Context: an optimization exercise on an open-source flow, tuned for small area, a short achievable clock period and few clock cycles per item. The choices shown serve that exercise and are no tape-out recipe.
At most, simulation tests tie the RTL to the original design; equivalence was not proved.
The series may have gaps, and a smaller design here may also do less where the tests do not look.
Function not checked in runs 2 to 8: the RTL went through the layout flow alone.

$ cat flow/run.sh
#!/bin/bash
# synth_recipe.tcl (not shown) runs the flow's synth.tcl, then flattens the netlist and writes it again
# the make line also repeats each setting of config.mk as NAME=value (left out here)
make -C /OpenROAD-flow-scripts/flow DESIGN_CONFIG=/design/flow/config.mk WORK_HOME=/design/flow/orfs CLKGATE_MAP_FILE= SYNTH_SCRIPT=/design/flow/synth_recipe.tcl finish
$ cat flow/config.mk
export PLATFORM = sky130hd
export DESIGN_NAME = main
export DESIGN_NICKNAME = main
export VERILOG_FILES = /design/flow/design.v
export SDC_FILE = /design/flow/constraint.sdc
export NUM_CORES = 4
export LEC_CHECK = 0
export CAP_MARGIN = 20
export CORE_MARGIN = 2
export CORE_UTILIZATION = 40
export SLEW_MARGIN = 20
$ cat flow/constraint.sdc
create_clock -name core_clock -period 13.0 [get_ports {clk}]
set_input_delay 2.6000 -clock core_clock [delete_from_list [all_inputs] [get_ports {clk}]]
set_output_delay 2.6000 -clock core_clock [all_outputs]
set_load 0.01 [all_outputs]
$ cat flow/design.v
module main (
    input wire [15:0] v, x,
    input wire clk, reset, start,
    output wire done,
    output wire [15:0] final_result
);
    reg [2:0] ph;
    reg done_r;
    reg [14:0] X2;
    reg [13:0] T;
    reg [15:0] F;
    wire [13:0] m1 = X2[14:1] + X2[0];
    wire [20:0] p170 = {m1, 7'b0} + {m1, 5'b0} + {m1, 3'b0} + {m1, 1'b0};
    wire [19:0] p68  = {T, 6'b0} + {T, 2'b0} + 20'd2047;
    wire [18:0] p36  = {T, 5'b0} + {T, 2'b0};
    wire [18:0] p23  = {T, 4'b0} + {T, 3'b0} - T + 19'd2047;
    wire [13:0] accm = F[13:0] - T;
    reg signed [13:0] A;
    reg signed [15:0] B;
    reg rnd;
    always @(*) begin
        A = x[13:0]; B = {{2{x[13]}}, x[13:0]}; rnd = 1'b0;
        case (ph)
            3'd1: begin A = {3'b0, p170[20:11]}; B = {1'b0, X2}; end
            3'd2: begin A = {5'b0, p68[19:11]};  B = {1'b0, X2}; rnd = 1'b1; end
            3'd3: begin A = {6'b0, p36[18:11]};  B = {1'b0, X2}; end
            3'd4: begin A = {6'b0, p23[18:11]};  B = {1'b0, X2}; rnd = 1'b1; end
            3'd5: begin A = accm; B = v; end
            default: ;
        endcase
    end
    wire signed [11:0] R = {1'b0, {11{rnd}}};
    wire signed [29:0] P = A * B + R;
    wire add = (ph == 3'd2) || (ph == 3'd4);
    wire [13:0] acc_a = (ph == 3'd1) ? 14'd2048 : F[13:0];
    wire [13:0] acc_b = (ph == 3'd1) ? m1 : T;
    wire [13:0] acc_n = add ? acc_a + acc_b : acc_a - acc_b;
    always @(posedge clk) begin
        if (reset) begin
            ph <= 3'd0;
            done_r <= 1'b0;
        end else begin
            case (ph)
                3'd0: if (start) begin ph <= 3'd1; done_r <= 1'b0; end
                3'd5: begin ph <= 3'd0; done_r <= 1'b1; end
                default: ph <= ph + 3'd1;
            endcase
        end
    end
    always @(posedge clk) begin
        if (ph == 3'd0) X2 <= P[25:11];
        if (ph != 3'd0 && ph != 3'd5) T <= P[24:11];
        if (ph == 3'd5) F <= P[26:11];
        else if (ph != 3'd0) F <= {{2{acc_n[13]}}, acc_n};
    end
    assign done = done_r;
    assign final_result = F;
endmodule
==> run notes, run 1 <==
- The flow ran to the end and the layout has no timing, DRC or antenna violations.
- The number of endpoints with negative hold slack in the final report is 0.
- The startpoint identified for the worst hold timing path is done_r.
- The min-delay analysis places its worst path in the category flip-flop to flip-flop.
- Across the run, the number of max-cap violations was 0.
- The number of cells on the critical path is 40.
- The multi-input logic area is 12,200 µm².
- Summing the sequential cell areas from Yosys gives 9.46% of the chip area.
- The cts-stage hold buffer count is 0.
- Hold is met by 0.504 ns.
- The detailed-route DRC error count is 0.
- The kind of launch point of the worst setup path is a flip-flop.
- The die covers 39,400 µm².
- The smallest clock period supported by the final layout is computed as 12.09 ns.
- The destination of the worst hold path is done_r.
- The number of register bits inferred by synthesis is 49.
- After filler insertion, the fill cell instance count of the layout stands at 3,765.
- The buffer depth of the longest clock path is 2.
- The post-synthesis net count is 2,209.
- The endpoint arrival time on the critical path is 12.16 ns.
- The well-tap cell count is 511.
- The routability-driven placement congestion ratio is 0.912.
- Along the worst path, the maximum fanout reaches 15.
- The synthesized netlist occupies a cell area of 15,100 µm².
- STA classifies the critical path endpoint as a flip-flop.
- The worst hold path passes through 2 cells.
- The total non-filler cell area in the finished layout is 16,400 µm².
- TritonCTS built the clock tree.
- The sequential cells in the finished layout cover a total of 1430 µm².
- Counting every sink on the clock net gives 49.
- The worst path buffer plus inverter count is 5.
- On the worst path, the slowest cell contributes a delay of 0.64 ns.
- The number of library cell types mapped by synthesis is 75.
- The required arrival time at the worst endpoint is 13.07 ns.
- The final worst-path setup slack is 0.912 ns.
- At the placement stage, the worst setup path has a slack of 0.967 ns.
- The depth of the most critical reg-to-reg path is 40.
- The number of gates resized after CTS was 0.
- After Yosys synthesis, full adders, half adders and majority gates account for 46.2% of the synthesized area.
- In the final layout, the share of cells above drive strength 1 is 3.36%.
- The worst setup path endpoint is F[9].
- The first detailed-routing pass took 5 iterations.
- The iteration-0 DRC count of the detailed router is 859.
- Setup total negative slack on the finished layout was measured at 0 ns.
- The clock root buffer master is clkbuf_16.
- The number of slew-limit violations in the final report is 0.
- The overall routing resource usage is 23.4%.
- Measured against the total synthesized area, the mux share comes to 0.636%.
- The XOR/XNOR share of the synthesized area is 6.06%.
- The standard cell with the maximum stage delay on the critical path is nor3b_1.
- The multi-input combinational cell count is 1,296.
- The simple-gate share of the synthesized area is 16.0%.
- The top achievable clock speed is 82.7 MHz.
- Leaving out the clock tree, the finished layout contains an inverter count of 357.
- The most used flip-flop cell after synthesis is edfxtp_1.
- The worst register-to-register path ends at F[9].
- After legalization and detailed placement, the total HPWL measured 36.2 mm.
- Each instance of the synthesized netlist takes up on average 8.63 µm².
- The clock network area share is 1.01%.
- Among all cell classes, the greatest summed area belongs to multi-input combinational cells.
- After detailed placement, the design holds a cell count of 2,287.
- The number of warnings issued by yosys is 1.
- Setup repair after global routing left no endpoint under its margin.
- The share of flip-flops with an asynchronous set or reset after synthesis is 0%.
- The clock input transition at the sequential cells of the worst setup and hold paths is 0.08 ns.
- The worst register-to-register path begins at X2[0].
- Counting flops with a built-in enable in the synthesized netlist gives 45.
- Summing the areas of all compound-gate instances in the mapped netlist gives 11.4% of the synthesized area.
- For the pin with the worst max-slew slack, the measured transition is 1.05 ns.
- The initial core utilization is 40.4%.
- The die boundary height is 199 µm.
- There are 49 flip-flops and latches.
- The sequential share of cell area is 8.71%.
- The via count of the first global-routing pass is 12,500.
- 0 antenna diodes ended up in the layout.
- The dominant combinational cell family by area after synthesis is adder cells.
- The total CTS buffers is 5.
Testbench counts for the RTL of run 1, summed over its fixed seeds: cycles 14,400, items 2,400.
[run 1: cell usage after synthesis, types with 4 or more instances]
library cell	number	area [µm²]
or3_1	8	50.1
nor3_1	33	165
mux2i_1	4	40.0
dfxtp_1	4	80.1
ha_1	188	2350
buf_2	5	25.0
a21o_1	27	203
a222oi_1	4	40.0
nor3b_1	5	37.5
nor2_1	170	638
nand4_1	8	50.1
clkbuf_1	43	161
nand2b_1	43	269
buf_1	4	15.0
or2_2	7	43.8
nor4_1	5	31.3
fa_1	231	4620
a221oi_1	5	43.8
edfxtp_1	45	1350
a211oi_1	12	90.1
nand3_1	18	90.1
inv_1	356	1340
xnor2_1	62	543
o21a_1	21	158
and3_1	8	50.1
nand2_1	137	514
nor2b_1	16	100
a22oi_1	10	75.1
mux2_2	5	56.3
o21ai_0	39	195
o211ai_1	5	37.5
o31ai_1	7	52.6
and2_1	38	238
o21bai_1	12	90.1
o21ai_1	4	20.0
a31oi_1	8	50.1
a21oi_1	60	300
xor2_1	40	350
[run 1: sequential cells by signal (all words and copies together), names as in the netlist]
| register | cells |
|---|---|
| ph | 3 |
| X2 | 15 |
| F | 16 |
| T | 14 |
| done_r | 1 |
[run 1: layout by cell type (no fill, tap or decap), drive strengths merged, types with 7 or more instances in the layout]
cell type and count:
inv 357, o31ai 7, a211oi 14, and3 8, nor3 34, a21o 27, nor2b 16, nand3 18
clkdlybuf4s50 49, o21ai 43, edfxtp 45, nand2b 43, o21a 21, fa 231, a31oi 8, a21oi 60
nor2 171, nand4 8, ha 188, xnor2 62, a22oi 10, nand2 137, or2 7, o21bai 12
buf 25, xor2 40, or3 8, and2 38
[run 1: kinds of logic (layout without fill, tap and decap cells)]
kind of cell,Yosys count,count (layout)
muxes,9,9
AOI/OAI and AO/OA,253,253
buffers and inverters,410,439
DFF,49,49
xor gates and xnor gates,103,103
and+or+nand+nor,510,510
adders and majority gates,421,421
[run 1: layer usage]
| metal | wire (µm) | GRT usage (%) | up-vias |
|---|---|---|---|
| met2 | 20600 | 38.8 | 353 |
| met4 | 2020 | 10.1 | 0 |
| li1 | - | - | 5669 |
| met1 | 19300 | 31.2 | 6056 |
| met3 | 2110 | 2.20 | 95 |
| met5 | 0 | 0 | - |
run_1/io_fan.png
Bar = 50 µm.
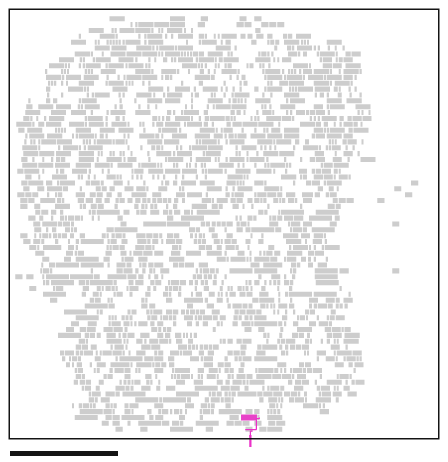
[magenta] `done` | direction: output | edge: south | end cells: 1 | buffers: 1 | wire: 15.7 µm
I/O Pins: 52
Buffers on Ports: 49

run_1/wires.png
Bar = 50 µm.
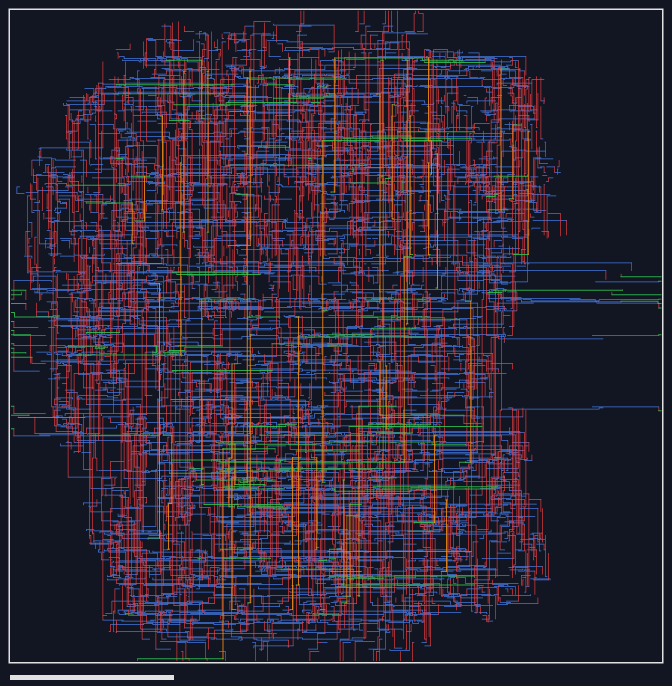
[green] metal 3 | wire length: 2,110 µm
[orange] metal 4 | wire length: 2,020 µm
[blue] metal 1 | wire length: 19,300 µm
[red] metal 2 | wire length: 20.6 mm
Routed WL per cell: 19.2 µm
number of vias in the routed layout: 12,200
sum of routed wire length over all layers: 44.0 mm

run_1/placement.png
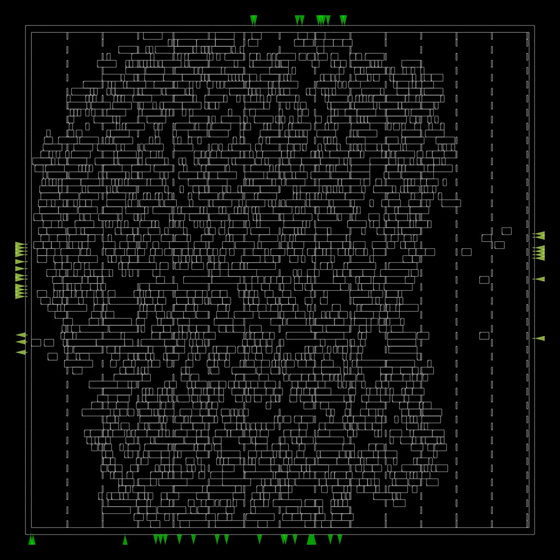
count of standard-cell rows: 71
post-route insts no fill: 2,295

==> run 2: a larger rewrite; changed files in full <==
==> flow/design.v <==
module register (
    input wire clk,
    input wire load,
    input wire inc,
    input wire clr,
    input wire [15:0] data_in,
    output wire [15:0] data_out
);
reg [15:0] tmp;
always @(posedge clk) begin
    if (clr) tmp <= 16'b0;
    else if (load) tmp <= data_in;
    else if (inc) tmp <= tmp + 1;
    else tmp <= tmp;
end
assign data_out = tmp;
endmodule
module flipflop (
    input wire set,
    input wire clear,
    input wire clk,
    output wire Q
);
    reg tmp;
    always @(posedge clk) begin
        if (set) tmp <= 1'b1;
        else if (clear) tmp <= 1'b0;
        else tmp <= tmp;
    end
    assign Q = tmp;
endmodule
module mult (
    input [15:0] a,
    input [15:0] b,
    output wire[15:0] product
);
    reg [31:0] tmp;
    reg sign;
    reg [15:0]a_norm;
    reg [15:0]b_norm;
    always @(*) begin
        sign = a[15] ^ b[15];
        a_norm = a;
        b_norm = b;
        if(a[15]) 
            a_norm = -a;
        if(b[15]) 
            b_norm = -b;
        tmp = a_norm * b_norm;
        if(sign) 
            tmp = -tmp;
    end
    assign product = tmp[26:11];
endmodule
module adder (
    input wire [15:0]a,
    input wire [15:0]b,
    output wire [15:0]sum
);
    assign sum = a + b;
endmodule
module CMP (
    input wire [15:0] a,
    output wire g,
    output wire e,
    output wire l
);
   assign g = (a > 16'd8);
   assign e = (a == 16'd8);
   assign l = (a < 16'd8); 
endmodule
module ROM (
    input wire [3:0]address,
    output wire [15:0] data_out
);
    reg [15:0]tmp;
    always @(*) begin
        case (address)
            0 : tmp <= -16'd1024;
            1 : tmp <= -16'd170;
            2 : tmp <= -16'd68;
            3 : tmp <= -16'd36;
            4 : tmp <= -16'd23;
            5 : tmp <= -16'd16;
            6 : tmp <= -16'd11;
            7 : tmp <= 16'b0;
            8 : tmp <= 16'b0;
            9 : tmp <= 16'b0;
            10 : tmp <= 16'b0;
            11 : tmp <= 16'b0;
            12 : tmp <= 16'b0;
            13 : tmp <= 16'b0;
            14 : tmp <= 16'b0;
            15 : tmp <= 16'b0;
            default: tmp <= 0;
        endcase
    end
    assign data_out = tmp;
endmodule
module MUX2_1 (
    input wire s,
    input wire [15:0]d0,
    input wire [15:0]d1,
    output wire [15:0]data_out
);
    assign data_out = s ? d1 : d0;
endmodule
module MUX4_2 (
    input wire s1,
    input wire s0,
    input wire [15:0] d3,
    input wire [15:0] d2,
    input wire [15:0] d1,
    input wire [15:0] d0,
    output wire [15:0] data_out
);
    reg [15:0]tmp;
    always @(*) begin
        if (s1 == 1'b1)begin
            if (s0 == 1'b1) tmp <= d3;
            else tmp <= d2;
        end
        else begin
            if (s0 == 1'b1) tmp <= d1;
            else tmp <= d0;
        end
    end
    assign data_out = tmp;
endmodule
module datapath (
    input wire [15:0]v, x,
    input wire clk, reset,
    input wire ld_R1,ld_R2,ld_R4,ld_R5,ld_R6,ld_R7,
    input wire clr_R1,clr_R2,clr_R4,clr_R5,clr_R6,clr_R7,
    input wire inc_R4,
    input wire set_done, clear_done,
    input wire S0, S1, S5,
    output wire is_R4_greater_than_eight,
    output wire done,
    output wire [15:0]final_result
);
    wire [15:0] R1_out, R2_out,R4_out, R5_out, R6_out;
    wire [15:0] mux_0_out, mux_1_out, mux_2_out;
    wire [15:0] mult_result, adder_out;
    wire [15:0] rom_out;
    wire g,e,l;
    wire [15:0] one;
    assign one = 16'b0000100000000000;
    register R1 (.clk(clk), .load(ld_R1), .clr(clr_R1), .inc(1'b0), .data_in(mult_result), .data_out(R1_out));
    register R2 (.clk(clk), .load(ld_R2), .clr(clr_R2), .inc(1'b0), .data_in(v), .data_out(R2_out));
    register R4 (.clk(clk), .load(ld_R4), .clr(clr_R4), .inc(inc_R4), .data_in(16'b0), .data_out(R4_out));
    register R5 (.clk(clk), .load(ld_R5), .clr(clr_R5), .inc(1'b0), .data_in(mux_0_out), .data_out(R5_out));
    register R6 (.clk(clk), .load(ld_R6), .clr(clr_R6), .inc(1'b0), .data_in(adder_out), .data_out(R6_out));
    register R7 (.clk(clk), .load(ld_R7), .clr(clr_R7), .inc(1'b0), .data_in(mult_result), .data_out(final_result));
    ROM rom (.address(R4_out[3:0]), .data_out(rom_out));
    CMP cmp (.a(R4_out), .g(g), .e(e), .l(l));
    or or_gate(is_R4_greater_than_eight, g, e);
    flipflop is_done (.set(set_done), .clear(clear_done), .clk(clk), .Q(done));
    adder add (.a(R5_out), .b(R6_out), .sum(adder_out));
    mult multiplier (.a(mux_1_out), .b(mux_2_out), .product(mult_result));
    MUX2_1 mux_0 (.s(S5), .d0(one), .d1(mult_result), .data_out(mux_0_out));
    MUX4_2 mux_1 (.s1(S1), .s0(S0), .d0(x), .d1(R5_out), .d2(R5_out), .d3(R6_out), .data_out(mux_1_out));
    MUX4_2 mux_2 (.s1(S1), .s0(S0), .d0(x), .d1(rom_out), .d2(R1_out), .d3(R2_out), .data_out(mux_2_out));
endmodule
module control_unit (
    input wire reset,
    input wire clk,
    input wire start,
    input wire is_R4_greater_than_eight,
    output wire set_done, clear_done,
    output wire ld_R1, clr_R1,
    output wire ld_R2, clr_R2,
    output wire ld_R4, clr_R4, inc_R4,
    output wire ld_R5, clr_R5,
    output wire ld_R6, clr_R6,
    output wire ld_R7, clr_R7,
    output wire S0, S1, S5
    );
    parameter PRE1 = 3'b000;
    parameter PRE2 = 3'b001;
    parameter INIT = 3'b010;
    parameter CALC1 = 3'b011;
    parameter CALC2 = 3'b100;
    parameter FIN = 3'b101;
    reg [2:0]next_state;
    reg [2:0]state;
    assign set_done = (state == FIN) && !reset;
    assign clear_done = (state == INIT) || reset || ((state == PRE1) && start);
    assign ld_R1 = (state == INIT);
    assign clr_R1 = (reset);
    assign ld_R2 = (state == INIT);
    assign clr_R2 = reset;
    assign ld_R4 = 0;
    assign clr_R4 = ((state == INIT) || reset);
    assign inc_R4 = (state == CALC2);
    assign ld_R5 = ((state == INIT) || (state == CALC1) || (state == CALC2));
    assign clr_R5 = reset;
    assign ld_R6 = (state == CALC1);
    assign clr_R6 = ((state == INIT) || reset);
    assign ld_R7 = (state == FIN);
    assign clr_R7 = reset;
    assign S1 = ((state == CALC2) || (state == FIN));
    assign S0 = ((state == CALC1) || (state == FIN));
    assign S5 = (state != INIT);
    always @(*) begin
            case (state)
            PRE1:begin
                if(start) next_state =  PRE2;
                else next_state = PRE1;
            end 
            PRE2:begin
                if(start) next_state = PRE2;
                else next_state = INIT;
            end
            INIT: next_state = CALC1;
            CALC1: begin
                if (is_R4_greater_than_eight) next_state = FIN;
                else next_state = CALC2;
            end
            CALC2: next_state = CALC1;
            FIN : next_state = PRE1;
            default: next_state = PRE1;
        endcase
    end
    always @(posedge clk) begin
        if (reset) state <= PRE1;
        else state <= next_state;
    end
endmodule
module main (
    input wire [15:0] v, x,
    input wire clk, reset, start,
    output wire done,
    output wire [15:0]final_result
);
    wire ld_R1, ld_R2, ld_R4, ld_R5, ld_R6, ld_R7;
    wire clr_R1, clr_R2, clr_R4, clr_R5, clr_R6, clr_R7;
    wire inc_R4;
    wire set_done, clear_done;
    wire S0, S1, S5;
    wire is_R4_greater_than_eight;
    wire [2:0] next_state;
    datapath dp(.v(v), .x(x), .clk(clk), .reset(reset),
    .ld_R1(ld_R1), .ld_R2(ld_R2), .ld_R4(ld_R4), .ld_R5(ld_R5), .ld_R6(ld_R6), .ld_R7(ld_R7)
    , .clr_R1(clr_R1), .clr_R2(clr_R2), .clr_R4(clr_R4),
    .clr_R5(clr_R5), .clr_R6(clr_R6), .clr_R7(clr_R7),
    .inc_R4(inc_R4), .set_done(set_done), .clear_done(clear_done),
    .S0(S0), .S1(S1), .S5(S5), .is_R4_greater_than_eight(is_R4_greater_than_eight),
    .done(done), .final_result(final_result));
    control_unit cu(.reset(reset),
    .clk(clk), .start(start), .is_R4_greater_than_eight(is_R4_greater_than_eight),
    .set_done(set_done), .clear_done(clear_done),
    .ld_R1(ld_R1), .ld_R2(ld_R2), .ld_R4(ld_R4), .ld_R5(ld_R5),
    .ld_R6(ld_R6), .ld_R7(ld_R7),
    .clr_R1(clr_R1), .clr_R2(clr_R2), .clr_R4(clr_R4),
    .clr_R5(clr_R5), .clr_R6(clr_R6), .clr_R7(clr_R7),
    .inc_R4(inc_R4),
    .S0(S0), .S1(S1), .S5(S5));
endmodule
run_2/by_instance.png
Bar = 50 µm. Other cells in grey.
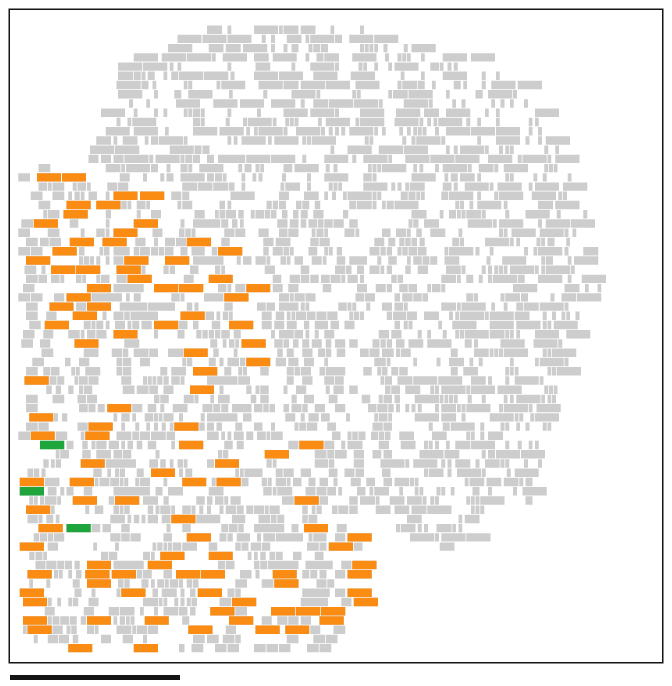
[orange] `dp` | sequential cells: 107
[green] `cu` | sequential cells: 3
die area: 36,900 µm²
post-route insts no fill: 2,196
final design utilization: 45.4%

run_2/detail.png
Bar = 10 µm. Window x 28 to 68, y 124 to 164 µm. Cells in grey, sequential cells in the stronger grey; small squares are vias.
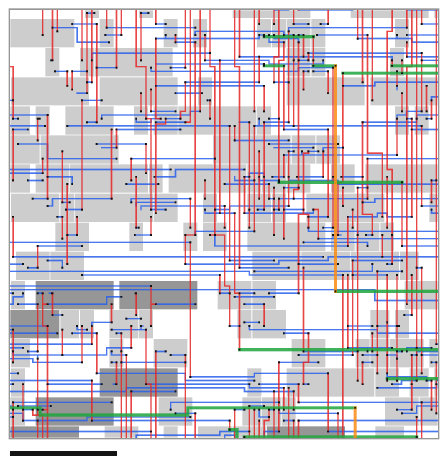
[blue] metal 1
[orange] metal 4
[green] metal 3
[red] metal 2
most frequent: nor2_1 (18), fa_1 (14), nand2_1 (10)
sequential cells in the window: 5
netlist names of flops here include: `dp.R7.tmp` (3), `dp.R5.tmp` (2)
cells with their middle in the window: 100

==> run 2 against run 1 <==
  * Still clean
  * Sequential share of layout area up 5.3 points
  * Clock skew is 0.0017 ns higher
  * Synthesized area decreased by 6.5%
  * Setup slack improved by 0.19 ns
  * Hold slack got worse by 0.040 ns
  * Die area down 6.4%
  * Count of clock-buffer cells in the layout is 6 higher
  * Largest cell class unchanged
==> run notes, run 2 <==
- The run finished with no timing, DRC or antenna violations.
- The cts-stage hold buffer count was 0 (unchanged).
- The area of the core is 34,700 µm².
- The combined area of all synthesized cells came to 14,200 µm² (-6.5%).
- The die boundary height is 192 µm (-3.2%).
- In the layout the commonest cells are inv_1 (251), nor2_1 (200), fa_1 (187), nand2_1 (169), dfxtp_1 (110).
- The share of flip-flops with an asynchronous set or reset after synthesis is 0% (unchanged).
- The multi-input logic area is 10,800 µm² (-12%).
- The met1 demand-to-capacity share in global routing is 33.3% (+2.2 points).
- The overall routing resource usage is 24.4% (+1.0 points).
- The number of library cell types mapped by synthesis was 77 (+2.7%).
- The min-delay analysis places its worst path in the category flip-flop to flip-flop.
- Setup repair after global routing left no endpoint under its margin.
- The most common cell in the synthesized netlist is inv_1.
- The number of placed I/O pins is 52 (unchanged).
- After layout, the worst path uses 91.5% of the clock period.
- In this run the most used layer during global routing was met2.
- Clock tree synthesis selected as its root buffer the cell clkbuf_16.
- The endpoint identified for the worst register-to-register timing path is dp.R5.tmp[15].
- In this run the remaining antenna-violating nets after routing total 0.
- The number of cells on the critical path is 30 (-25%).
- The iteration-0 DRC count of the detailed router is 896 (+4.3%).
- The number of endpoints with negative hold slack in the final report is 0 (unchanged).
- The clock net sink count is 110 (+120%).
- The number of placement rows is 68 (-4.2%).
- The clock skew after layout is 0.0111 ns.
- The number of post-CTS setup repair buffers is 0.
- The number of optimization iterations in the first detailed-route pass is 7 (+2).
- The total CTS buffers is 9 (+4).
- The path type of the worst setup path is primary input to flip-flop.
- The post-cts gate resize count is 0 (unchanged).
- Sorting the synthesized cells by area gives the leading types as fa_1 (26%), dfxtp_1 (16%), ha_1 (8.8%), inv_1 (6.7%), nor2_1 (5.3%).
- The worst register-to-register path begins at cu.state[1].
- The fraction of final layout cells sized beyond drive strength 1 came to 6.49% (+3.1 points).
- The detailed placer's ending HPWL is 33.8 mm (-6.7%).
- The number of register bits inferred by synthesis came to 110 (+120%).
- The post-synthesis net count is 2,003 (-9.3%).
- Ranked by instance count, the synthesized netlist is headed by inv_1 (251), nor2_1 (201), fa_1 (187).
- The required arrival time at the worst endpoint is 13.30 ns (+0.23 ns).
- The number of warnings issued by yosys came to 6 (+5).
- The path with the worst hold slack has its endpoint at dp.R1.tmp[10].
- The placed instances occupy a cell area of 15,400 µm².
- The initial core utilization is 40.8% (+0.40 points).
- The first global-routing pass estimated 69.1 mm of wire.
- The number of slew-limit violations in the final report came to 0 (unchanged).
- The number of antenna violations at the first check in global routing is 0.
- The worst setup path is launched from a primary input.
- The count of input and output buffers is 51 (+4.1%).
- The via count of the routed design is 11,900 (-2.0%).
- The number of enable-type register cells in the synthesized netlist is 0 (-100%).
- The routing usage on met2 was 40.2% (+1.4 points).
- The mean routed wirelength per cell is 19.4 µm (+1.2%).
- The number of diodes added for antenna fixing was 0 (unchanged).
- The commonest non-fill, non-tap cell in the layout is inv_1.
- Clock latency on the worst-skew pair, taken at its later pin, is 0.36 ns.
- The routability-driven placement congestion ratio was 0.945 (+3.6%).
- For this run, the leading register cell type out of synthesis is dfxtp_1.
- The share of Yosys cell area claimed by the top area cell type was 26.4% (-4.1 points).
- The synthesized area per cell is 8.42 µm² (-2.4%).
- The depth of the most critical reg-to-reg path is 30 (-25%).
- Synthesis handed over a netlist of 1,681 instances.
- The cell family contributing the most delay on the critical path is adder cells.
- The final-layout fill cell count came to 3,496 (-7.1%).
- The register-to-register path setup slack is 2.06 ns.
- The detailed-route DRC error count is 0 (unchanged).
- The final setup TNS was 0 ns (unchanged).
- The endpoint arrival time on the critical path is 12.19 ns (+0.03 ns).
- STA classifies the critical path endpoint as a flip-flop.
- The number of instances on the worst hold path is 2 (unchanged).
- The transition at the pin with the smallest max-transition slack is 1.08 ns (+0.0249 ns).
- The clock input transition at the sequential cells of the worst setup and hold paths is 0.07 ns (about the same).
- The maximum number of pins on one net before global-route repair is 50.
- The area added between synthesis and finish is 11.2%.
- The worst slew slack as a fraction of its limit is 27.7%.
- The slowest stage of the critical path is the nor4_1 cell.
- The total non-filler cell area in the finished layout is 15,700 µm² (-4.1%).
- Among the stages of the critical path, the cell type that occurs most often is fa_1.
- The routed wire length is 42.7 mm (-3.2%).
- The post-synthesis sequential area ratio is 15.6% (+6.1 points).
- The max-cap check violation count is 0 (unchanged).
- Global routing finished with a remaining overflow of 0.
- The highest fanout seen on the critical path is 9 (-6).
- The CTS tree is done.
- The startpoint of the worst hold path is dp.R1.tmp[10].
- The die is 192 µm wide.
- The met3 layer usage reported by global route is 3.20% (+0.99 points).
- The worst path buffer plus inverter count is 7 (+2).
- The time the final worst path needs with I/O delays and setup is 11.89 ns (-0.194 ns).
- The level count of the clock H-tree is 3.
- The via count of the first global-routing pass is 12,300 (-1.6%).
- The buffer depth of the longest clock path came to 2 (unchanged).
- The cell type with the largest total area after synthesis is fa_1.
- The layout net count is 2,058.
- The maximum cell stage delay along the critical path is 0.74 ns (+0.10 ns).
- The top achievable clock speed is 84.1 MHz (+1.6%).
run_2/flops_by_reg.png
Bar = 50 µm. Other sequential cells in the stronger grey, the rest of the logic in the fainter grey.
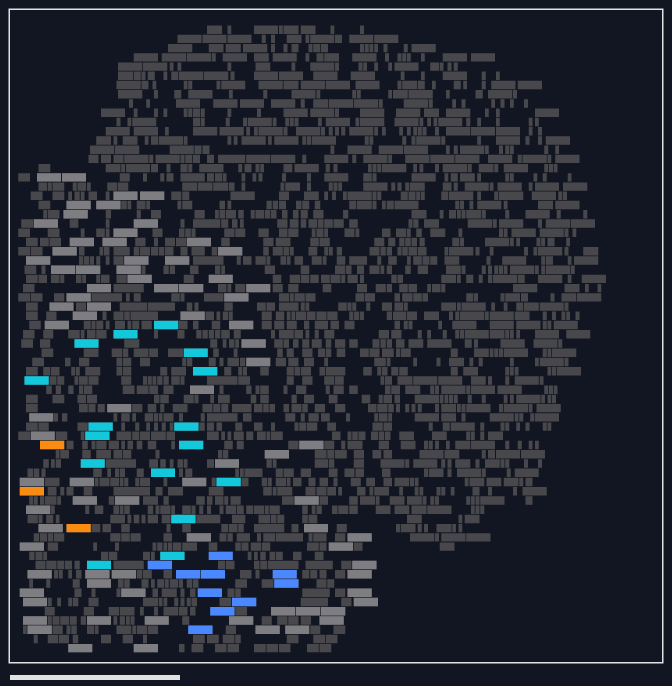
[orange] `cu.state` | sequential cells: 3
[cyan] `dp.R6.tmp` | sequential cells: 16
[blue] `dp.mux_2.d1` | sequential cells: 10
total area of sequential cells: 2200 µm²
share of the final layout cell area in sequential cells: 14.0%

## run 2: cell count changes after synthesis, sizes merged, moves of 17 or more
cell    delta
fa        -44
and2      -22
dfxtp    +106
edfxtp    -45
ha        -88
o22ai     +18
nor2      +31
a22o      +23
inv      -106
o21ai     +17
nand2     +33
## run 2: cell type report
class / instances / share of cell area (%)
repair buffers: 110 / 6.02
well taps: 455 / 3.62
clock inverters: 5 / 0.477
multi-input cells: 1252 / 68.3
clock buffers: 11 / 1.54
inverters: 253 / 6.03
flip-flops and latches: 110 / 14.0
## run 2: worst register-to-register path: cells and delay by family (launching register included)
kind            cells  cell delay [ns]
compound gates      8             2.68
xor+xnor            1             0.73
fa+ha+maj           7             3.33
buf+inv             7             0.94
flops               1             0.34
simple gates        7             2.87
## run 2: metal layers
layer / wire (µm) / share of wire, % / up-vias
li1: - / - / 5583
met1: 19200 / 45 / 5893
met2: 19700 / 46 / 383
met3: 2430 / 5.7 / 75
met4: 1320 / 3.1 / 0
met5: 0 / 0 / -
## run 2: worst max path at each step
stage | start | to | slack [ns]
3_5_place_dp | x[0] | dp.R5.tmp[15] | 0.87
3_3_place_gp | x[0] | dp.R5.tmp[15] | 0.99
5_1_grt | x[0] | dp.R7.tmp[14] | 0.49
4_1_cts | x[0] | dp.R5.tmp[15] | 1.17
6_report | x[0] | dp.R5.tmp[15] | 1.11
2_1_floorplan | x[4] | dp.R5.tmp[15] | 2.00
## run 2: cell families after synthesis
group	Yosys count	synth area share (%)
mux	19	1.96
flops	110	15.6
xor+xnor	104	6.74
simple gates	555	18.3
buf+inv	319	8.58
fa+ha+maj	287	35.3
compound gates	287	13.6
## run 2: per-stage QoR
stage	hold slack, ns	std cells	worst slack, ns
2_1_floorplan	0.417	1681	2.00
3_3_place_gp	0.436	2180	0.988
3_5_place_dp	0.447	2180	0.868
4_1_cts	0.464	2196	1.17
5_1_grt	0.494	2196	0.492
6_report	0.464	2196	1.11
--- run 3 (changed files replaced; the others as in run 2) ---
==> flow/design.v <==
module bmul (
    input wire [13:0] a,
    input wire [15:0] b,
    input wire rnd,
    output wire [26:0] s,
    output wire [26:0] c
);
    wire [14:0] ae = {a, 1'b0};
    wire [16:0] be = {b[15], b};
    wire n0 = ae[2];
    wire o0 = ae[1] ^ ae[0];
    wire t0 = (ae[2] & ~ae[1] & ~ae[0]) | (~ae[2] & ae[1] & ae[0]);
    wire p0_0 = (o0 & be[0]) ^ n0;
    wire p0_1 = ((o0 & be[1]) | (t0 & be[0])) ^ n0;
    wire p0_2 = ((o0 & be[2]) | (t0 & be[1])) ^ n0;
    wire p0_3 = ((o0 & be[3]) | (t0 & be[2])) ^ n0;
    wire p0_4 = ((o0 & be[4]) | (t0 & be[3])) ^ n0;
    wire p0_5 = ((o0 & be[5]) | (t0 & be[4])) ^ n0;
    wire p0_6 = ((o0 & be[6]) | (t0 & be[5])) ^ n0;
    wire p0_7 = ((o0 & be[7]) | (t0 & be[6])) ^ n0;
    wire p0_8 = ((o0 & be[8]) | (t0 & be[7])) ^ n0;
    wire p0_9 = ((o0 & be[9]) | (t0 & be[8])) ^ n0;
    wire p0_10 = ((o0 & be[10]) | (t0 & be[9])) ^ n0;
    wire p0_11 = ((o0 & be[11]) | (t0 & be[10])) ^ n0;
    wire p0_12 = ((o0 & be[12]) | (t0 & be[11])) ^ n0;
    wire p0_13 = ((o0 & be[13]) | (t0 & be[12])) ^ n0;
    wire p0_14 = ((o0 & be[14]) | (t0 & be[13])) ^ n0;
    wire p0_15 = ((o0 & be[15]) | (t0 & be[14])) ^ n0;
    wire p0_16 = ~(((o0 & be[16]) | (t0 & be[15])) ^ n0);
    wire n1 = ae[4];
    wire o1 = ae[3] ^ ae[2];
    wire t1 = (ae[4] & ~ae[3] & ~ae[2]) | (~ae[4] & ae[3] & ae[2]);
    wire p1_0 = (o1 & be[0]) ^ n1;
    wire p1_1 = ((o1 & be[1]) | (t1 & be[0])) ^ n1;
    wire p1_2 = ((o1 & be[2]) | (t1 & be[1])) ^ n1;
    wire p1_3 = ((o1 & be[3]) | (t1 & be[2])) ^ n1;
    wire p1_4 = ((o1 & be[4]) | (t1 & be[3])) ^ n1;
    wire p1_5 = ((o1 & be[5]) | (t1 & be[4])) ^ n1;
    wire p1_6 = ((o1 & be[6]) | (t1 & be[5])) ^ n1;
    wire p1_7 = ((o1 & be[7]) | (t1 & be[6])) ^ n1;
    wire p1_8 = ((o1 & be[8]) | (t1 & be[7])) ^ n1;
    wire p1_9 = ((o1 & be[9]) | (t1 & be[8])) ^ n1;
    wire p1_10 = ((o1 & be[10]) | (t1 & be[9])) ^ n1;
    wire p1_11 = ((o1 & be[11]) | (t1 & be[10])) ^ n1;
    wire p1_12 = ((o1 & be[12]) | (t1 & be[11])) ^ n1;
    wire p1_13 = ((o1 & be[13]) | (t1 & be[12])) ^ n1;
    wire p1_14 = ((o1 & be[14]) | (t1 & be[13])) ^ n1;
    wire p1_15 = ((o1 & be[15]) | (t1 & be[14])) ^ n1;
    wire p1_16 = ~(((o1 & be[16]) | (t1 & be[15])) ^ n1);
    wire n2 = ae[6];
    wire o2 = ae[5] ^ ae[4];
    wire t2 = (ae[6] & ~ae[5] & ~ae[4]) | (~ae[6] & ae[5] & ae[4]);
    wire p2_0 = (o2 & be[0]) ^ n2;
    wire p2_1 = ((o2 & be[1]) | (t2 & be[0])) ^ n2;
    wire p2_2 = ((o2 & be[2]) | (t2 & be[1])) ^ n2;
    wire p2_3 = ((o2 & be[3]) | (t2 & be[2])) ^ n2;
    wire p2_4 = ((o2 & be[4]) | (t2 & be[3])) ^ n2;
    wire p2_5 = ((o2 & be[5]) | (t2 & be[4])) ^ n2;
    wire p2_6 = ((o2 & be[6]) | (t2 & be[5])) ^ n2;
    wire p2_7 = ((o2 & be[7]) | (t2 & be[6])) ^ n2;
    wire p2_8 = ((o2 & be[8]) | (t2 & be[7])) ^ n2;
    wire p2_9 = ((o2 & be[9]) | (t2 & be[8])) ^ n2;
    wire p2_10 = ((o2 & be[10]) | (t2 & be[9])) ^ n2;
    wire p2_11 = ((o2 & be[11]) | (t2 & be[10])) ^ n2;
    wire p2_12 = ((o2 & be[12]) | (t2 & be[11])) ^ n2;
    wire p2_13 = ((o2 & be[13]) | (t2 & be[12])) ^ n2;
    wire p2_14 = ((o2 & be[14]) | (t2 & be[13])) ^ n2;
    wire p2_15 = ((o2 & be[15]) | (t2 & be[14])) ^ n2;
    wire p2_16 = ~(((o2 & be[16]) | (t2 & be[15])) ^ n2);
    wire n3 = ae[8];
    wire o3 = ae[7] ^ ae[6];
    wire t3 = (ae[8] & ~ae[7] & ~ae[6]) | (~ae[8] & ae[7] & ae[6]);
    wire p3_0 = (o3 & be[0]) ^ n3;
    wire p3_1 = ((o3 & be[1]) | (t3 & be[0])) ^ n3;
    wire p3_2 = ((o3 & be[2]) | (t3 & be[1])) ^ n3;
    wire p3_3 = ((o3 & be[3]) | (t3 & be[2])) ^ n3;
    wire p3_4 = ((o3 & be[4]) | (t3 & be[3])) ^ n3;
    wire p3_5 = ((o3 & be[5]) | (t3 & be[4])) ^ n3;
    wire p3_6 = ((o3 & be[6]) | (t3 & be[5])) ^ n3;
    wire p3_7 = ((o3 & be[7]) | (t3 & be[6])) ^ n3;
    wire p3_8 = ((o3 & be[8]) | (t3 & be[7])) ^ n3;
    wire p3_9 = ((o3 & be[9]) | (t3 & be[8])) ^ n3;
    wire p3_10 = ((o3 & be[10]) | (t3 & be[9])) ^ n3;
    wire p3_11 = ((o3 & be[11]) | (t3 & be[10])) ^ n3;
    wire p3_12 = ((o3 & be[12]) | (t3 & be[11])) ^ n3;
    wire p3_13 = ((o3 & be[13]) | (t3 & be[12])) ^ n3;
    wire p3_14 = ((o3 & be[14]) | (t3 & be[13])) ^ n3;
    wire p3_15 = ((o3 & be[15]) | (t3 & be[14])) ^ n3;
    wire p3_16 = ~(((o3 & be[16]) | (t3 & be[15])) ^ n3);
    wire n4 = ae[10];
    wire o4 = ae[9] ^ ae[8];
    wire t4 = (ae[10] & ~ae[9] & ~ae[8]) | (~ae[10] & ae[9] & ae[8]);
    wire p4_0 = (o4 & be[0]) ^ n4;
    wire p4_1 = ((o4 & be[1]) | (t4 & be[0])) ^ n4;
    wire p4_2 = ((o4 & be[2]) | (t4 & be[1])) ^ n4;
    wire p4_3 = ((o4 & be[3]) | (t4 & be[2])) ^ n4;
    wire p4_4 = ((o4 & be[4]) | (t4 & be[3])) ^ n4;
    wire p4_5 = ((o4 & be[5]) | (t4 & be[4])) ^ n4;
    wire p4_6 = ((o4 & be[6]) | (t4 & be[5])) ^ n4;
    wire p4_7 = ((o4 & be[7]) | (t4 & be[6])) ^ n4;
    wire p4_8 = ((o4 & be[8]) | (t4 & be[7])) ^ n4;
    wire p4_9 = ((o4 & be[9]) | (t4 & be[8])) ^ n4;
    wire p4_10 = ((o4 & be[10]) | (t4 & be[9])) ^ n4;
    wire p4_11 = ((o4 & be[11]) | (t4 & be[10])) ^ n4;
    wire p4_12 = ((o4 & be[12]) | (t4 & be[11])) ^ n4;
    wire p4_13 = ((o4 & be[13]) | (t4 & be[12])) ^ n4;
    wire p4_14 = ((o4 & be[14]) | (t4 & be[13])) ^ n4;
    wire p4_15 = ((o4 & be[15]) | (t4 & be[14])) ^ n4;
    wire p4_16 = ~(((o4 & be[16]) | (t4 & be[15])) ^ n4);
    wire n5 = ae[12];
    wire o5 = ae[11] ^ ae[10];
    wire t5 = (ae[12] & ~ae[11] & ~ae[10]) | (~ae[12] & ae[11] & ae[10]);
    wire p5_0 = (o5 & be[0]) ^ n5;
    wire p5_1 = ((o5 & be[1]) | (t5 & be[0])) ^ n5;
    wire p5_2 = ((o5 & be[2]) | (t5 & be[1])) ^ n5;
    wire p5_3 = ((o5 & be[3]) | (t5 & be[2])) ^ n5;
    wire p5_4 = ((o5 & be[4]) | (t5 & be[3])) ^ n5;
    wire p5_5 = ((o5 & be[5]) | (t5 & be[4])) ^ n5;
    wire p5_6 = ((o5 & be[6]) | (t5 & be[5])) ^ n5;
    wire p5_7 = ((o5 & be[7]) | (t5 & be[6])) ^ n5;
    wire p5_8 = ((o5 & be[8]) | (t5 & be[7])) ^ n5;
    wire p5_9 = ((o5 & be[9]) | (t5 & be[8])) ^ n5;
    wire p5_10 = ((o5 & be[10]) | (t5 & be[9])) ^ n5;
    wire p5_11 = ((o5 & be[11]) | (t5 & be[10])) ^ n5;
    wire p5_12 = ((o5 & be[12]) | (t5 & be[11])) ^ n5;
    wire p5_13 = ((o5 & be[13]) | (t5 & be[12])) ^ n5;
    wire p5_14 = ((o5 & be[14]) | (t5 & be[13])) ^ n5;
    wire p5_15 = ((o5 & be[15]) | (t5 & be[14])) ^ n5;
    wire p5_16 = ~(((o5 & be[16]) | (t5 & be[15])) ^ n5);
    wire n6 = ae[14];
    wire o6 = ae[13] ^ ae[12];
    wire t6 = (ae[14] & ~ae[13] & ~ae[12]) | (~ae[14] & ae[13] & ae[12]);
    wire p6_0 = (o6 & be[0]) ^ n6;
    wire p6_1 = ((o6 & be[1]) | (t6 & be[0])) ^ n6;
    wire p6_2 = ((o6 & be[2]) | (t6 & be[1])) ^ n6;
    wire p6_3 = ((o6 & be[3]) | (t6 & be[2])) ^ n6;
    wire p6_4 = ((o6 & be[4]) | (t6 & be[3])) ^ n6;
    wire p6_5 = ((o6 & be[5]) | (t6 & be[4])) ^ n6;
    wire p6_6 = ((o6 & be[6]) | (t6 & be[5])) ^ n6;
    wire p6_7 = ((o6 & be[7]) | (t6 & be[6])) ^ n6;
    wire p6_8 = ((o6 & be[8]) | (t6 & be[7])) ^ n6;
    wire p6_9 = ((o6 & be[9]) | (t6 & be[8])) ^ n6;
    wire p6_10 = ((o6 & be[10]) | (t6 & be[9])) ^ n6;
    wire p6_11 = ((o6 & be[11]) | (t6 & be[10])) ^ n6;
    wire p6_12 = ((o6 & be[12]) | (t6 & be[11])) ^ n6;
    wire p6_13 = ((o6 & be[13]) | (t6 & be[12])) ^ n6;
    wire p6_14 = ((o6 & be[14]) | (t6 & be[13])) ^ n6;
    wire w1 = rnd ^ n0 ^ p0_0;
    wire w2 = (rnd & n0) | (rnd & p0_0) | (n0 & p0_0);
    wire w3 = rnd ^ n1 ^ p0_2;
    wire w4 = (rnd & n1) | (rnd & p0_2) | (n1 & p0_2);
    wire w5 = rnd ^ p0_3 ^ p1_1;
    wire w6 = (rnd & p0_3) | (rnd & p1_1) | (p0_3 & p1_1);
    wire w7 = rnd ^ n2 ^ p0_4;
    wire w8 = (rnd & n2) | (rnd & p0_4) | (n2 & p0_4);
    wire w9 = rnd ^ p0_5 ^ p1_3;
    wire w10 = (rnd & p0_5) | (rnd & p1_3) | (p0_5 & p1_3);
    wire w11 = rnd ^ n3 ^ p0_6;
    wire w12 = (rnd & n3) | (rnd & p0_6) | (n3 & p0_6);
    wire w13 = p1_4 ^ p2_2 ^ p3_0;
    wire w14 = (p1_4 & p2_2) | (p1_4 & p3_0) | (p2_2 & p3_0);
    wire w15 = rnd ^ p0_7 ^ p1_5;
    wire w16 = (rnd & p0_7) | (rnd & p1_5) | (p0_7 & p1_5);
    wire w17 = rnd ^ n4 ^ p0_8;
    wire w18 = (rnd & n4) | (rnd & p0_8) | (n4 & p0_8);
    wire w19 = p1_6 ^ p2_4 ^ p3_2;
    wire w20 = (p1_6 & p2_4) | (p1_6 & p3_2) | (p2_4 & p3_2);
    wire w21 = rnd ^ p0_9 ^ p1_7;
    wire w22 = (rnd & p0_9) | (rnd & p1_7) | (p0_9 & p1_7);
    wire w23 = p2_5 ^ p3_3 ^ p4_1;
    wire w24 = (p2_5 & p3_3) | (p2_5 & p4_1) | (p3_3 & p4_1);
    wire w25 = rnd ^ n5 ^ p0_10;
    wire w26 = (rnd & n5) | (rnd & p0_10) | (n5 & p0_10);
    wire w27 = p1_8 ^ p2_6 ^ p3_4;
    wire w28 = (p1_8 & p2_6) | (p1_8 & p3_4) | (p2_6 & p3_4);
    wire w29 = p0_11 ^ p1_9 ^ p2_7;
    wire w30 = (p0_11 & p1_9) | (p0_11 & p2_7) | (p1_9 & p2_7);
    wire w31 = p3_5 ^ p4_3 ^ p5_1;
    wire w32 = (p3_5 & p4_3) | (p3_5 & p5_1) | (p4_3 & p5_1);
    wire w33 = n6 ^ p0_12 ^ p1_10;
    wire w34 = (n6 & p0_12) | (n6 & p1_10) | (p0_12 & p1_10);
    wire w35 = p2_8 ^ p3_6 ^ p4_4;
    wire w36 = (p2_8 & p3_6) | (p2_8 & p4_4) | (p3_6 & p4_4);
    wire w37 = p0_13 ^ p1_11 ^ p2_9;
    wire w38 = (p0_13 & p1_11) | (p0_13 & p2_9) | (p1_11 & p2_9);
    wire w39 = p3_7 ^ p4_5 ^ p5_3;
    wire w40 = (p3_7 & p4_5) | (p3_7 & p5_3) | (p4_5 & p5_3);
    wire w41 = p0_14 ^ p1_12 ^ p2_10;
    wire w42 = (p0_14 & p1_12) | (p0_14 & p2_10) | (p1_12 & p2_10);
    wire w43 = p3_8 ^ p4_6 ^ p5_4;
    wire w44 = (p3_8 & p4_6) | (p3_8 & p5_4) | (p4_6 & p5_4);
    wire w45 = p0_15 ^ p1_13 ^ p2_11;
    wire w46 = (p0_15 & p1_13) | (p0_15 & p2_11) | (p1_13 & p2_11);
    wire w47 = p3_9 ^ p4_7 ^ p5_5;
    wire w48 = (p3_9 & p4_7) | (p3_9 & p5_5) | (p4_7 & p5_5);
    wire w49 = 1'b1 ^ p0_16 ^ p1_14;
    wire w50 = (1'b1 & p0_16) | (1'b1 & p1_14) | (p0_16 & p1_14);
    wire w51 = p2_12 ^ p3_10 ^ p4_8;
    wire w52 = (p2_12 & p3_10) | (p2_12 & p4_8) | (p3_10 & p4_8);
    wire w53 = 1'b1 ^ p1_15 ^ p2_13;
    wire w54 = (1'b1 & p1_15) | (1'b1 & p2_13) | (p1_15 & p2_13);
    wire w55 = p3_11 ^ p4_9 ^ p5_7;
    wire w56 = (p3_11 & p4_9) | (p3_11 & p5_7) | (p4_9 & p5_7);
    wire w57 = p1_16 ^ p2_14 ^ p3_12;
    wire w58 = (p1_16 & p2_14) | (p1_16 & p3_12) | (p2_14 & p3_12);
    wire w59 = p4_10 ^ p5_8 ^ p6_6;
    wire w60 = (p4_10 & p5_8) | (p4_10 & p6_6) | (p5_8 & p6_6);
    wire w61 = 1'b1 ^ p2_15 ^ p3_13;
    wire w62 = (1'b1 & p2_15) | (1'b1 & p3_13) | (p2_15 & p3_13);
    wire w63 = p4_11 ^ p5_9 ^ p6_7;
    wire w64 = (p4_11 & p5_9) | (p4_11 & p6_7) | (p5_9 & p6_7);
    wire w65 = p2_16 ^ p3_14 ^ p4_12;
    wire w66 = (p2_16 & p3_14) | (p2_16 & p4_12) | (p3_14 & p4_12);
    wire w67 = 1'b1 ^ p3_15 ^ p4_13;
    wire w68 = (1'b1 & p3_15) | (1'b1 & p4_13) | (p3_15 & p4_13);
    wire w69 = p3_16 ^ p4_14 ^ p5_12;
    wire w70 = (p3_16 & p4_14) | (p3_16 & p5_12) | (p4_14 & p5_12);
    wire w71 = 1'b1 ^ p4_15 ^ p5_13;
    wire w72 = (1'b1 & p4_15) | (1'b1 & p5_13) | (p4_15 & p5_13);
    wire w73 = p4_16 ^ p5_14 ^ p6_12;
    wire w74 = (p4_16 & p5_14) | (p4_16 & p6_12) | (p5_14 & p6_12);
    wire w75 = 1'b1 ^ p5_15 ^ p6_13;
    wire w76 = (1'b1 & p5_15) | (1'b1 & p6_13) | (p5_15 & p6_13);
    wire w77 = rnd ^ p0_1 ^ w2;
    wire w78 = (rnd & p0_1) | (rnd & w2) | (p0_1 & w2);
    wire w79 = p1_2 ^ p2_0 ^ w6;
    wire w80 = (p1_2 & p2_0) | (p1_2 & w6) | (p2_0 & w6);
    wire w81 = p2_1 ^ w8 ^ w9;
    wire w82 = (p2_1 & w8) | (p2_1 & w9) | (w8 & w9);
    wire w83 = w10 ^ w11 ^ w13;
    wire w84 = (w10 & w11) | (w10 & w13) | (w11 & w13);
    wire w85 = p2_3 ^ p3_1 ^ w12;
    wire w86 = (p2_3 & p3_1) | (p2_3 & w12) | (p3_1 & w12);
    wire w87 = p4_0 ^ w16 ^ w17;
    wire w88 = (p4_0 & w16) | (p4_0 & w17) | (w16 & w17);
    wire w89 = w18 ^ w20 ^ w21;
    wire w90 = (w18 & w20) | (w18 & w21) | (w20 & w21);
    wire w91 = p4_2 ^ p5_0 ^ w22;
    wire w92 = (p4_2 & p5_0) | (p4_2 & w22) | (p5_0 & w22);
    wire w93 = w24 ^ w25 ^ w27;
    wire w94 = (w24 & w25) | (w24 & w27) | (w25 & w27);
    wire w95 = w26 ^ w28 ^ w29;
    wire w96 = (w26 & w28) | (w26 & w29) | (w28 & w29);
    wire w97 = p5_2 ^ p6_0 ^ w30;
    wire w98 = (p5_2 & p6_0) | (p5_2 & w30) | (p6_0 & w30);
    wire w99 = w32 ^ w33 ^ w35;
    wire w100 = (w32 & w33) | (w32 & w35) | (w33 & w35);
    wire w101 = p6_1 ^ w34 ^ w36;
    wire w102 = (p6_1 & w34) | (p6_1 & w36) | (w34 & w36);
    wire w103 = p6_2 ^ w38 ^ w40;
    wire w104 = (p6_2 & w38) | (p6_2 & w40) | (w38 & w40);
    wire w105 = p6_3 ^ w42 ^ w44;
    wire w106 = (p6_3 & w42) | (p6_3 & w44) | (w42 & w44);
    wire w107 = p5_6 ^ p6_4 ^ w46;
    wire w108 = (p5_6 & p6_4) | (p5_6 & w46) | (p6_4 & w46);
    wire w109 = w48 ^ w49 ^ w51;
    wire w110 = (w48 & w49) | (w48 & w51) | (w49 & w51);
    wire w111 = p6_5 ^ w50 ^ w52;
    wire w112 = (p6_5 & w50) | (p6_5 & w52) | (w50 & w52);
    wire w113 = w54 ^ w56 ^ w57;
    wire w114 = (w54 & w56) | (w54 & w57) | (w56 & w57);
    wire w115 = w58 ^ w60 ^ w61;
    wire w116 = (w58 & w60) | (w58 & w61) | (w60 & w61);
    wire w117 = p5_10 ^ p6_8 ^ w62;
    wire w118 = (p5_10 & p6_8) | (p5_10 & w62) | (p6_8 & w62);
    wire w119 = p5_11 ^ p6_9 ^ w66;
    wire w120 = (p5_11 & p6_9) | (p5_11 & w66) | (p6_9 & w66);
    wire w121 = p6_10 ^ w68 ^ w69;
    wire w122 = (p6_10 & w68) | (p6_10 & w69) | (w68 & w69);
    wire w123 = p6_11 ^ w70 ^ w71;
    wire w124 = (p6_11 & w70) | (p6_11 & w71) | (w70 & w71);
    wire w125 = p5_16 ^ p6_14 ^ w76;
    wire w126 = (p5_16 & p6_14) | (p5_16 & w76) | (p6_14 & w76);
    wire w127 = p1_0 ^ w3 ^ w78;
    wire w128 = (p1_0 & w3) | (p1_0 & w78) | (w3 & w78);
    wire w129 = w14 ^ w15 ^ w84;
    wire w130 = (w14 & w15) | (w14 & w84) | (w15 & w84);
    wire w131 = w19 ^ w86 ^ w87;
    wire w132 = (w19 & w86) | (w19 & w87) | (w86 & w87);
    wire w133 = w23 ^ w88 ^ w89;
    wire w134 = (w23 & w88) | (w23 & w89) | (w88 & w89);
    wire w135 = w90 ^ w91 ^ w93;
    wire w136 = (w90 & w91) | (w90 & w93) | (w91 & w93);
    wire w137 = w31 ^ w92 ^ w94;
    wire w138 = (w31 & w92) | (w31 & w94) | (w92 & w94);
    wire w139 = w96 ^ w97 ^ w99;
    wire w140 = (w96 & w97) | (w96 & w99) | (w97 & w99);
    wire w141 = w37 ^ w39 ^ w98;
    wire w142 = (w37 & w39) | (w37 & w98) | (w39 & w98);
    wire w143 = w41 ^ w43 ^ w102;
    wire w144 = (w41 & w43) | (w41 & w102) | (w43 & w102);
    wire w145 = w45 ^ w47 ^ w104;
    wire w146 = (w45 & w47) | (w45 & w104) | (w47 & w104);
    wire w147 = w106 ^ w107 ^ w109;
    wire w148 = (w106 & w107) | (w106 & w109) | (w107 & w109);
    wire w149 = w53 ^ w55 ^ w108;
    wire w150 = (w53 & w55) | (w53 & w108) | (w55 & w108);
    wire w151 = w59 ^ w112 ^ w113;
    wire w152 = (w59 & w112) | (w59 & w113) | (w112 & w113);
    wire w153 = w63 ^ w114 ^ w115;
    wire w154 = (w63 & w114) | (w63 & w115) | (w114 & w115);
    wire w155 = w64 ^ w65 ^ w116;
    wire w156 = (w64 & w65) | (w64 & w116) | (w65 & w116);
    wire w157 = w67 ^ w118 ^ w119;
    wire w158 = (w67 & w118) | (w67 & w119) | (w118 & w119);
    wire w159 = w72 ^ w73 ^ w124;
    wire w160 = (w72 & w73) | (w72 & w124) | (w73 & w124);
    wire w161 = w4 ^ w5 ^ w128;
    wire w162 = (w4 & w5) | (w4 & w128) | (w5 & w128);
    wire w163 = w95 ^ w136 ^ w137;
    wire w164 = (w95 & w136) | (w95 & w137) | (w136 & w137);
    wire w165 = w100 ^ w101 ^ w140;
    wire w166 = (w100 & w101) | (w100 & w140) | (w101 & w140);
    wire w167 = w103 ^ w142 ^ w143;
    wire w168 = (w103 & w142) | (w103 & w143) | (w142 & w143);
    wire w169 = w105 ^ w144 ^ w145;
    wire w170 = (w105 & w144) | (w105 & w145) | (w144 & w145);
    wire w171 = w110 ^ w111 ^ w148;
    wire w172 = (w110 & w111) | (w110 & w148) | (w111 & w148);
    wire w173 = w117 ^ w154 ^ w155;
    wire w174 = (w117 & w154) | (w117 & w155) | (w154 & w155);
    wire w175 = w120 ^ w121 ^ w158;
    wire w176 = (w120 & w121) | (w120 & w158) | (w121 & w158);
    wire w177 = w74 ^ w75 ^ w160;
    wire w178 = (w74 & w75) | (w74 & w160) | (w75 & w160);
    wire w179 = w7 ^ w79 ^ w162;
    wire w180 = (w7 & w79) | (w7 & w162) | (w79 & w162);
    wire w181 = w138 ^ w139 ^ w164;
    wire w182 = (w138 & w139) | (w138 & w164) | (w139 & w164);
    wire w183 = w146 ^ w147 ^ w170;
    wire w184 = (w146 & w147) | (w146 & w170) | (w147 & w170);
    wire w185 = w150 ^ w151 ^ w172;
    wire w186 = (w150 & w151) | (w150 & w172) | (w151 & w172);
    wire w187 = w156 ^ w157 ^ w174;
    wire w188 = (w156 & w157) | (w156 & w174) | (w157 & w174);
    wire w189 = w122 ^ w123 ^ w176;
    wire w190 = (w122 & w123) | (w122 & w176) | (w123 & w176);
    wire w191 = w80 ^ w81 ^ w180;
    wire w192 = (w80 & w81) | (w80 & w180) | (w81 & w180);
    wire w193 = w141 ^ w165 ^ w182;
    wire w194 = (w141 & w165) | (w141 & w182) | (w165 & w182);
    wire w195 = w149 ^ w171 ^ w184;
    wire w196 = (w149 & w171) | (w149 & w184) | (w171 & w184);
    wire w197 = w152 ^ w153 ^ w186;
    wire w198 = (w152 & w153) | (w152 & w186) | (w153 & w186);
    wire w199 = w82 ^ w83 ^ w192;
    wire w200 = (w82 & w83) | (w82 & w192) | (w83 & w192);
    wire w201 = w166 ^ w167 ^ w194;
    wire w202 = (w166 & w167) | (w166 & w194) | (w167 & w194);
    wire w203 = w85 ^ w129 ^ w200;
    wire w204 = (w85 & w129) | (w85 & w200) | (w129 & w200);
    wire w205 = w168 ^ w169 ^ w202;
    wire w206 = (w168 & w169) | (w168 & w202) | (w169 & w202);
    wire w207 = w130 ^ w131 ^ w204;
    wire w208 = (w130 & w131) | (w130 & w204) | (w131 & w204);
    wire w209 = w132 ^ w133 ^ w208;
    wire w210 = (w132 & w133) | (w132 & w208) | (w133 & w208);
    wire w211 = w134 ^ w135 ^ w210;
    wire w212 = (w134 & w135) | (w134 & w210) | (w135 & w210);
    assign s = {w125, w177, w159, w189, w175, w187, w173, w197, w185, w195, w183, w205, w201, w193, w181, w212, w211, w209, w207, w203, w199, w191, w179, w161, w127, w77, w1};
    assign c = {w178, 1'b0, w190, 1'b0, w188, 1'b0, w198, 1'b0, w196, 1'b0, w206, 1'b0, 1'b0, 1'b0, 1'b0, w163, 1'b0, 1'b0, 1'b0, 1'b0, 1'b0, 1'b0, 1'b0, 1'b0, 1'b0, 1'b0, 1'b0};
endmodule
module main (
    input wire [15:0] v, x,
    input wire clk, reset, start,
    output wire done,
    output wire [15:0] final_result
);
    reg [2:0] ph;
    reg done_r;
    reg [14:0] X2;
    reg [13:0] T;
    reg [15:0] F;
    wire [20:0] p85  = {X2, 6'b0} + {X2, 4'b0} + {X2, 2'b0} + X2 + (X2[0] ? 21'd85 : 21'd0);
    wire [17:0] p17  = {T, 4'b0} + T + 18'd511;
    wire [17:0] p9   = {T, 3'b0} + T;
    wire [18:0] p23  = {T, 4'b0} + {T, 2'b0} + {T, 1'b0} + T + 19'd2047;
    wire [13:0] accm = F[13:0] - T;
    reg [13:0] A;
    reg [15:0] B;
    reg rnd;
    always @(*) begin
        A = x[13:0]; B = {{2{x[13]}}, x[13:0]}; rnd = 1'b0;
        case (ph)
            3'd1: begin A = {4'b0, p85[20:11]}; B = {1'b0, X2}; end
            3'd2: begin A = {5'b0, p17[17:9]};  B = {1'b0, X2}; rnd = 1'b1; end
            3'd3: begin A = {8'b0, p9[14:9]};   B = {1'b0, X2}; end
            3'd4: begin A = {11'b0, p23[13:11]}; B = {1'b0, X2}; rnd = 1'b1; end
            3'd5: begin A = accm; B = v; end
            default: ;
        endcase
    end
    wire [26:0] ps, pc;
    bmul mul (.a(A), .b(B), .rnd(rnd), .s(ps), .c(pc));
    wire [26:0] P = ps + pc;
    wire add = (ph == 3'd2) || (ph == 3'd4);
    wire [13:0] m1 = X2[14:1] + X2[0];
    wire [13:0] acc_a = (ph == 3'd1) ? 14'd2048 : F[13:0];
    wire [13:0] acc_b = (ph == 3'd1) ? m1 : T;
    wire [13:0] acc_n = add ? acc_a + acc_b : acc_a - acc_b;
    always @(posedge clk) begin
        if (reset) begin
            ph <= 3'd0;
            done_r <= 1'b0;
        end else begin
            case (ph)
                3'd0: if (start) begin ph <= 3'd1; done_r <= 1'b0; end
                3'd5: begin ph <= 3'd0; done_r <= 1'b1; end
                default: ph <= ph + 3'd1;
            endcase
        end
    end
    always @(posedge clk) begin
        if (ph == 3'd0) X2 <= P[25:11];
        if (ph != 3'd0 && ph != 3'd5) T <= P[24:11];
        if (ph == 3'd5) F <= P[26:11];
        else if (ph != 3'd0) F <= {{2{acc_n[13]}}, acc_n};
    end
    assign done = done_r;
    assign final_result = F;
endmodule
==> flow/config.mk <==
export PLATFORM = sky130hd
export DESIGN_NAME = main
export DESIGN_NICKNAME = main
export VERILOG_FILES = /design/flow/design.v
export SDC_FILE = /design/flow/constraint.sdc
export NUM_CORES = 4
export LEC_CHECK = 0
export ABC_CLOCK_PERIOD_IN_PS = 4000
export CAP_MARGIN = 20
export CORE_MARGIN = 2
export CORE_UTILIZATION = 40
export SLEW_MARGIN = 20
run_3/flops_by_reg.png
Bar = 50 µm. Other sequential cells in the stronger grey, the rest of the logic in the fainter grey.
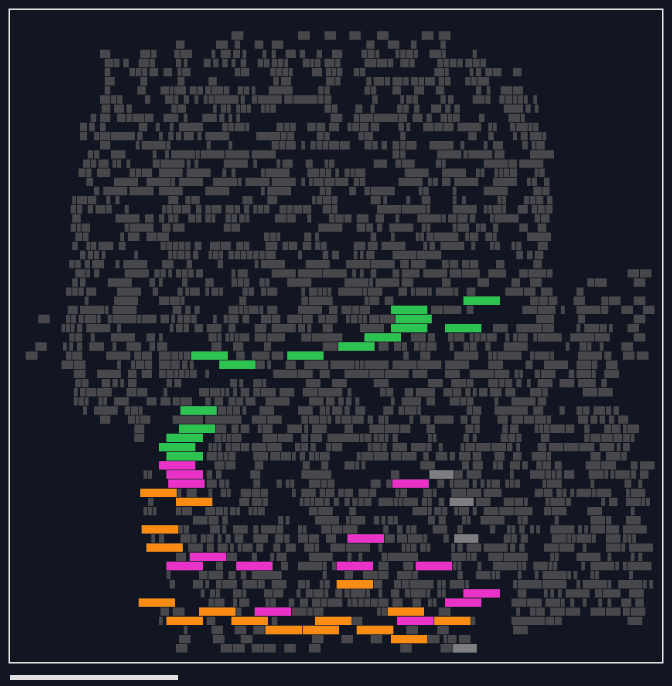
[magenta] `T` | sequential cells: 14
[green] `X2` | sequential cells: 15
[orange] `F` | sequential cells: 16

run_3/detail.png
Bar = 10 µm. Window x 28 to 68, y 125 to 165 µm. Cells in grey, sequential cells in the stronger grey; small squares are vias.
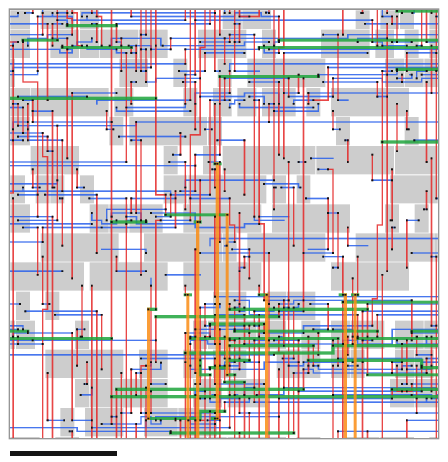
[green] metal 3
[red] metal 2
[blue] metal 1
[orange] metal 4
sequential cells in the window: 0
most frequent: inv_1 (22), fa_1 (21), o21ai_0 (19)
cells with their middle in the window: 109

run_3/io_fan.png
Bar = 50 µm.
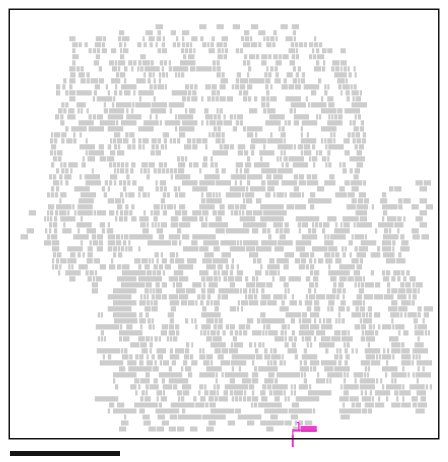
[magenta] `done` | direction: output | edge: south | end cells: 1 | buffers: 1 | wire: 21.7 µm

==> run 3 against run 2 <==
  * Final cell count rose by 3.5%
  * Non-clock buffer count fell by 15
  * Global-route usage rose by 1.4 points
  * Synthesized area rose by 1.9%
  * Final area fell by 1.2%
  * Still clean
  * Count of clock-buffer cells in the layout fell by 6
  * Critical endpoint is now F[15]
  * Flip-flop and latch count fell by 61
  * Die area rose by 1.9%
==> run notes, run 3 <==
- The number of instances on the worst hold path came to 2 (unchanged).
- The end-of-flow core utilization is 43.7% (-1.6 points).
- The register-to-register path setup slack is 1.45 ns (-0.61 ns).
- Setup repair after global routing left no endpoint under its margin.
- The detailed placer's ending HPWL is 37.6 mm (+11%).
- The iteration-0 DRC count of the detailed router is 1,570 (+75%).
- The routability-driven placement congestion ratio was 0.924 (-2.3%).
- By startpoint and endpoint, the worst setup path is classified as flip-flop to flip-flop.
- The total non-filler cell area in the finished layout is 15,600 µm² (-1.2%).
- The number of register bits inferred by synthesis is 49 (-55%).
- The highest fanout seen on the critical path is 16 (+7).
- The number of placement rows is 69 (+1.5%).
- The commonest cells after synthesis are inv_1 (189), o21ai_0 (182), a21oi_1 (150).
- The worst hold path begins at done_r.
- The number of post-CTS setup repair buffers is 0 (unchanged).
- The run finished with no timing, DRC or antenna violations.
- The number of optimization iterations in the first detailed-route pass is 6 (-1).
- The global-route wire length before repair came to 76.5 mm (+11%).
- The share of Yosys cell area claimed by the top area cell type is 17.9% (-8.5 points).
- The arithmetic-cell share of the synthesized area counting full adders, half adders and majority gates is 31.6% (-3.7 points).
- The routed wire length is 49.5 mm (+16%).
- The buffer depth of the longest clock path was 2 (unchanged).
- Leaving out fill and tap cells, the most frequent cell in the layout is inv_1.
- The share of the synthesized area in compound gates (AO/OA/AOI/OAI) is 29.2% (+16 points).
- The multiplexer share of the synthesized area is 0.555% (-1.4 points).
- The worst-case hold slack is 0.512 ns (+0.0477 ns).
- The synthesized area per cell is 7.81 µm² (-7.2%).
- The number of antenna violations at the first check in global routing was 0 (unchanged).
- The worst reg2reg path startpoint is X2[4].
- The floorplan die area is 37,600 µm² (+1.9%).
- The simple-gate share of the synthesized area was 14.8% (-3.4 points).
- The top achievable clock speed is 86.6 MHz (+3.0%).
- By area the synthesized netlist is led by fa_1 (18%), ha_1 (12%), edfxtp_1 (9.4%), o21ai_0 (6.3%), a21oi_1 (5.2%).
- The x dimension of the die is 194 µm (+0.93%).
- The clock network latency to the later pin of the worst-skew pair is 0.32 ns (-0.04 ns).
- The number of nets still failing antenna checks after routing is 0 (unchanged).
- In the layout the commonest cells are inv_1 (189), o21ai_0 (181), a21oi_1 (149), ha_1 (139), fa_1 (129).
- The level count of the clock H-tree is 2 (-1).
- The clock skew after layout is 0.0159 ns (+0.00477 ns).
run 3: cell types whose count changed after synthesis, sizes merged, moves of 58 or more:
cell    previous run  this run
clkbuf            56       118
nor2             202       131
a21oi             62       151
o21ai             60       188
dfxtp            110         4
inv              251       190
fa               187       129
run 3: final cells by class:
type	count	area, µm²
flip-flops and latches	49	1430
clock inverters	3	43.8
clock buffers	5	125
well taps	461	577
multi-input cells	1468	11800
repair buffers	95	836
fillers	3584	20000
inverters	191	717
run 3: cells by family after synthesis:
logic type	after synthesis
flip-flops	49
buffers and inverters	329
AO/OA/AOI/OAI	639
XOR/XNOR	84
AND/OR/NAND/NOR	447
multiplexers	7
adder cells (fa/ha/maj)	291
run 3: worst reg2reg max path: cells and delay by family (launching register included):
kind	cells	cell delay, ns
flops	1	0.56
compound gates	14	3.07
xor+xnor	4	0.72
simple gates	5	1.62
buf+inv	5	0.72
fa+ha+maj	11	4.55
run 3: layer usage:
metal	track usage, %	wire length [µm]	vias to the layer above
met5	0	0	-
met3	3.32	3760	85
met4	9.34	1770	0
met2	41.1	22500	617
met1	35.8	21500	6794
li1	-	-	6584
run 3: how the worst max path moves through the flow:
| stage | startpoint | end | slack (ns) |
|---|---|---|---|
| 6_report | X2[4] | F[15] | 1.45 |
| 5_1_grt | X2[4] | F[15] | 0.67 |
| 4_1_cts | X2[4] | F[15] | 1.51 |
| 3_5_place_dp | X2[4] | F[15] | 1.54 |
| 3_3_place_gp | X2[4] | F[15] | 1.63 |
| 2_1_floorplan | X2[3] | F[15] | 3.05 |
run 3: stage by stage:
| stage | cells |
|---|---|
| 2_1_floorplan | 1846 |
| 3_3_place_gp | 2264 |
| 3_5_place_dp | 2264 |
| 4_1_cts | 2272 |
| 5_1_grt | 2272 |
| 6_report | 2272 |
==> run 4: changes to the inputs <==
--- a/flow/config.mk
+++ b/flow/config.mk
@@ -5,7 +5,6 @@
 export SDC_FILE = /design/flow/constraint.sdc
 export NUM_CORES = 4
 export LEC_CHECK = 0
-export ABC_CLOCK_PERIOD_IN_PS = 4000
 export CAP_MARGIN = 20
 export CORE_MARGIN = 2
 export CORE_UTILIZATION = 40
==> run 4 against run 3 <==
  * Largest cell class unchanged
  * Non-clock buffer count is the same
  * Sequential share of layout area unchanged
  * First-iteration DRC count did not move
  * Final cell count is the same
  * Synthesized area unchanged
  * Register-to-register slack hardly changed
  * Global-route usage unchanged
  * Synthesized cell count stayed put
==> run notes, run 4 <==
- The library cell used most frequently in the layout, excluding fill and tap cells, is inv_1.
- The number of instances on the worst hold path is 2 (unchanged).
- The number of optimization iterations in the first detailed-route pass is 6 (unchanged).
- The buffer depth of the longest clock path is 2 (unchanged).
- The routability-driven placement congestion ratio is 0.924 (unchanged).
- The path type of the worst setup path is flip-flop to flip-flop.
- Once the floorplan was initialized, standard cells occupied 40.6% of the core.
- The iteration-0 DRC count of the detailed router is 1,570 (unchanged).
- The top achievable clock speed is 86.6 MHz (unchanged).
- The synthesized area per cell came to 7.81 µm² (unchanged).
- The post-synthesis net count is 2,149.
- The detailed placer's ending HPWL is 37.6 mm (unchanged).
- The number of antenna violations at the first check in global routing was 0 (unchanged).
- The global-route wire length before repair is 76.5 mm (unchanged).
- The share of Yosys cell area claimed by the top area cell type is 17.9% (unchanged).
- The number of register bits inferred by synthesis is 49 (unchanged).
- The number of post-CTS setup repair buffers is 0 (unchanged).
- The max-cap check violation count is 0.
- The clock network latency to the later pin of the worst-skew pair was 0.32 ns (about the same).
- The flow ran to the end and the layout has no timing, DRC or antenna violations.
- The multi-input logic area is 11,800 µm² (unchanged).
- By area the synthesized netlist is led by fa_1 (18%), ha_1 (12%), edfxtp_1 (9.4%), o21ai_0 (6.3%), a21oi_1 (5.2%).
- The level count of the clock H-tree was 2 (unchanged).
- The x dimension of the die was 194 µm (unchanged).
- The area taken by flip-flops and latches is 1430 µm² (unchanged).
- In the layout the commonest cells are inv_1 (189), o21ai_0 (181), a21oi_1 (149), ha_1 (139), fa_1 (129).
- The clock skew after layout is 0.0159 ns (unchanged).
- Setup repair after global routing left no endpoint under its margin.
- The post-cts gate resize count is 0.
- The worst-case hold slack was 0.512 ns (unchanged).
- The routed wire length is 49.5 mm (unchanged).
- The worst-case setup slack after placement is 1.54 ns.
- The final-layout fill cell count is 3,584 (unchanged).
- The highest fanout seen on the critical path is 16 (unchanged).
- The number of nets still failing antenna checks after routing is 0 (unchanged).
[run 4: cell counts after synthesis]
No cell type changed its count.
[run 4: metal layers]
layer | part of all wire [%] | track usage, % | vias to the layer above
met2 | 45 | 41.1 | 617
met3 | 7.6 | 3.32 | 85
met1 | 43 | 35.8 | 6794
met4 | 3.6 | 9.34 | 0
li1 | - | - | 6584
met5 | 0 | 0 | -
[run 4: worst max-delay path, delay by kind of cell, from the launching register on]
family / cells / cell delay [ns]
adder cells (fa/ha/maj): 11 / 4.55
XOR/XNOR: 4 / 0.71
flip-flops: 1 / 0.56
AO/OA/AOI/OAI: 14 / 3.07
AND/OR/NAND/NOR: 5 / 1.62
buffers and inverters: 5 / 0.72
[run 4: layout make-up]
| class | count | share of cell area (%) |
|---|---|---|
| Sequential cell | 49 | 9.20 |
| Inverter | 191 | 4.61 |
| Tap cell | 461 | 3.71 |
| Timing Repair Buffer | 95 | 5.37 |
| Clock inverter | 3 | 0.281 |
| Clock buffer | 5 | 0.804 |
| Multi-Input combinational cell | 1468 | 76.0 |
[run 4: logic make-up (layout without fill, tap and decap cells)]
kind of cell,after synthesis,in the layout,synth area share [%]
DFF,49,49,9.92
muxes,7,7,0.555
AOI/OAI and AO/OA,639,639,29.2
and+or+nand+nor,447,447,14.8
adders and majority gates,291,291,31.6
buffers and inverters,329,294,8.78
xor gates and xnor gates,84,84,5.15
[run 4: stage by stage]
stage | area [µm²] | instances
2_1_floorplan | 14400 | 1846
3_3_place_gp | 15400 | 2264
3_5_place_dp | 15400 | 2264
4_1_cts | 15600 | 2272
5_1_grt | 15600 | 2272
6_report | 15600 | 2272
[run 4: path summary, 6_finish.rpt]
kind	startpoint	slack (ns)	endpoint
worst max-delay path	X2[4]	1.45	F[15]
worst max register to register	X2[4]	1.45	F[15]
worst min register to register	done_r	0.51	done_r
worst min-delay path	done_r	0.51	done_r
run_4/placement.png
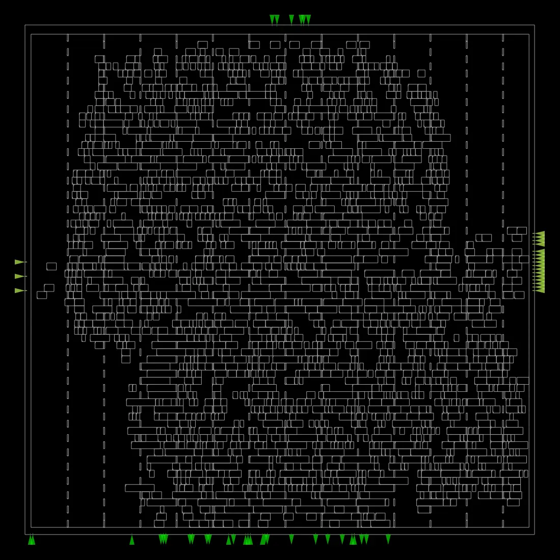
post-route insts no fill: 2,272
share of the final layout cell area in sequential cells: 9.20%
count of inserted tapcells: 461
final design utilization: 43.7%
count of standard-cell rows: 69

run_4/wires.png
Bar = 50 µm.
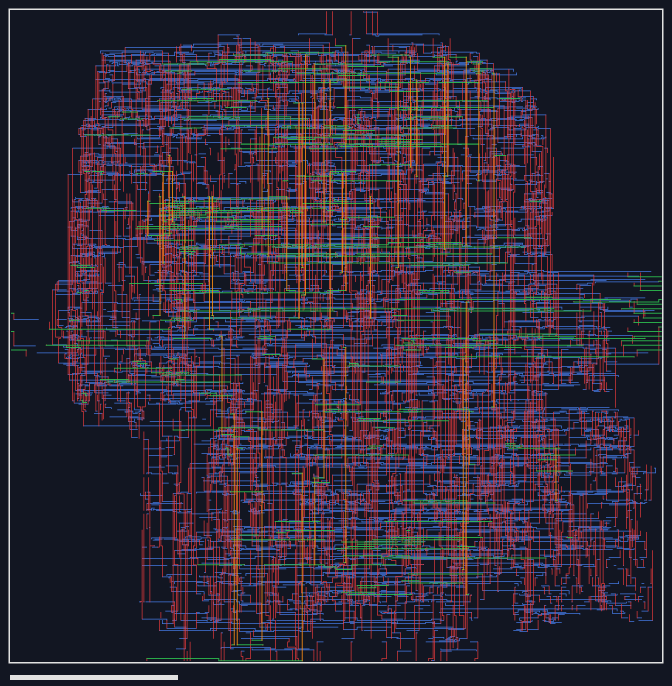
[green] metal 3 | wire length: 3,760 µm
[blue] metal 1 | wire length: 21.5 mm
[orange] metal 4 | wire length: 1,770 µm
[red] metal 2 | wire length: 22.5 mm

run_4/clocks.png
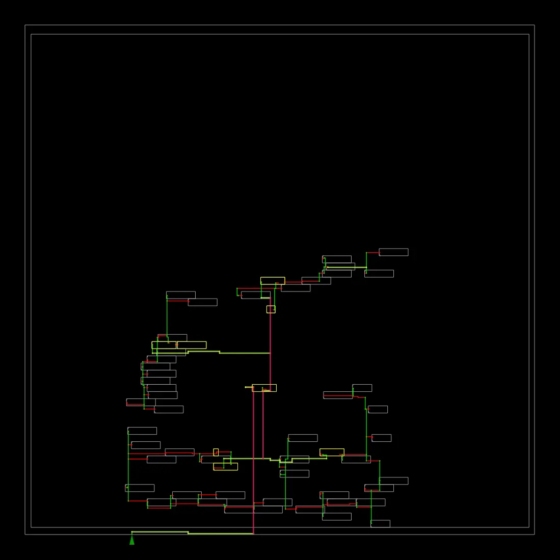
TritonCTS Buffers: 5
sequential cells: 49

--- run 5: outline of the changes from run 4 ---
flow/design.v: 421 -> 842 lines; modules unchanged: 0
  bmul: edited, 362 -> 518 lines
  pre85: new, 147 lines
  pre2: new, 119 lines
  main: edited, 59 -> 58 lines
==> module main as of run 5 <==
module main (
    input wire [15:0] v, x,
    input wire clk, reset, start,
    output wire done,
    output wire [15:0] final_result
);
    reg [2:0] ph;
    reg done_r;
    reg [14:0] X2;
    reg [13:0] T;
    reg [15:0] F;
    wire ph0 = (ph == 3'd0);
    wire ph1 = (ph == 3'd1);
    wire ph2 = (ph == 3'd2);
    wire ph3 = (ph == 3'd3);
    wire ph4 = (ph == 3'd4);
    wire ph5 = (ph == 3'd5);
    wire [9:0] u1;
    pre85 p85 (.X2(X2), .u1(u1));
    wire [8:0] a23;
    pre2 p2 (.T(T), .s(ph2), .q(a23));
    wire [8:0] t9 = T[8:0];
    wire k1 = (t9 != 9'd0), k2 = (t9 >= 9'd90), k3 = (t9 >= 9'd179);
    wire k4 = (t9 >= 9'd268), k5 = (t9 >= 9'd357), k6 = (t9 >= 9'd446);
    wire [2:0] a4 = {k4, (k2 & ~k4) | k6, (k1 & ~k2) | (k3 & ~k4) | (k5 & ~k6)};
    wire [13:0] acc_a = ph1 ? 14'd2048 : F[13:0];
    wire [13:0] acc_b = ph1 ? {1'b1, ~X2[14:1]} : (ph3 ? ~T : T);
    wire acc_ci = ph1 ? ~X2[0] : ph3;
    wire [13:0] acc_n = acc_a + acc_b + {13'b0, acc_ci};
    wire [13:0] A = ({14{ph0}} & x[13:0]) | ({14{ph1}} & {4'b0, u1}) |
                    ({14{ph2 | ph3}} & {5'b0, a23}) | ({14{ph4}} & {11'b0, a4}) |
                    ({14{ph5}} & F[13:0]);
    wire [15:0] B = ph0 ? {{2{x[13]}}, x[13:0]} : (ph5 ? v : {1'b0, X2});
    wire [15:0] ea = ph4 ? {{2{F[13]}}, F[13:0]} : 16'd0;
    wire [8:0] eb = ph4 ? T[8:0] : 9'd0;
    wire [15:0] P;
    bmul mul (.a(A), .b(B), .neg(ph4), .rnd(ph2), .ea(ea), .eb(eb), .p(P));
    always @(posedge clk) begin
        if (reset) begin
            ph <= 3'd0;
            done_r <= 1'b0;
        end else begin
            case (ph)
                3'd0: if (start) begin ph <= 3'd1; done_r <= 1'b0; end
                3'd5: begin ph <= 3'd0; done_r <= 1'b1; end
                default: ph <= ph + 3'd1;
            endcase
        end
    end
    always @(posedge clk) begin
        if (ph0) X2 <= P[14:0];
        T <= P[13:0];
        if (ph4 | ph5) F <= P;
        else if (!ph0) F[13:0] <= acc_n;
    end
    assign done = done_r;
    assign final_result = F;
endmodule
==> module pre2 as of run 5 <==
module pre2 (
    input wire [13:0] T,
    input wire s,
    output wire [8:0] q
);
    wire m3 = ~s & T[0];
    wire m4 = s ? T[0] : T[1];
    wire m5 = s ? T[1] : T[2];
    wire m6 = s ? T[2] : T[3];
    wire m7 = s ? T[3] : T[4];
    wire m8 = s ? T[4] : T[5];
    wire m9 = s ? T[5] : T[6];
    wire m10 = s ? T[6] : T[7];
    wire m11 = s ? T[7] : T[8];
    wire m12 = s ? T[8] : T[9];
    wire m13 = s ? T[9] : T[10];
    wire m14 = s ? T[10] : T[11];
    wire m15 = s ? T[11] : T[12];
    wire m16 = s ? T[12] : T[13];
    wire m17 = s & T[13];
    wire w1 = T[3] ^ s ^ m3;
    wire w2 = (T[3] & s) | (T[3] & m3) | (s & m3);
    wire w3 = T[4] ^ s ^ m4;
    wire w4 = (T[4] & s) | (T[4] & m4) | (s & m4);
    wire w5 = T[5] ^ s ^ m5;
    wire w6 = (T[5] & s) | (T[5] & m5) | (s & m5);
    wire w7 = T[6] ^ s ^ m6;
    wire w8 = (T[6] & s) | (T[6] & m6) | (s & m6);
    wire w9 = T[7] ^ s ^ m7;
    wire w10 = (T[7] & s) | (T[7] & m7) | (s & m7);
    wire w11 = T[8] ^ s ^ m8;
    wire w12 = (T[8] & s) | (T[8] & m8) | (s & m8);
    wire w13 = T[9] ^ m9 ^ w12;
    wire w14 = (T[9] & m9) | (T[9] & w12) | (m9 & w12);
    wire w15 = T[10] ^ m10 ^ w14;
    wire w16 = (T[10] & m10) | (T[10] & w14) | (m10 & w14);
    wire w17 = T[11] ^ m11 ^ w16;
    wire w18 = (T[11] & m11) | (T[11] & w16) | (m11 & w16);
    wire w19 = T[12] ^ m12 ^ w18;
    wire w20 = (T[12] & m12) | (T[12] & w18) | (m12 & w18);
    wire w21 = T[13] ^ m13 ^ w20;
    wire w22 = (T[13] & m13) | (T[13] & w20) | (m13 & w20);
    wire w23 = T[0] & s;
    wire w24 = T[0] ^ s;
    wire w25 = T[1] & s;
    wire w26 = T[1] ^ s;
    wire w27 = T[2] & s;
    wire w28 = T[2] ^ s;
    wire w29 = w2 & w3;
    wire w30 = w2 ^ w3;
    wire w31 = w4 & w5;
    wire w32 = w4 ^ w5;
    wire w33 = w6 & w7;
    wire w34 = w6 ^ w7;
    wire w35 = w8 & w9;
    wire w36 = w8 ^ w9;
    wire w37 = w10 & w11;
    wire w38 = w10 ^ w11;
    wire w39 = w22 & m14;
    wire w40 = w22 ^ m14;
    wire w41 = w25 | (w26 & w23);
    wire w42 = w1 & w27;
    wire w43 = w1 & w28;
    wire w44 = w31 | (w32 & w29);
    wire w45 = w32 & w30;
    wire w46 = w35 | (w36 & w33);
    wire w47 = w36 & w34;
    wire w48 = w13 & w37;
    wire w49 = w13 & w38;
    wire w50 = w17 & w15;
    wire w51 = w21 & w19;
    wire w52 = m15 & w39;
    wire w53 = m15 & w40;
    wire w54 = m17 & m16;
    wire w55 = w27 | (w28 & w41);
    wire w56 = w42 | (w43 & w41);
    wire w57 = w33 | (w34 & w44);
    wire w58 = w34 & w45;
    wire w59 = w46 | (w47 & w44);
    wire w60 = w47 & w45;
    wire w61 = w15 & w48;
    wire w62 = w15 & w49;
    wire w63 = w50 & w48;
    wire w64 = w50 & w49;
    wire w65 = w40 & w51;
    wire w66 = w53 & w51;
    wire w67 = w29 | (w30 & w56);
    wire w68 = w44 | (w45 & w56);
    wire w69 = w57 | (w58 & w56);
    wire w70 = w59 | (w60 & w56);
    wire w71 = w19 & w63;
    wire w72 = w19 & w64;
    wire w73 = w51 & w63;
    wire w74 = w51 & w64;
    wire w75 = w39 | (w65 & w63);
    wire w76 = w65 & w64;
    wire w77 = w52 | (w66 & w63);
    wire w78 = w66 & w64;
    wire w79 = w37 | (w38 & w70);
    wire w80 = w48 | (w49 & w70);
    wire w81 = w61 | (w62 & w70);
    wire w82 = w63 | (w64 & w70);
    wire w83 = w71 | (w72 & w70);
    wire w84 = w73 | (w74 & w70);
    wire w85 = w75 | (w76 & w70);
    wire w86 = w77 | (w78 & w70);
    wire w87 = m16 & w86;
    wire w88 = w54 & w86;
    wire w89 = w13 ^ w79;
    wire w90 = w15 ^ w80;
    wire w91 = w17 ^ w81;
    wire w92 = w19 ^ w82;
    wire w93 = w21 ^ w83;
    wire w94 = w40 ^ w84;
    wire w95 = m15 ^ w85;
    wire w96 = m16 ^ w86;
    wire w97 = m17 ^ w87;
    assign q = {w97, w96, w95, w94, w93, w92, w91, w90, w89};
endmodule
--- a/flow/config.mk
+++ b/flow/config.mk
@@ -6,6 +6,8 @@
 export NUM_CORES = 4
 export LEC_CHECK = 0
+export ABC_AREA = 1
 export CAP_MARGIN = 20
 export CORE_MARGIN = 2
 export CORE_UTILIZATION = 40
+export SETUP_SLACK_MARGIN = 5
 export SLEW_MARGIN = 20
run_5/wires.png
Bar = 50 µm.
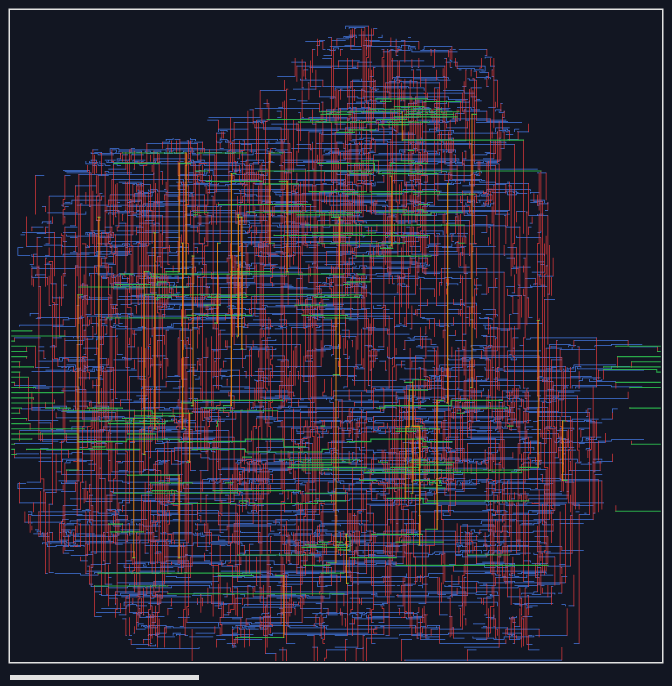
[orange] metal 4 | wire length: 1,080 µm
[blue] metal 1 | wire length: 15,000 µm
[green] metal 3 | wire length: 2,460 µm
[red] metal 2 | wire length: 16,300 µm

run_5/detail.png
Bar = 10 µm. Window x 23 to 63, y 109 to 149 µm. Cells in grey, sequential cells in the stronger grey; small squares are vias.
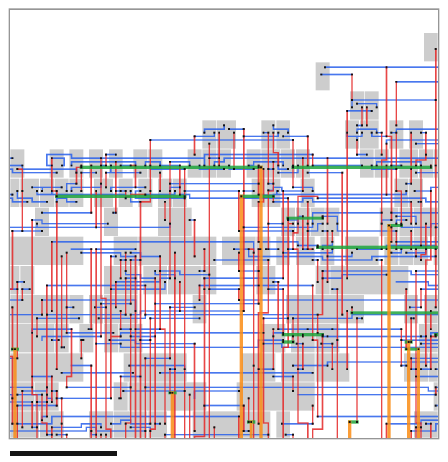
[green] metal 3
[red] metal 2
[blue] metal 1
[orange] metal 4
sequential cells in the window: 0
cells with their middle in the window: 110
most frequent: nand2_1 (44), inv_1 (14), xor2_1 (13)

run_5/placement.png
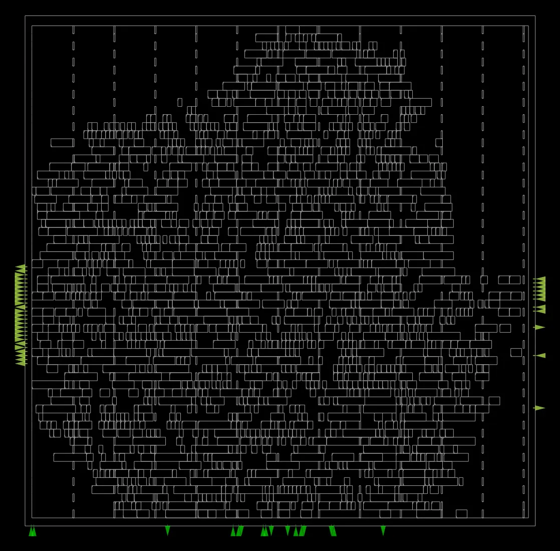
final design utilization: 48.2%
count of inserted tapcells: 378
count of standard-cell rows: 61
FILL cells: 2,744

==> run 5 against run 4 <==
  * Die area is 21% lower
  * Critical path depth increased by 11
  * First-iteration DRC count fell by 51%
  * Highest routed layer unchanged
  * Synthesized cell count down 17%
  * Largest cell class unchanged
  * Register-to-register slack improved by 1.4 ns
  * Fmax increased by 13%
  * Critical path type unchanged
  * Routed wire length is 30% lower
==> run notes, run 5 <==
- The number of slew-limit violations in the final report is 0.
- For this run, the number of Yosys warnings is 1.
- After synthesis, the cell types taking the most area are fa_1 (29%), nand2_1 (13%), inv_1 (10%), xor2_1 (8.4%), edfxtp_1 (8.2%).
- The global-route wire length before repair is 55.7 mm (-27%).
- The cell sitting at the root of the clock tree is a clkbuf_16.
- The total CTS buffers is 5 (unchanged).
- The clock skew after layout is 0.00959 ns (-0.00627 ns).
- The via count of the first global-routing pass is 10,200.
- The final setup TNS is 0 ns.
- The post-synthesis net count was 1,766 (-18%).
- The top achievable clock speed is 98.2 MHz (+13%).
- The area taken by flip-flops and latches is 1290 µm² (-9.8%).
- Using the TritonRoute via totals, the vias-per-cell ratio works out to 5.20.
- The worst-case setup slack after placement is 1.64 ns (+0.104 ns).
- The worst slew slack as a fraction of its limit is 36.2%.
- The number of endpoints with negative hold slack in the final report is 0.
- The buffer depth of the longest clock path is 2 (unchanged).
- The clock net sink count is 49.
- The number of register bits inferred by synthesis is 49 (unchanged).
- Leaving out fill and tap cells, the most frequent cell in the layout is nand2_1.
- The clock network latency to the later pin of the worst-skew pair is 0.30 ns (-0.02 ns).
- The post-synthesis sequential area ratio is 11.4%.
- The area added between synthesis and finish is 18.6%.
- The floorplan die area is 29,600 µm².
- The total placed cells including tap cells is 1,923 (-15%).
- The detailed placer's ending HPWL is 27.4 mm (-27%).
- The total of endpoints with negative setup slack in the final report is 0.
- The synthesized area per cell is 7.42 µm² (-5.1%).
- The number of nets still failing antenna checks after routing was 0 (unchanged).
- The setup path with the least slack is of type flip-flop to flip-flop.
- The library cells used most frequently in the layout, excluding fill and tap cells, are nand2_1 (369), inv_1 (282), fa_1 (125), xor2_1 (98), nor2_1 (67).
- The max-cap check violation count is 0 (unchanged).
- The flip-flop count of the largest register, all copies and words added is 16.
- The highest fanout seen on the critical path is 4 (-12).
- The total non-filler cell area in the finished layout is 13,400 µm² (-14%).
- The iteration-0 DRC count of the detailed router came to 773 (-51%).
- The initial core utilization is 40.7% (+0.096 points).
- The number of enable-type register cells in the synthesized netlist is 31.
- Entering global routing, the biggest net connects 35 pins.
- The overall routing resource usage is 24.5%.
- The kind of end point of the critical path is a flip-flop.
- The worst-case hold slack is 0.478 ns (-0.0335 ns).
- The instance area at placement came to 12,200 µm² (-20%).
- The CTS tree is done.
- After clock tree synthesis, the clock-pin slew on the worst setup and hold paths is 0.07 ns.
- The share of Yosys cell area claimed by the top area cell type is 28.5% (+11 points).
- The layout net count is 1,850.
- The x dimension of the die is 172 µm (-11%).
- The maximum cell stage delay along the critical path is 0.56 ns.
- The primary flip-flop cell chosen by synthesis mapping is edfxtp_1.
- Setup repair after global routing could not meet its margin everywhere.
- The routed wire length was 34.8 mm (-30%).
- The flow ran to the end and the layout has no timing, DRC or antenna violations.
- The number of antenna violations at the first check in global routing is 0 (unchanged).
- The worst hold-check path type is flip-flop to flip-flop.
- The multi-input logic area is 9160 µm² (-23%).
- The number of standard cells in the final layout excluding fillers came to 1,986 (-13%).
- The biggest area contributor in the post-synthesis netlist is fa_1.
- The routability-driven placement congestion ratio was 0.906 (-1.9%).
- F holds more flip-flops than any other register.
- The level count of the clock H-tree came to 2 (unchanged).
- The number of optimization iterations in the first detailed-route pass is 6 (unchanged).
- The endpoint arrival time on the critical path is 10.24 ns.
- The most common cell in the synthesized netlist is nand2_1.
run 5: cell types whose count changed after synthesis, moves of 30 or more:
cell,previous run,this run
inv_1,189,300
nand3_1,31,61
nor2_1,128,73
fa_1,129,161
o21ai_0,182,64
clkbuf_1,118,19
a21oi_1,150,42
xnor2_1,65,17
a221oi_1,32,1
ha_1,139,47
xor2_1,18,108
nand2_1,126,394
a22oi_1,43,3
run 5: worst paths after layout:
check	from	end	slack, ns	cells after the start
worst max-delay path	X2[0]	F[15]	2.81	50
worst min-delay path	done_r	done_r	0.48	2
worst max register to register	X2[0]	F[15]	2.81	50
worst min register to register	done_r	done_r	0.48	2
run 5: worst max-delay path, delay by kind of cell, from the launching register on:
kind,cells,cell delay (ns)
fa+ha+maj,19,6.42
simple gates,15,1.46
compound gates,6,0.55
buf+inv,7,0.53
flops,1,0.49
xor+xnor,3,0.46
run 5: layout make-up:
class,count,area share [%]
multi-input combinational,1112,68.3
sequential,49,9.64
inverter,320,9.06
timing repair buffer,119,8.34
tap,378,3.53
clock buffer,5,0.934
clock inverter,3,0.159
run 5: what timing repair did:
| action | 4_1_cts | 5_1_grt |
|---|---|---|
| pin swaps | 40 | 30 |
| hold buffers | 0 | 0 |
| setup buffers | 45 | 10 |
| endpoints found under the setup margin | 45 | 45 |
| gates resized for setup | 82 | 54 |
| cloned | 0 | 0 |
run 5: cell families after synthesis:
| logic type | after synthesis | share of synthesized area [%] |
|---|---|---|
| muxes | 1 | 0.0886 |
| adders and majority gates | 208 | 33.7 |
| buffers and inverters | 362 | 12.6 |
| AOI/OAI and AO/OA | 210 | 11.3 |
| and+or+nand+nor | 565 | 20.5 |
| xor gates and xnor gates | 128 | 10.3 |
| DFF | 49 | 11.4 |
run 5: metal layers:
layer  vias to the layer above  global-route usage, %  share of wire (%)
li1                       4854                      -                  -
met1                      4999                   34.1                 43
met2                       421                   40.8                 47
met3                        63                   2.98                7.1
met4                         0                   5.74                3.1
met5                         -                      0                  0
==> run 6: changes to the inputs <==
--- a/flow/config.mk
+++ b/flow/config.mk
@@ -9,5 +9,4 @@
 export CAP_MARGIN = 20
 export CORE_MARGIN = 2
 export CORE_UTILIZATION = 40
-export SETUP_SLACK_MARGIN = 5
 export SLEW_MARGIN = 20
run_6/placement.png
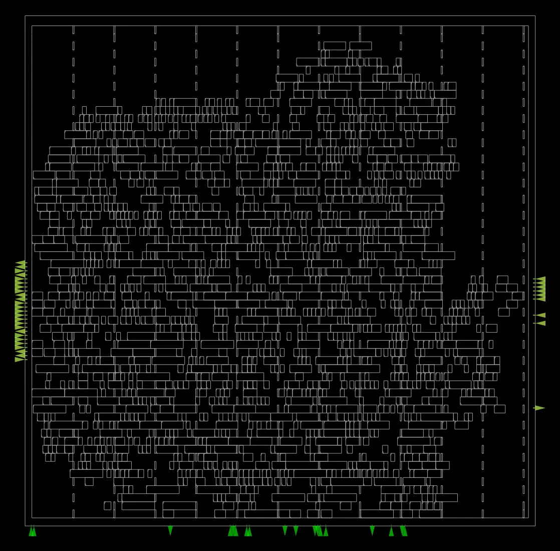
area of the core region: 27,800 µm²
FILL cells: 2,890
post-route insts no fill: 1,932
final design utilization: 44.4%

run_6/detail.png
Bar = 10 µm. Window x 23 to 63, y 109 to 149 µm. Cells in grey, sequential cells in the stronger grey; small squares are vias.
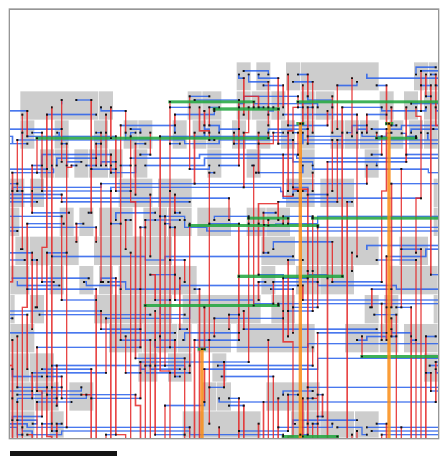
[green] metal 3
[blue] metal 1
[orange] metal 4
[red] metal 2
sequential cells in the window: 0
most frequent: nand2_1 (42), xor2_1 (17), inv_1 (14)
cells with their middle in the window: 109

run_6/io_fan.png
Bar = 50 µm.
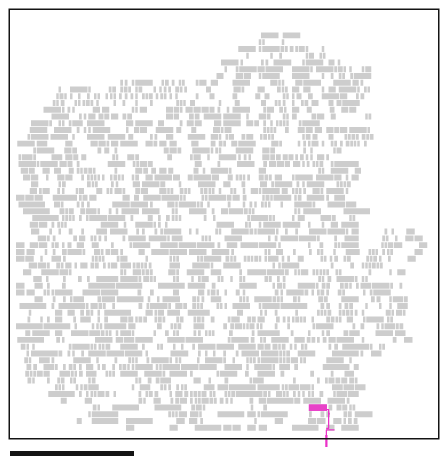
[magenta] `done` | direction: output | edge: south | end cells: 1 | buffers: 1 | wire: 15.9 µm

==> run 6 against run 5 <==
  * Synthesized area unchanged
  * Hold slack improved by 0.0084 ns
  * Via count decreased by 3.4%
  * Register-to-register slack got worse by 1.4 ns
  * Sequential share of layout area increased by 0.83 points
==> run notes, run 6 <==
- The overall routing resource usage is 24.7% (+0.17 points).
- The CTS tree is done.
- The cts-stage hold buffer count is 0 (unchanged).
- The detailed placer's ending HPWL is 28.0 mm (+2.2%).
- The number of warnings issued by yosys is 1 (unchanged).
- The number of endpoints with negative hold slack in the final report came to 0 (unchanged).
- The die boundary height is 172 µm.
- The cell type with the largest total area after synthesis is fa_1.
- The total CTS buffers is 5 (unchanged).
- The routed wire length was 34.9 mm (+0.29%).
- The post-synthesis sequential area ratio is 11.4% (unchanged).
- The clock net sink count is 49 (unchanged).
- The largest register by flop count is F.
- The number of post-CTS setup repair buffers is 0 (-100%).
- The primary flip-flop cell chosen by synthesis mapping is edfxtp_1.
- The detailed-route vias per instance was 5.17 (-0.72%).
- The synthesized area per cell was 7.42 µm² (unchanged).
- The met3 layer usage reported by global route is 2.45% (-0.53 points).
- The buffer depth of the longest clock path is 2 (unchanged).
- The most common cell in the synthesized netlist is nand2_1.
- The worst register-to-register path ends at F[15].
- The maximum cell stage delay along the critical path came to 0.57 ns (about the same).
- The worst slew slack as a fraction of its limit is 40.0% (+3.9 points).
- The number of optimization iterations in the first detailed-route pass is 5 (-1).
- The clock network latency to the later pin of the worst-skew pair was 0.31 ns (about the same).
- The max-cap check violation count was 0 (unchanged).
- The instance area at placement is 12,200 µm² (-0.68%).
- The highest fanout seen on the critical path was 16 (+12).
- The startpoint identified for the worst register-to-register timing path is X2[2].
- The endpoint arrival time on the critical path is 11.62 ns (+1.38 ns).
- The routability-driven placement congestion ratio is 0.907 (+0.12%).
- The post-synthesis net count is 1,766 (unchanged).
- Yosys mapped the design onto 51 distinct sky130hd cell types.
- The worst setup path is launched from a flip-flop.
- The number of antenna violations at the first check in global routing is 0 (unchanged).
- The level count of the clock H-tree is 2 (unchanged).
- The flip-flop count of the largest register, all copies and words added is 16 (unchanged).
- The depth of the most critical reg-to-reg path was 51 (+2.0%).
- The top achievable clock speed is 86.5 MHz (-12%).
- The layer flagged by global routing as most heavily used is met2.
- The worst hold path belongs to the class flip-flop to flip-flop.
- The layout net count came to 1,796 (-2.9%).
- The commonest non-fill, non-tap cell in the layout is nand2_1.
- The library cells used most frequently in the layout, excluding fill and tap cells, are nand2_1 (394), inv_1 (300), fa_1 (161), xor2_1 (108), nor2_1 (72).
- In the final layout, the registers with the most flip-flops are F x16, X2 x15, T x14.
- The standard cell with the maximum stage delay on the critical path is edfxtp_1.
- Clock tree synthesis selected as its root buffer the cell clkbuf_16.
- The share of the clock period used by the worst path after layout is 88.9%.
- The number of register bits inferred by synthesis is 49 (unchanged).
- The worst-case setup slack after placement is 1.41 ns (-0.228 ns).
- The worst setup path is captured at a flip-flop.
- Yosys attributes the largest share of cell area to fa_1 (29%), nand2_1 (13%), inv_1 (10%), xor2_1 (8.4%), edfxtp_1 (8.2%).
- The maximum number of pins on one net before global-route repair is 35 (unchanged).
- From synthesis to final layout, the design area changed by 9.19%.
- Counting every instance in the synthesized netlist gives 1,523.
- The path with the worst hold slack has its endpoint at done_r.
- The clock skew after layout was 0.00950 ns (-0.0000853 ns).
- The path type of the worst setup path is flip-flop to flip-flop.
- The register-to-register path setup slack is 1.44 ns (-1.38 ns).
- The met1 demand-to-capacity share in global routing is 34.2% (+0.097 points).
- The floorplan die area is 29,600 µm² (unchanged).
- The post-cts gate resize count is 0 (-100%).
- Setup repair after global routing left no endpoint under its margin.
- The number of placement rows is 61 (unchanged).
- The x dimension of the die is 172 µm (unchanged).
- The number of enable-type register cells in the synthesized netlist is 31 (unchanged).
- The number of instances on the worst hold path came to 2 (unchanged).
- The initial core utilization came to 40.7% (unchanged).
- The total of endpoints with negative setup slack in the final report is 0 (unchanged).
- The iteration-0 DRC count of the detailed router came to 795 (+2.8%).
- The worst-case hold slack is 0.487 ns (+0.00838 ns).
- The total non-filler cell area in the finished layout is 12,300 µm² (-7.9%).
- The final setup TNS is 0 ns (unchanged).
- The clock input transition at the sequential cells of the worst setup and hold paths is 0.08 ns (about the same).
- The startpoint of the worst hold path is done_r.
- The routing usage on met2 is 41.3% (+0.51 points).
- The share of Yosys cell area claimed by the top area cell type was 28.5% (unchanged).
- The flow ran to the end and the layout has no timing, DRC or antenna violations.
- The global-route wire length before repair is 55.6 mm (-0.15%).
- The number of nets still failing antenna checks after routing is 0 (unchanged).
- The via count of the first global-routing pass came to 10,100 (-1.1%).
## run 6: per-stage QoR
stage	utilization (%)	instances
floorplan	-	1523
global placement	43.8	1924
detailed placement	43.8	1924
CTS	44.4	1932
global route	44.4	1932
finish	44.4	1932
## run 6: cell type report
| cell class | instances | area [µm²] | share of cell area (%) |
|---|---|---|---|
| Tap cell | 378 | 473 | 3.83 |
| Clock buffer | 6 | 129 | 1.04 |
| Inverter | 320 | 1210 | 9.80 |
| Sequential cell | 49 | 1290 | 10.5 |
| Clock inverter | 2 | 38.8 | 0.314 |
| Timing Repair Buffer | 65 | 611 | 4.95 |
| Multi-Input combinational cell | 1112 | 8580 | 69.6 |
## run 6: metal layers
layer	vias up	wire length, µm
met4	0	993
li1	4745	-
met3	65	2380
met5	-	0
met2	387	16300
met1	4787	15200
## run 6: kinds of logic after synthesis
group	count (synthesis)	synth area share, %
buffers and inverters	362	12.6
flip-flops	49	11.4
multiplexers	1	0.0886
XOR/XNOR	128	10.3
AND/OR/NAND/NOR	565	20.5
AO/OA/AOI/OAI	210	11.3
adder cells (fa/ha/maj)	208	33.7
## run 6: critical path: cells and delay by family, from the launching register on
family,cells,cell delay (ns)
fa+ha+maj,19,6.93
simple gates,17,1.86
compound gates,5,0.64
buf+inv,8,0.94
xor+xnor,2,0.34
flops,1,0.57
## run 6: how the worst max path moves through the flow
stage          startpoint  cells past startpoint     to  slack (ns)
4_1_cts             X2[2]                     51  F[15]        1.38
6_report            X2[2]                     51  F[15]        1.44
5_1_grt             X2[2]                     51  F[15]        0.70
3_3_place_gp        X2[1]                     49  F[13]        1.55
2_1_floorplan       X2[1]                     48  F[15]        2.54
3_5_place_dp        X2[2]                     51  F[15]        1.41
--- run 7: outline of the changes from run 6 ---
flow/design.v: 842 -> 976 lines; modules unchanged: 1
  bmul: edited, 518 -> 587 lines
  pre85: edited, 147 -> 196 lines
  pre2: edited, 119 -> 135 lines
==> run 7 against run 6 <==
  * Still clean on timing, DRC and antenna
  * Synthesized area is 7.2% higher
  * First-iteration DRC count is 11% higher
  * Critical path depth is 6 lower
  * Hold slack better by 0.0020 ns
  * Final cell count is 10% higher
  * Core utilization is 0.39 points lower
  * Critical path type unchanged
  * Critical endpoint unchanged
  * Highest routed layer unchanged
==> run notes, run 7 <==
- The flow ran to the end and the layout has no timing, DRC or antenna violations.
- The number of library cell types mapped by synthesis was 52 (+2.0%).
- The number of post-CTS setup repair buffers was 0 (unchanged).
- The CTS tree is done.
- The final setup TNS was 0 ns (unchanged).
- The floorplan die area is 31,700 µm² (+7.1%).
- The primary flip-flop cell chosen by synthesis mapping is edfxtp_1.
- The post-synthesis net count is 2,012 (+14%).
- The worst hold-check path type is flip-flop to flip-flop.
- The worst setup path is launched from a flip-flop.
- The die boundary height is 178 µm (+3.5%).
- The end-of-flow core utilization is 44.0% (-0.39 points).
- The flip-flop count of the largest register, all copies and words added is 16 (unchanged).
- The synthesized area per cell is 7.03 µm² (-5.2%).
- The iteration-0 DRC count of the detailed router is 879 (+11%).
- For this design, the slowest cell found on the critical path is nand4_1.
- The register-to-register path setup slack was 3.02 ns (+1.59 ns).
- Leaving out fill and tap cells, the most frequent cell in the layout is nand2_1.
- The area taken by flip-flops and latches was 1290 µm² (unchanged).
- STA classifies the critical path endpoint as a flip-flop.
- The detailed-route vias per instance was 5.21 (+0.86%).
- The buffer depth of the longest clock path is 2 (unchanged).
- The largest registers in the layout are F x16, X2 x15, T x14.
- The number of antenna violations at the first check in global routing was 0 (unchanged).
- The maximum cell stage delay along the critical path is 0.73 ns (+0.16 ns).
- The clock input transition at the sequential cells of the worst setup and hold paths is 0.07 ns (about the same).
- The detailed placer's ending HPWL came to 29.5 mm (+5.2%).
- In the post-synthesis netlist, the biggest area contributors are fa_1 (23%), nand2_1 (16%), ha_1 (12%), inv_1 (9.0%), edfxtp_1 (7.7%).
- The maximum number of pins on one net before global-route repair is 36 (+2.9%).
- Among all cell types in the netlist, the one instantiated most often is nand2_1.
- The instance area at placement is 12,900 µm² (+6.2%).
- The routability-driven placement congestion ratio was 0.929 (+2.4%).
- The number of placement rows came to 63 (+3.3%).
- The number of register bits inferred by synthesis came to 49 (unchanged).
- The initial core utilization is 40.8% (+0.11 points).
- The share of Yosys cell area claimed by the top area cell type is 22.6% (-5.9 points).
- The top achievable clock speed is 100 MHz (+16%).
- The post-cts gate resize count was 0 (unchanged).
- The number of optimization iterations in the first detailed-route pass came to 7 (+2).
- Setup repair after global routing left no endpoint under its margin.
- The path type of the worst setup path is flip-flop to flip-flop.
- The beginning of the critical path is ph[0].
- The highest fanout seen on the critical path is 31 (+15).
- The area of the core is 29,700 µm² (+7.0%).
- The final-layout fill cell count came to 3,035 (+5.0%).
- The number of enable-type register cells in the synthesized netlist is 31 (unchanged).
- The max-cap check violation count came to 0 (unchanged).
- More flip-flops sit in one register than any other, and that register is F.
- The depth of the most critical reg-to-reg path is 45 (-12%).
- The level count of the clock H-tree came to 2 (unchanged).
-- run 7: worst max-delay path: cells and delay by family (launching register included) --
family / cells / cell delay, ns
fa+ha+maj: 8 / 3.45
simple gates: 25 / 3.28
compound gates: 7 / 1.28
buf+inv: 4 / 1.13
flops: 1 / 0.34
xor+xnor: 1 / 0.20
-- run 7: final cells by class --
type	instances	share of cell area, %
clock inverters	2	0.105
multi-input cells	1314	72.0
well taps	390	3.73
clock buffers	6	1.06
repair buffers	59	4.32
flip-flops and latches	49	9.87
inverters	309	8.87
-- run 7: per-layer routing --
| layer | global-route usage (%) | vias to the layer above | part of all wire, % |
|---|---|---|---|
| li1 | - | 5378 | - |
| met1 | 32.8 | 5273 | 45 |
| met2 | 40.1 | 373 | 46 |
| met3 | 3.41 | 73 | 6.3 |
| met4 | 7.41 | 0 | 3.1 |
| met5 | 0 | - | 0 |
-- run 7: stage by stage --
step                instances
floorplan                1723
global placement         2121
detailed placement       2121
CTS                      2129
global route             2129
finish                   2129
-- run 7: worst min-delay path by stage --
stage               slack, ns      to    from  cells after the start
floorplan                0.49  done_r  done_r                      2
global placement         0.47  done_r  done_r                      2
detailed placement       0.47  done_r  done_r                      2
CTS                      0.49  done_r  done_r                      2
global route             0.52  done_r  done_r                      2
finish                   0.49  done_r  done_r                      2
-- run 7: kinds of logic after synthesis --
| family | Yosys count | synth area share (%) |
|---|---|---|
| flip-flops | 49 | 10.7 |
| XOR/XNOR | 111 | 8.09 |
| multiplexers | 2 | 0.165 |
| buffers and inverters | 360 | 11.6 |
| adder cells (fa/ha/maj) | 254 | 34.7 |
| AND/OR/NAND/NOR | 748 | 25.3 |
| AO/OA/AOI/OAI | 199 | 9.50 |
run_7/wires.png
Bar = 50 µm.
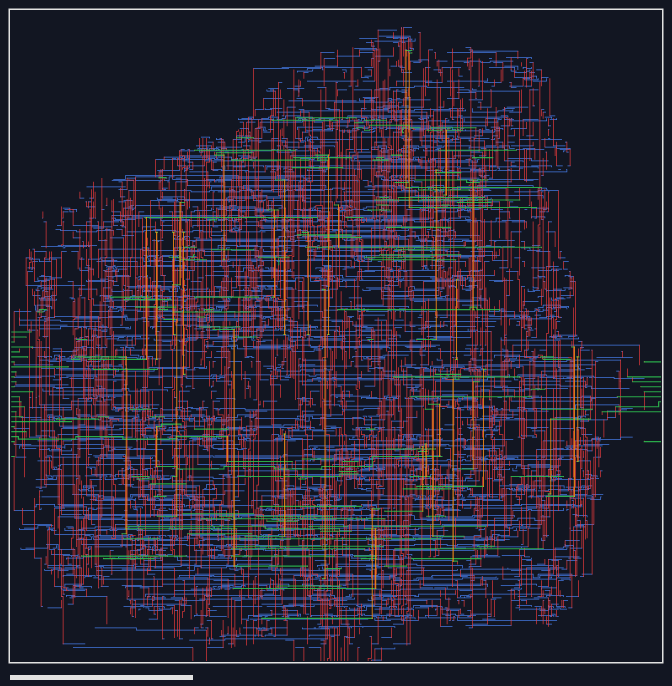
[green] metal 3 | wire length: 2,320 µm
[orange] metal 4 | wire length: 1,150 µm
[red] metal 2 | wire length: 16,900 µm
[blue] metal 1 | wire length: 16,400 µm
Total GRT Usage: 24.2%
number of vias in the routed layout: 11,100
sum of routed wire length over all layers: 36.7 mm

run_7/detail.png
Bar = 10 µm. Window x 25 to 65, y 114 to 154 µm. Cells in grey, sequential cells in the stronger grey; small squares are vias.
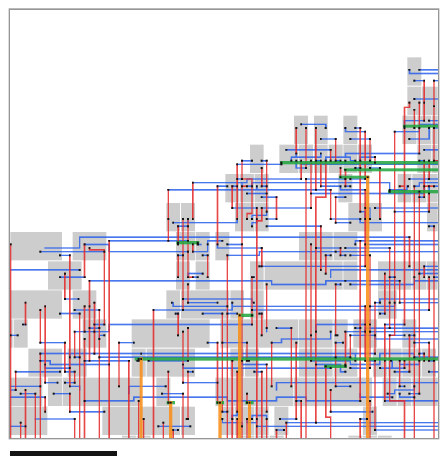
[orange] metal 4
[green] metal 3
[blue] metal 1
[red] metal 2
cells with their middle in the window: 87
most frequent: nand2_1 (36), inv_1 (13), fa_1 (9)
sequential cells in the window: 0

run_7/clocks.png
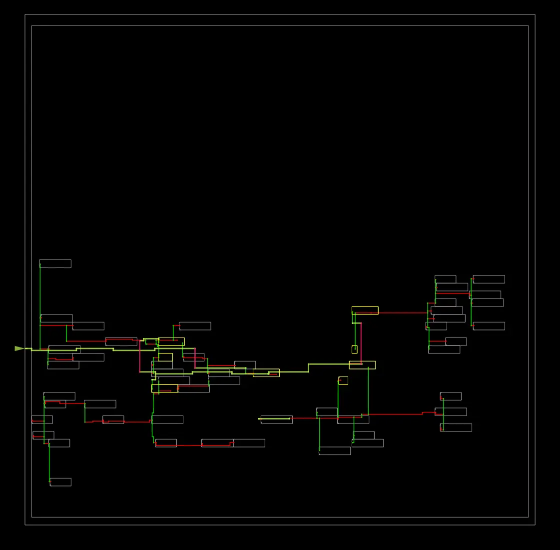
CTS sink cnt: 49
worst clock skew: 0.00841 ns
clock buffer count in the final layout: 6

==> run 8: changes to the inputs <==
--- a/flow/config.mk
+++ b/flow/config.mk
@@ -9,4 +9,5 @@
 export CAP_MARGIN = 20
 export CORE_MARGIN = 2
 export CORE_UTILIZATION = 40
+export SETUP_SLACK_MARGIN = 5
 export SLEW_MARGIN = 20
run_8/clocks.png
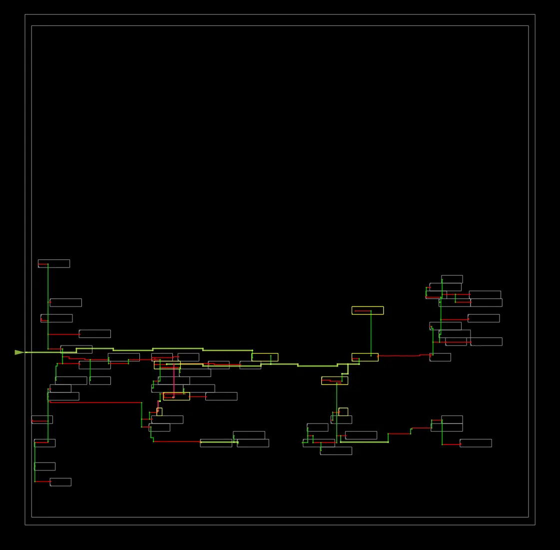
clock buffer count in the final layout: 5
worst clock skew: 0.0101 ns
Clk Latency, worst-skew pair: 0.30 ns

run_8/detail.png
Bar = 10 µm. Window x 25 to 65, y 114 to 154 µm. Cells in grey, sequential cells in the stronger grey; small squares are vias.
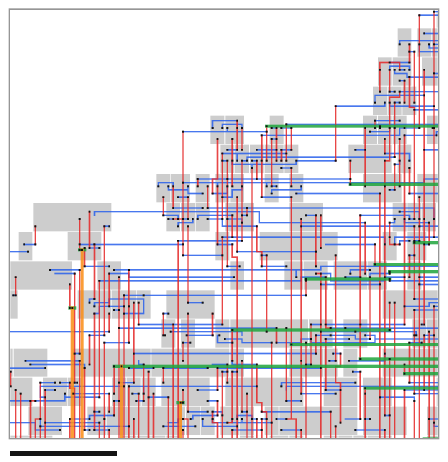
[red] metal 2
[orange] metal 4
[green] metal 3
[blue] metal 1
cells with their middle in the window: 94
sequential cells in the window: 0
most frequent: nand2_1 (35), inv_1 (13), fa_1 (10)

run_8/wires.png
Bar = 50 µm.
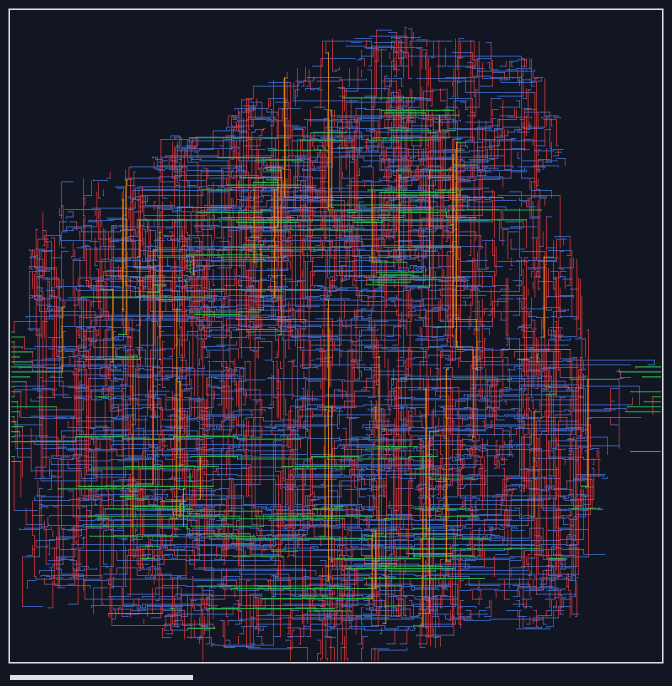
[blue] metal 1 | wire length: 16,500 µm
[green] metal 3 | wire length: 2,790 µm
[orange] metal 4 | wire length: 1,370 µm
[red] metal 2 | wire length: 18,500 µm

==> run 8 against run 7 <==
  * Still clean on timing, DRC and antenna
  * Critical endpoint is now X2[11]
  * Routed wire length is 6.6% higher
  * Via count is 6.3% higher
  * Die area stayed put
  * Final area is 13% higher
==> run notes, run 8 <==
- The flow ran to the end and the layout has no timing, DRC or antenna violations.
- The post-synthesis net count is 2,012 (unchanged).
- The number of placement rows was 63 (unchanged).
- Setup repair after global routing could not meet its margin everywhere.
- The primary flip-flop cell chosen by synthesis mapping is edfxtp_1.
- The iteration-0 DRC count of the detailed router is 920 (+4.7%).
- The number of antenna violations at the first check in global routing is 0 (unchanged).
- The simple-gate share of the synthesized area is 25.3% (unchanged).
- The path type of the worst setup path is flip-flop to flip-flop.
- The number of standard cells in the final layout excluding fillers came to 2,230 (+4.7%).
- The via count of the routed design came to 11,800 (+6.3%).
- The buffer depth of the longest clock path came to 2 (unchanged).
- The detailed-route DRC error count is 0.
- The clock input transition at the sequential cells of the worst setup and hold paths is 0.07 ns (about the same).
- The routability-driven placement congestion ratio was 0.921 (-0.83%).
- The share of the synthesized area in compound gates (AO/OA/AOI/OAI) is 9.50% (unchanged).
- The standard cell with the maximum stage delay on the critical path is fa_2.
- The most common cell in the synthesized netlist is nand2_1.
- The maximum cell stage delay along the critical path is 0.54 ns (-0.19 ns).
- The overall routing resource usage came to 24.9% (+0.67 points).
- By area, the combinational part of the netlist is dominated by adder cells.
- Ranked by total cell area, the synthesized netlist is headed by fa_1 (23%), nand2_1 (16%), ha_1 (12%), inv_1 (9.0%), edfxtp_1 (7.7%).
- The highest fanout seen on the critical path is 3 (-90%).
- The end-of-flow core utilization came to 49.9% (+5.9 points).
- The number of optimization iterations in the first detailed-route pass is 5 (-2).
- The register with the most flip-flops in the final layout is F.
- The area of the core was 29,700 µm² (unchanged).
- The top achievable clock speed is 114 MHz (+14%).
- The level count of the clock H-tree came to 2 (unchanged).
- The XOR/XNOR share of the synthesized area was 8.09% (unchanged).
- The CTS tree is done.
- The final setup TNS is 0 ns (unchanged).
- The flip-flop count of the largest register, all copies and words added is 16 (unchanged).
- The commonest non-fill, non-tap cell in the layout is nand2_1.
- The number of register bits inferred by synthesis is 49 (unchanged).
- The initial core utilization is 40.8% (unchanged).
- In this run the worst hold path is classified as flip-flop to flip-flop.
- In the final layout, the registers with the most flip-flops are F x16, X2 x15, T x14.
- The routed wire length is 39.2 mm (+6.6%).
- The max-cap check violation count is 0 (unchanged).
- The multiplexer share of the synthesized area came to 0.165% (unchanged).
- The worst setup path is captured at a flip-flop.
- The register-to-register path setup slack was 4.24 ns (+1.22 ns).
- The synthesized area per cell is 7.03 µm² (unchanged).
- For the worst setup path, the data arrival time is 8.82 ns.
- The number of library cell types mapped by synthesis is 52 (unchanged).
- The detailed-route vias per instance is 5.29 (+1.5%).
- The total placed cells including tap cells is 2,122 (+0.047%).
- The share of Yosys cell area claimed by the top area cell type is 22.6% (unchanged).
- The arithmetic-cell share of the synthesized area counting full adders, half adders and majority gates was 34.7% (unchanged).
- The maximum number of pins on one net before global-route repair was 36 (unchanged).
- The kind of launch point of the worst setup path is a flip-flop.
- The detailed placer's ending HPWL is 29.6 mm (+0.60%).
[run 8: cell types whose count changed in the layout (fill, tap and decap cells not counted), sizes merged]
cell      delta
clkinv       -1
clkinvlp     +2
clkbuf       -1
inv          -1
bufinv       +1
buf        +101
[run 8: final timing paths]
kind | endpoint | cells after the start | start
min reg2reg | done_r | 2 | done_r
max | X2[11] | 50 | X2[2]
max reg2reg | X2[11] | 50 | X2[2]
min | done_r | 2 | done_r
[run 8: cell type report]
cell class	instances	area (µm²)
timing repair buffer	160	1440
tap	390	488
clock inverter	3	43.8
sequential	49	1290
fill	2859	14900
clock buffer	5	125
inverter	309	1170
multi-input combinational	1314	10300
[run 8: critical path: cells and delay by family, from the launching register on]
family / cells / cell delay [ns]
buffers and inverters: 12 / 1.06
AO/OA/AOI/OAI: 7 / 1.02
XOR/XNOR: 1 / 0.19
flip-flops: 1 / 0.48
AND/OR/NAND/NOR: 20 / 1.82
adder cells (fa/ha/maj): 10 / 3.95
[run 8: metal layers]
metal  global-route usage, %  share of wire, %  up-vias
met5                       0                 0        -
met4                    7.65               3.5        0
met3                    2.96               7.1       90
met2                    42.3                47      455
met1                    33.2                42     5673
li1                        -                 -     5576
[run 8: cells by family (layout without fill, tap and decap cells)]
| group | after synthesis | after routing |
|---|---|---|
| buf+inv | 360 | 477 |
| xor+xnor | 111 | 111 |
| flops | 49 | 49 |
| compound gates | 199 | 199 |
| fa+ha+maj | 254 | 254 |
| mux | 2 | 2 |
| simple gates | 748 | 748 |
[run 8: stage by stage]
step,area [µm²],worst slack [ns]
2_1_floorplan,12200,4.73
5_1_grt,14800,3.89
3_3_place_gp,13000,3.09
4_1_cts,14100,4.36
3_5_place_dp,13000,2.98
6_report,14800,4.24
[run 8: what timing repair did]
item                                    CTS  global route
setup buffers                            69            31
resized for setup                        94           128
endpoints found under the setup margin   44            43
pin swaps                                37            49

==> screenshots <==
Clock wiring as the flow saved it.
picture 1
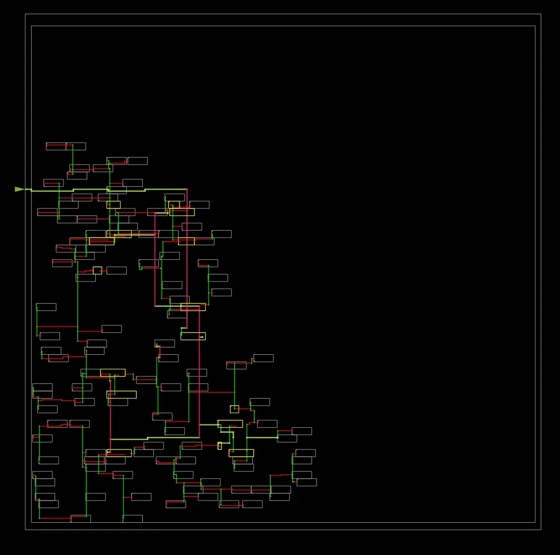
picture 2
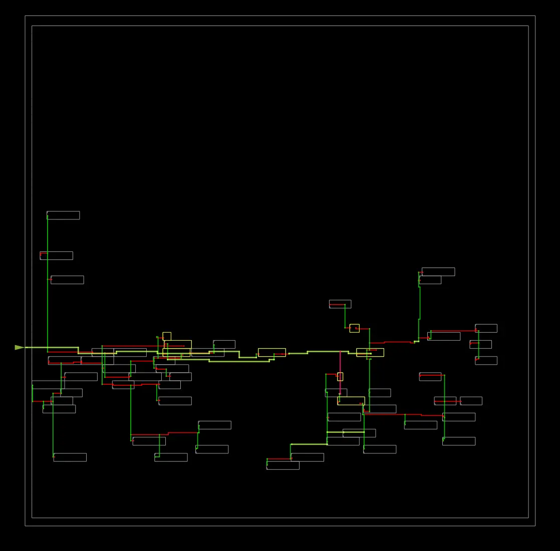
picture 3
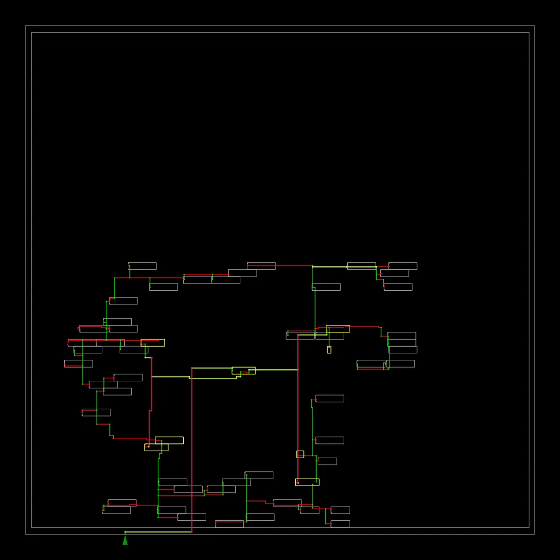
run 1: picture 3
run 2: picture 1
run 5: picture 2
The one with the most sequential cells is picture 1.


==> notes/layouts.md <==
Pictures saved along the way, in no particular order.

Register map, names as in the netlist.
Bar = 50 µm. Other sequential cells in the stronger grey, the rest of the logic in the fainter grey.
(a)
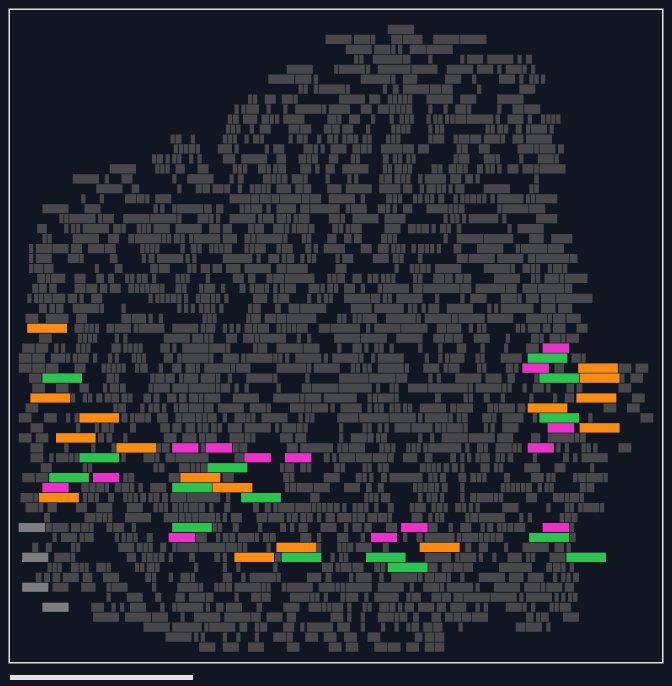
(b)
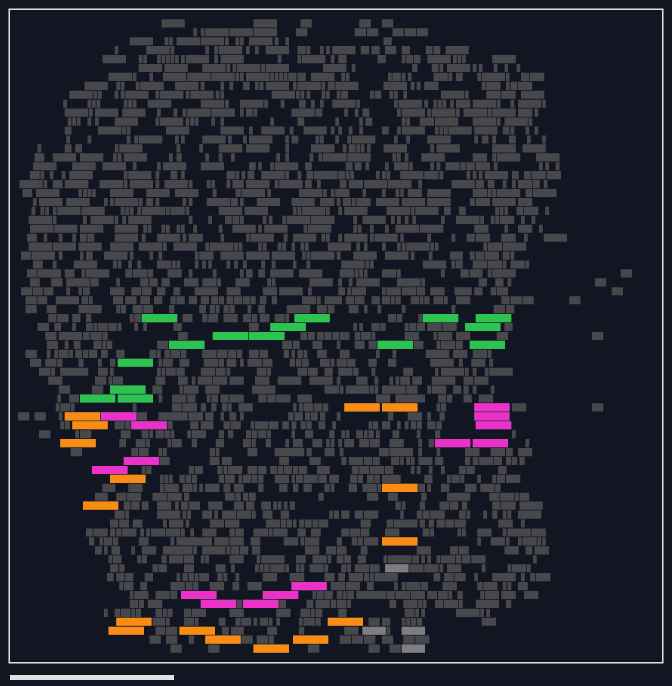
(c)
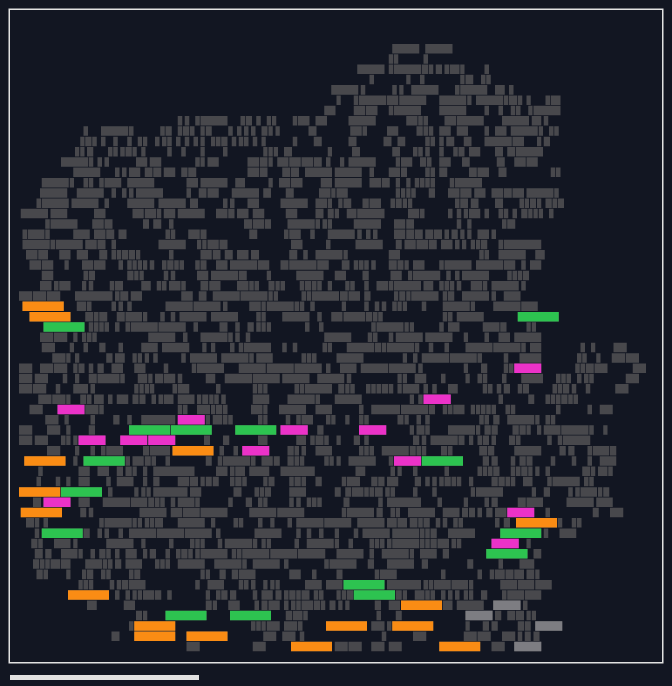
(a): run 8
(c): run 6
(b): run 1
Of these, largest die: (b)

Key to (a):
[green] `X2` | sequential cells: 15
[orange] `F` | sequential cells: 16
[magenta] `T` | sequential cells: 14
not coloured: 4

==> port drivers added, routing unchanged <==
The results above use ideal ports. As a check the final layouts listed here were re-extracted and re-timed, cells and wires unchanged.
Step 1 (the two cells are an assumption about what drives the block):
set clk [get_ports {clk}]
set_driving_cell -lib_cell sky130_fd_sc_hd__clkbuf_16 $clk
set_driving_cell -lib_cell sky130_fd_sc_hd__buf_2 [delete_from_list [all_inputs] $clk]
Step 2, shift: input delay + t, output delay - t, t = (earliest + latest rising clock arrival at the registers) / 2. This alone moves slack from input paths to output paths.
a / b / c = ideal / step 1 / step 2; a / b = the first two.
run	t (ns)	setup slack, ns	worst hold slack (ns)
run 1	0.349	0.912 / 0.912 / 0.912	0.504 / 0.504 / 0.504
run 2	0.403	1.107 / 1.131 / 0.728	0.464 / 0.464 / 0.464
run 3	0.347	1.449 / 1.449 / 1.449	0.512 / 0.512 / 0.512
run 4	0.347	1.449 / 1.449 / 1.449	0.512 / 0.512 / 0.512
run 5	0.335	2.814 / 2.814 / 2.814	0.478 / 0.478 / 0.478
run 6	0.342	1.439 / 1.439 / 1.439	0.487 / 0.487 / 0.487
run 7	0.338	3.024 / 3.024 / 2.885	0.489 / 0.489 / 0.489
run 8	0.336	4.242 / 4.242 / 3.967	0.486 / 0.486 / 0.486
After both steps every run listed still meets setup and hold. The setup slack of run 2, which loses most, moves by +0.024 ns with the drivers and by -0.379 ns with both steps.
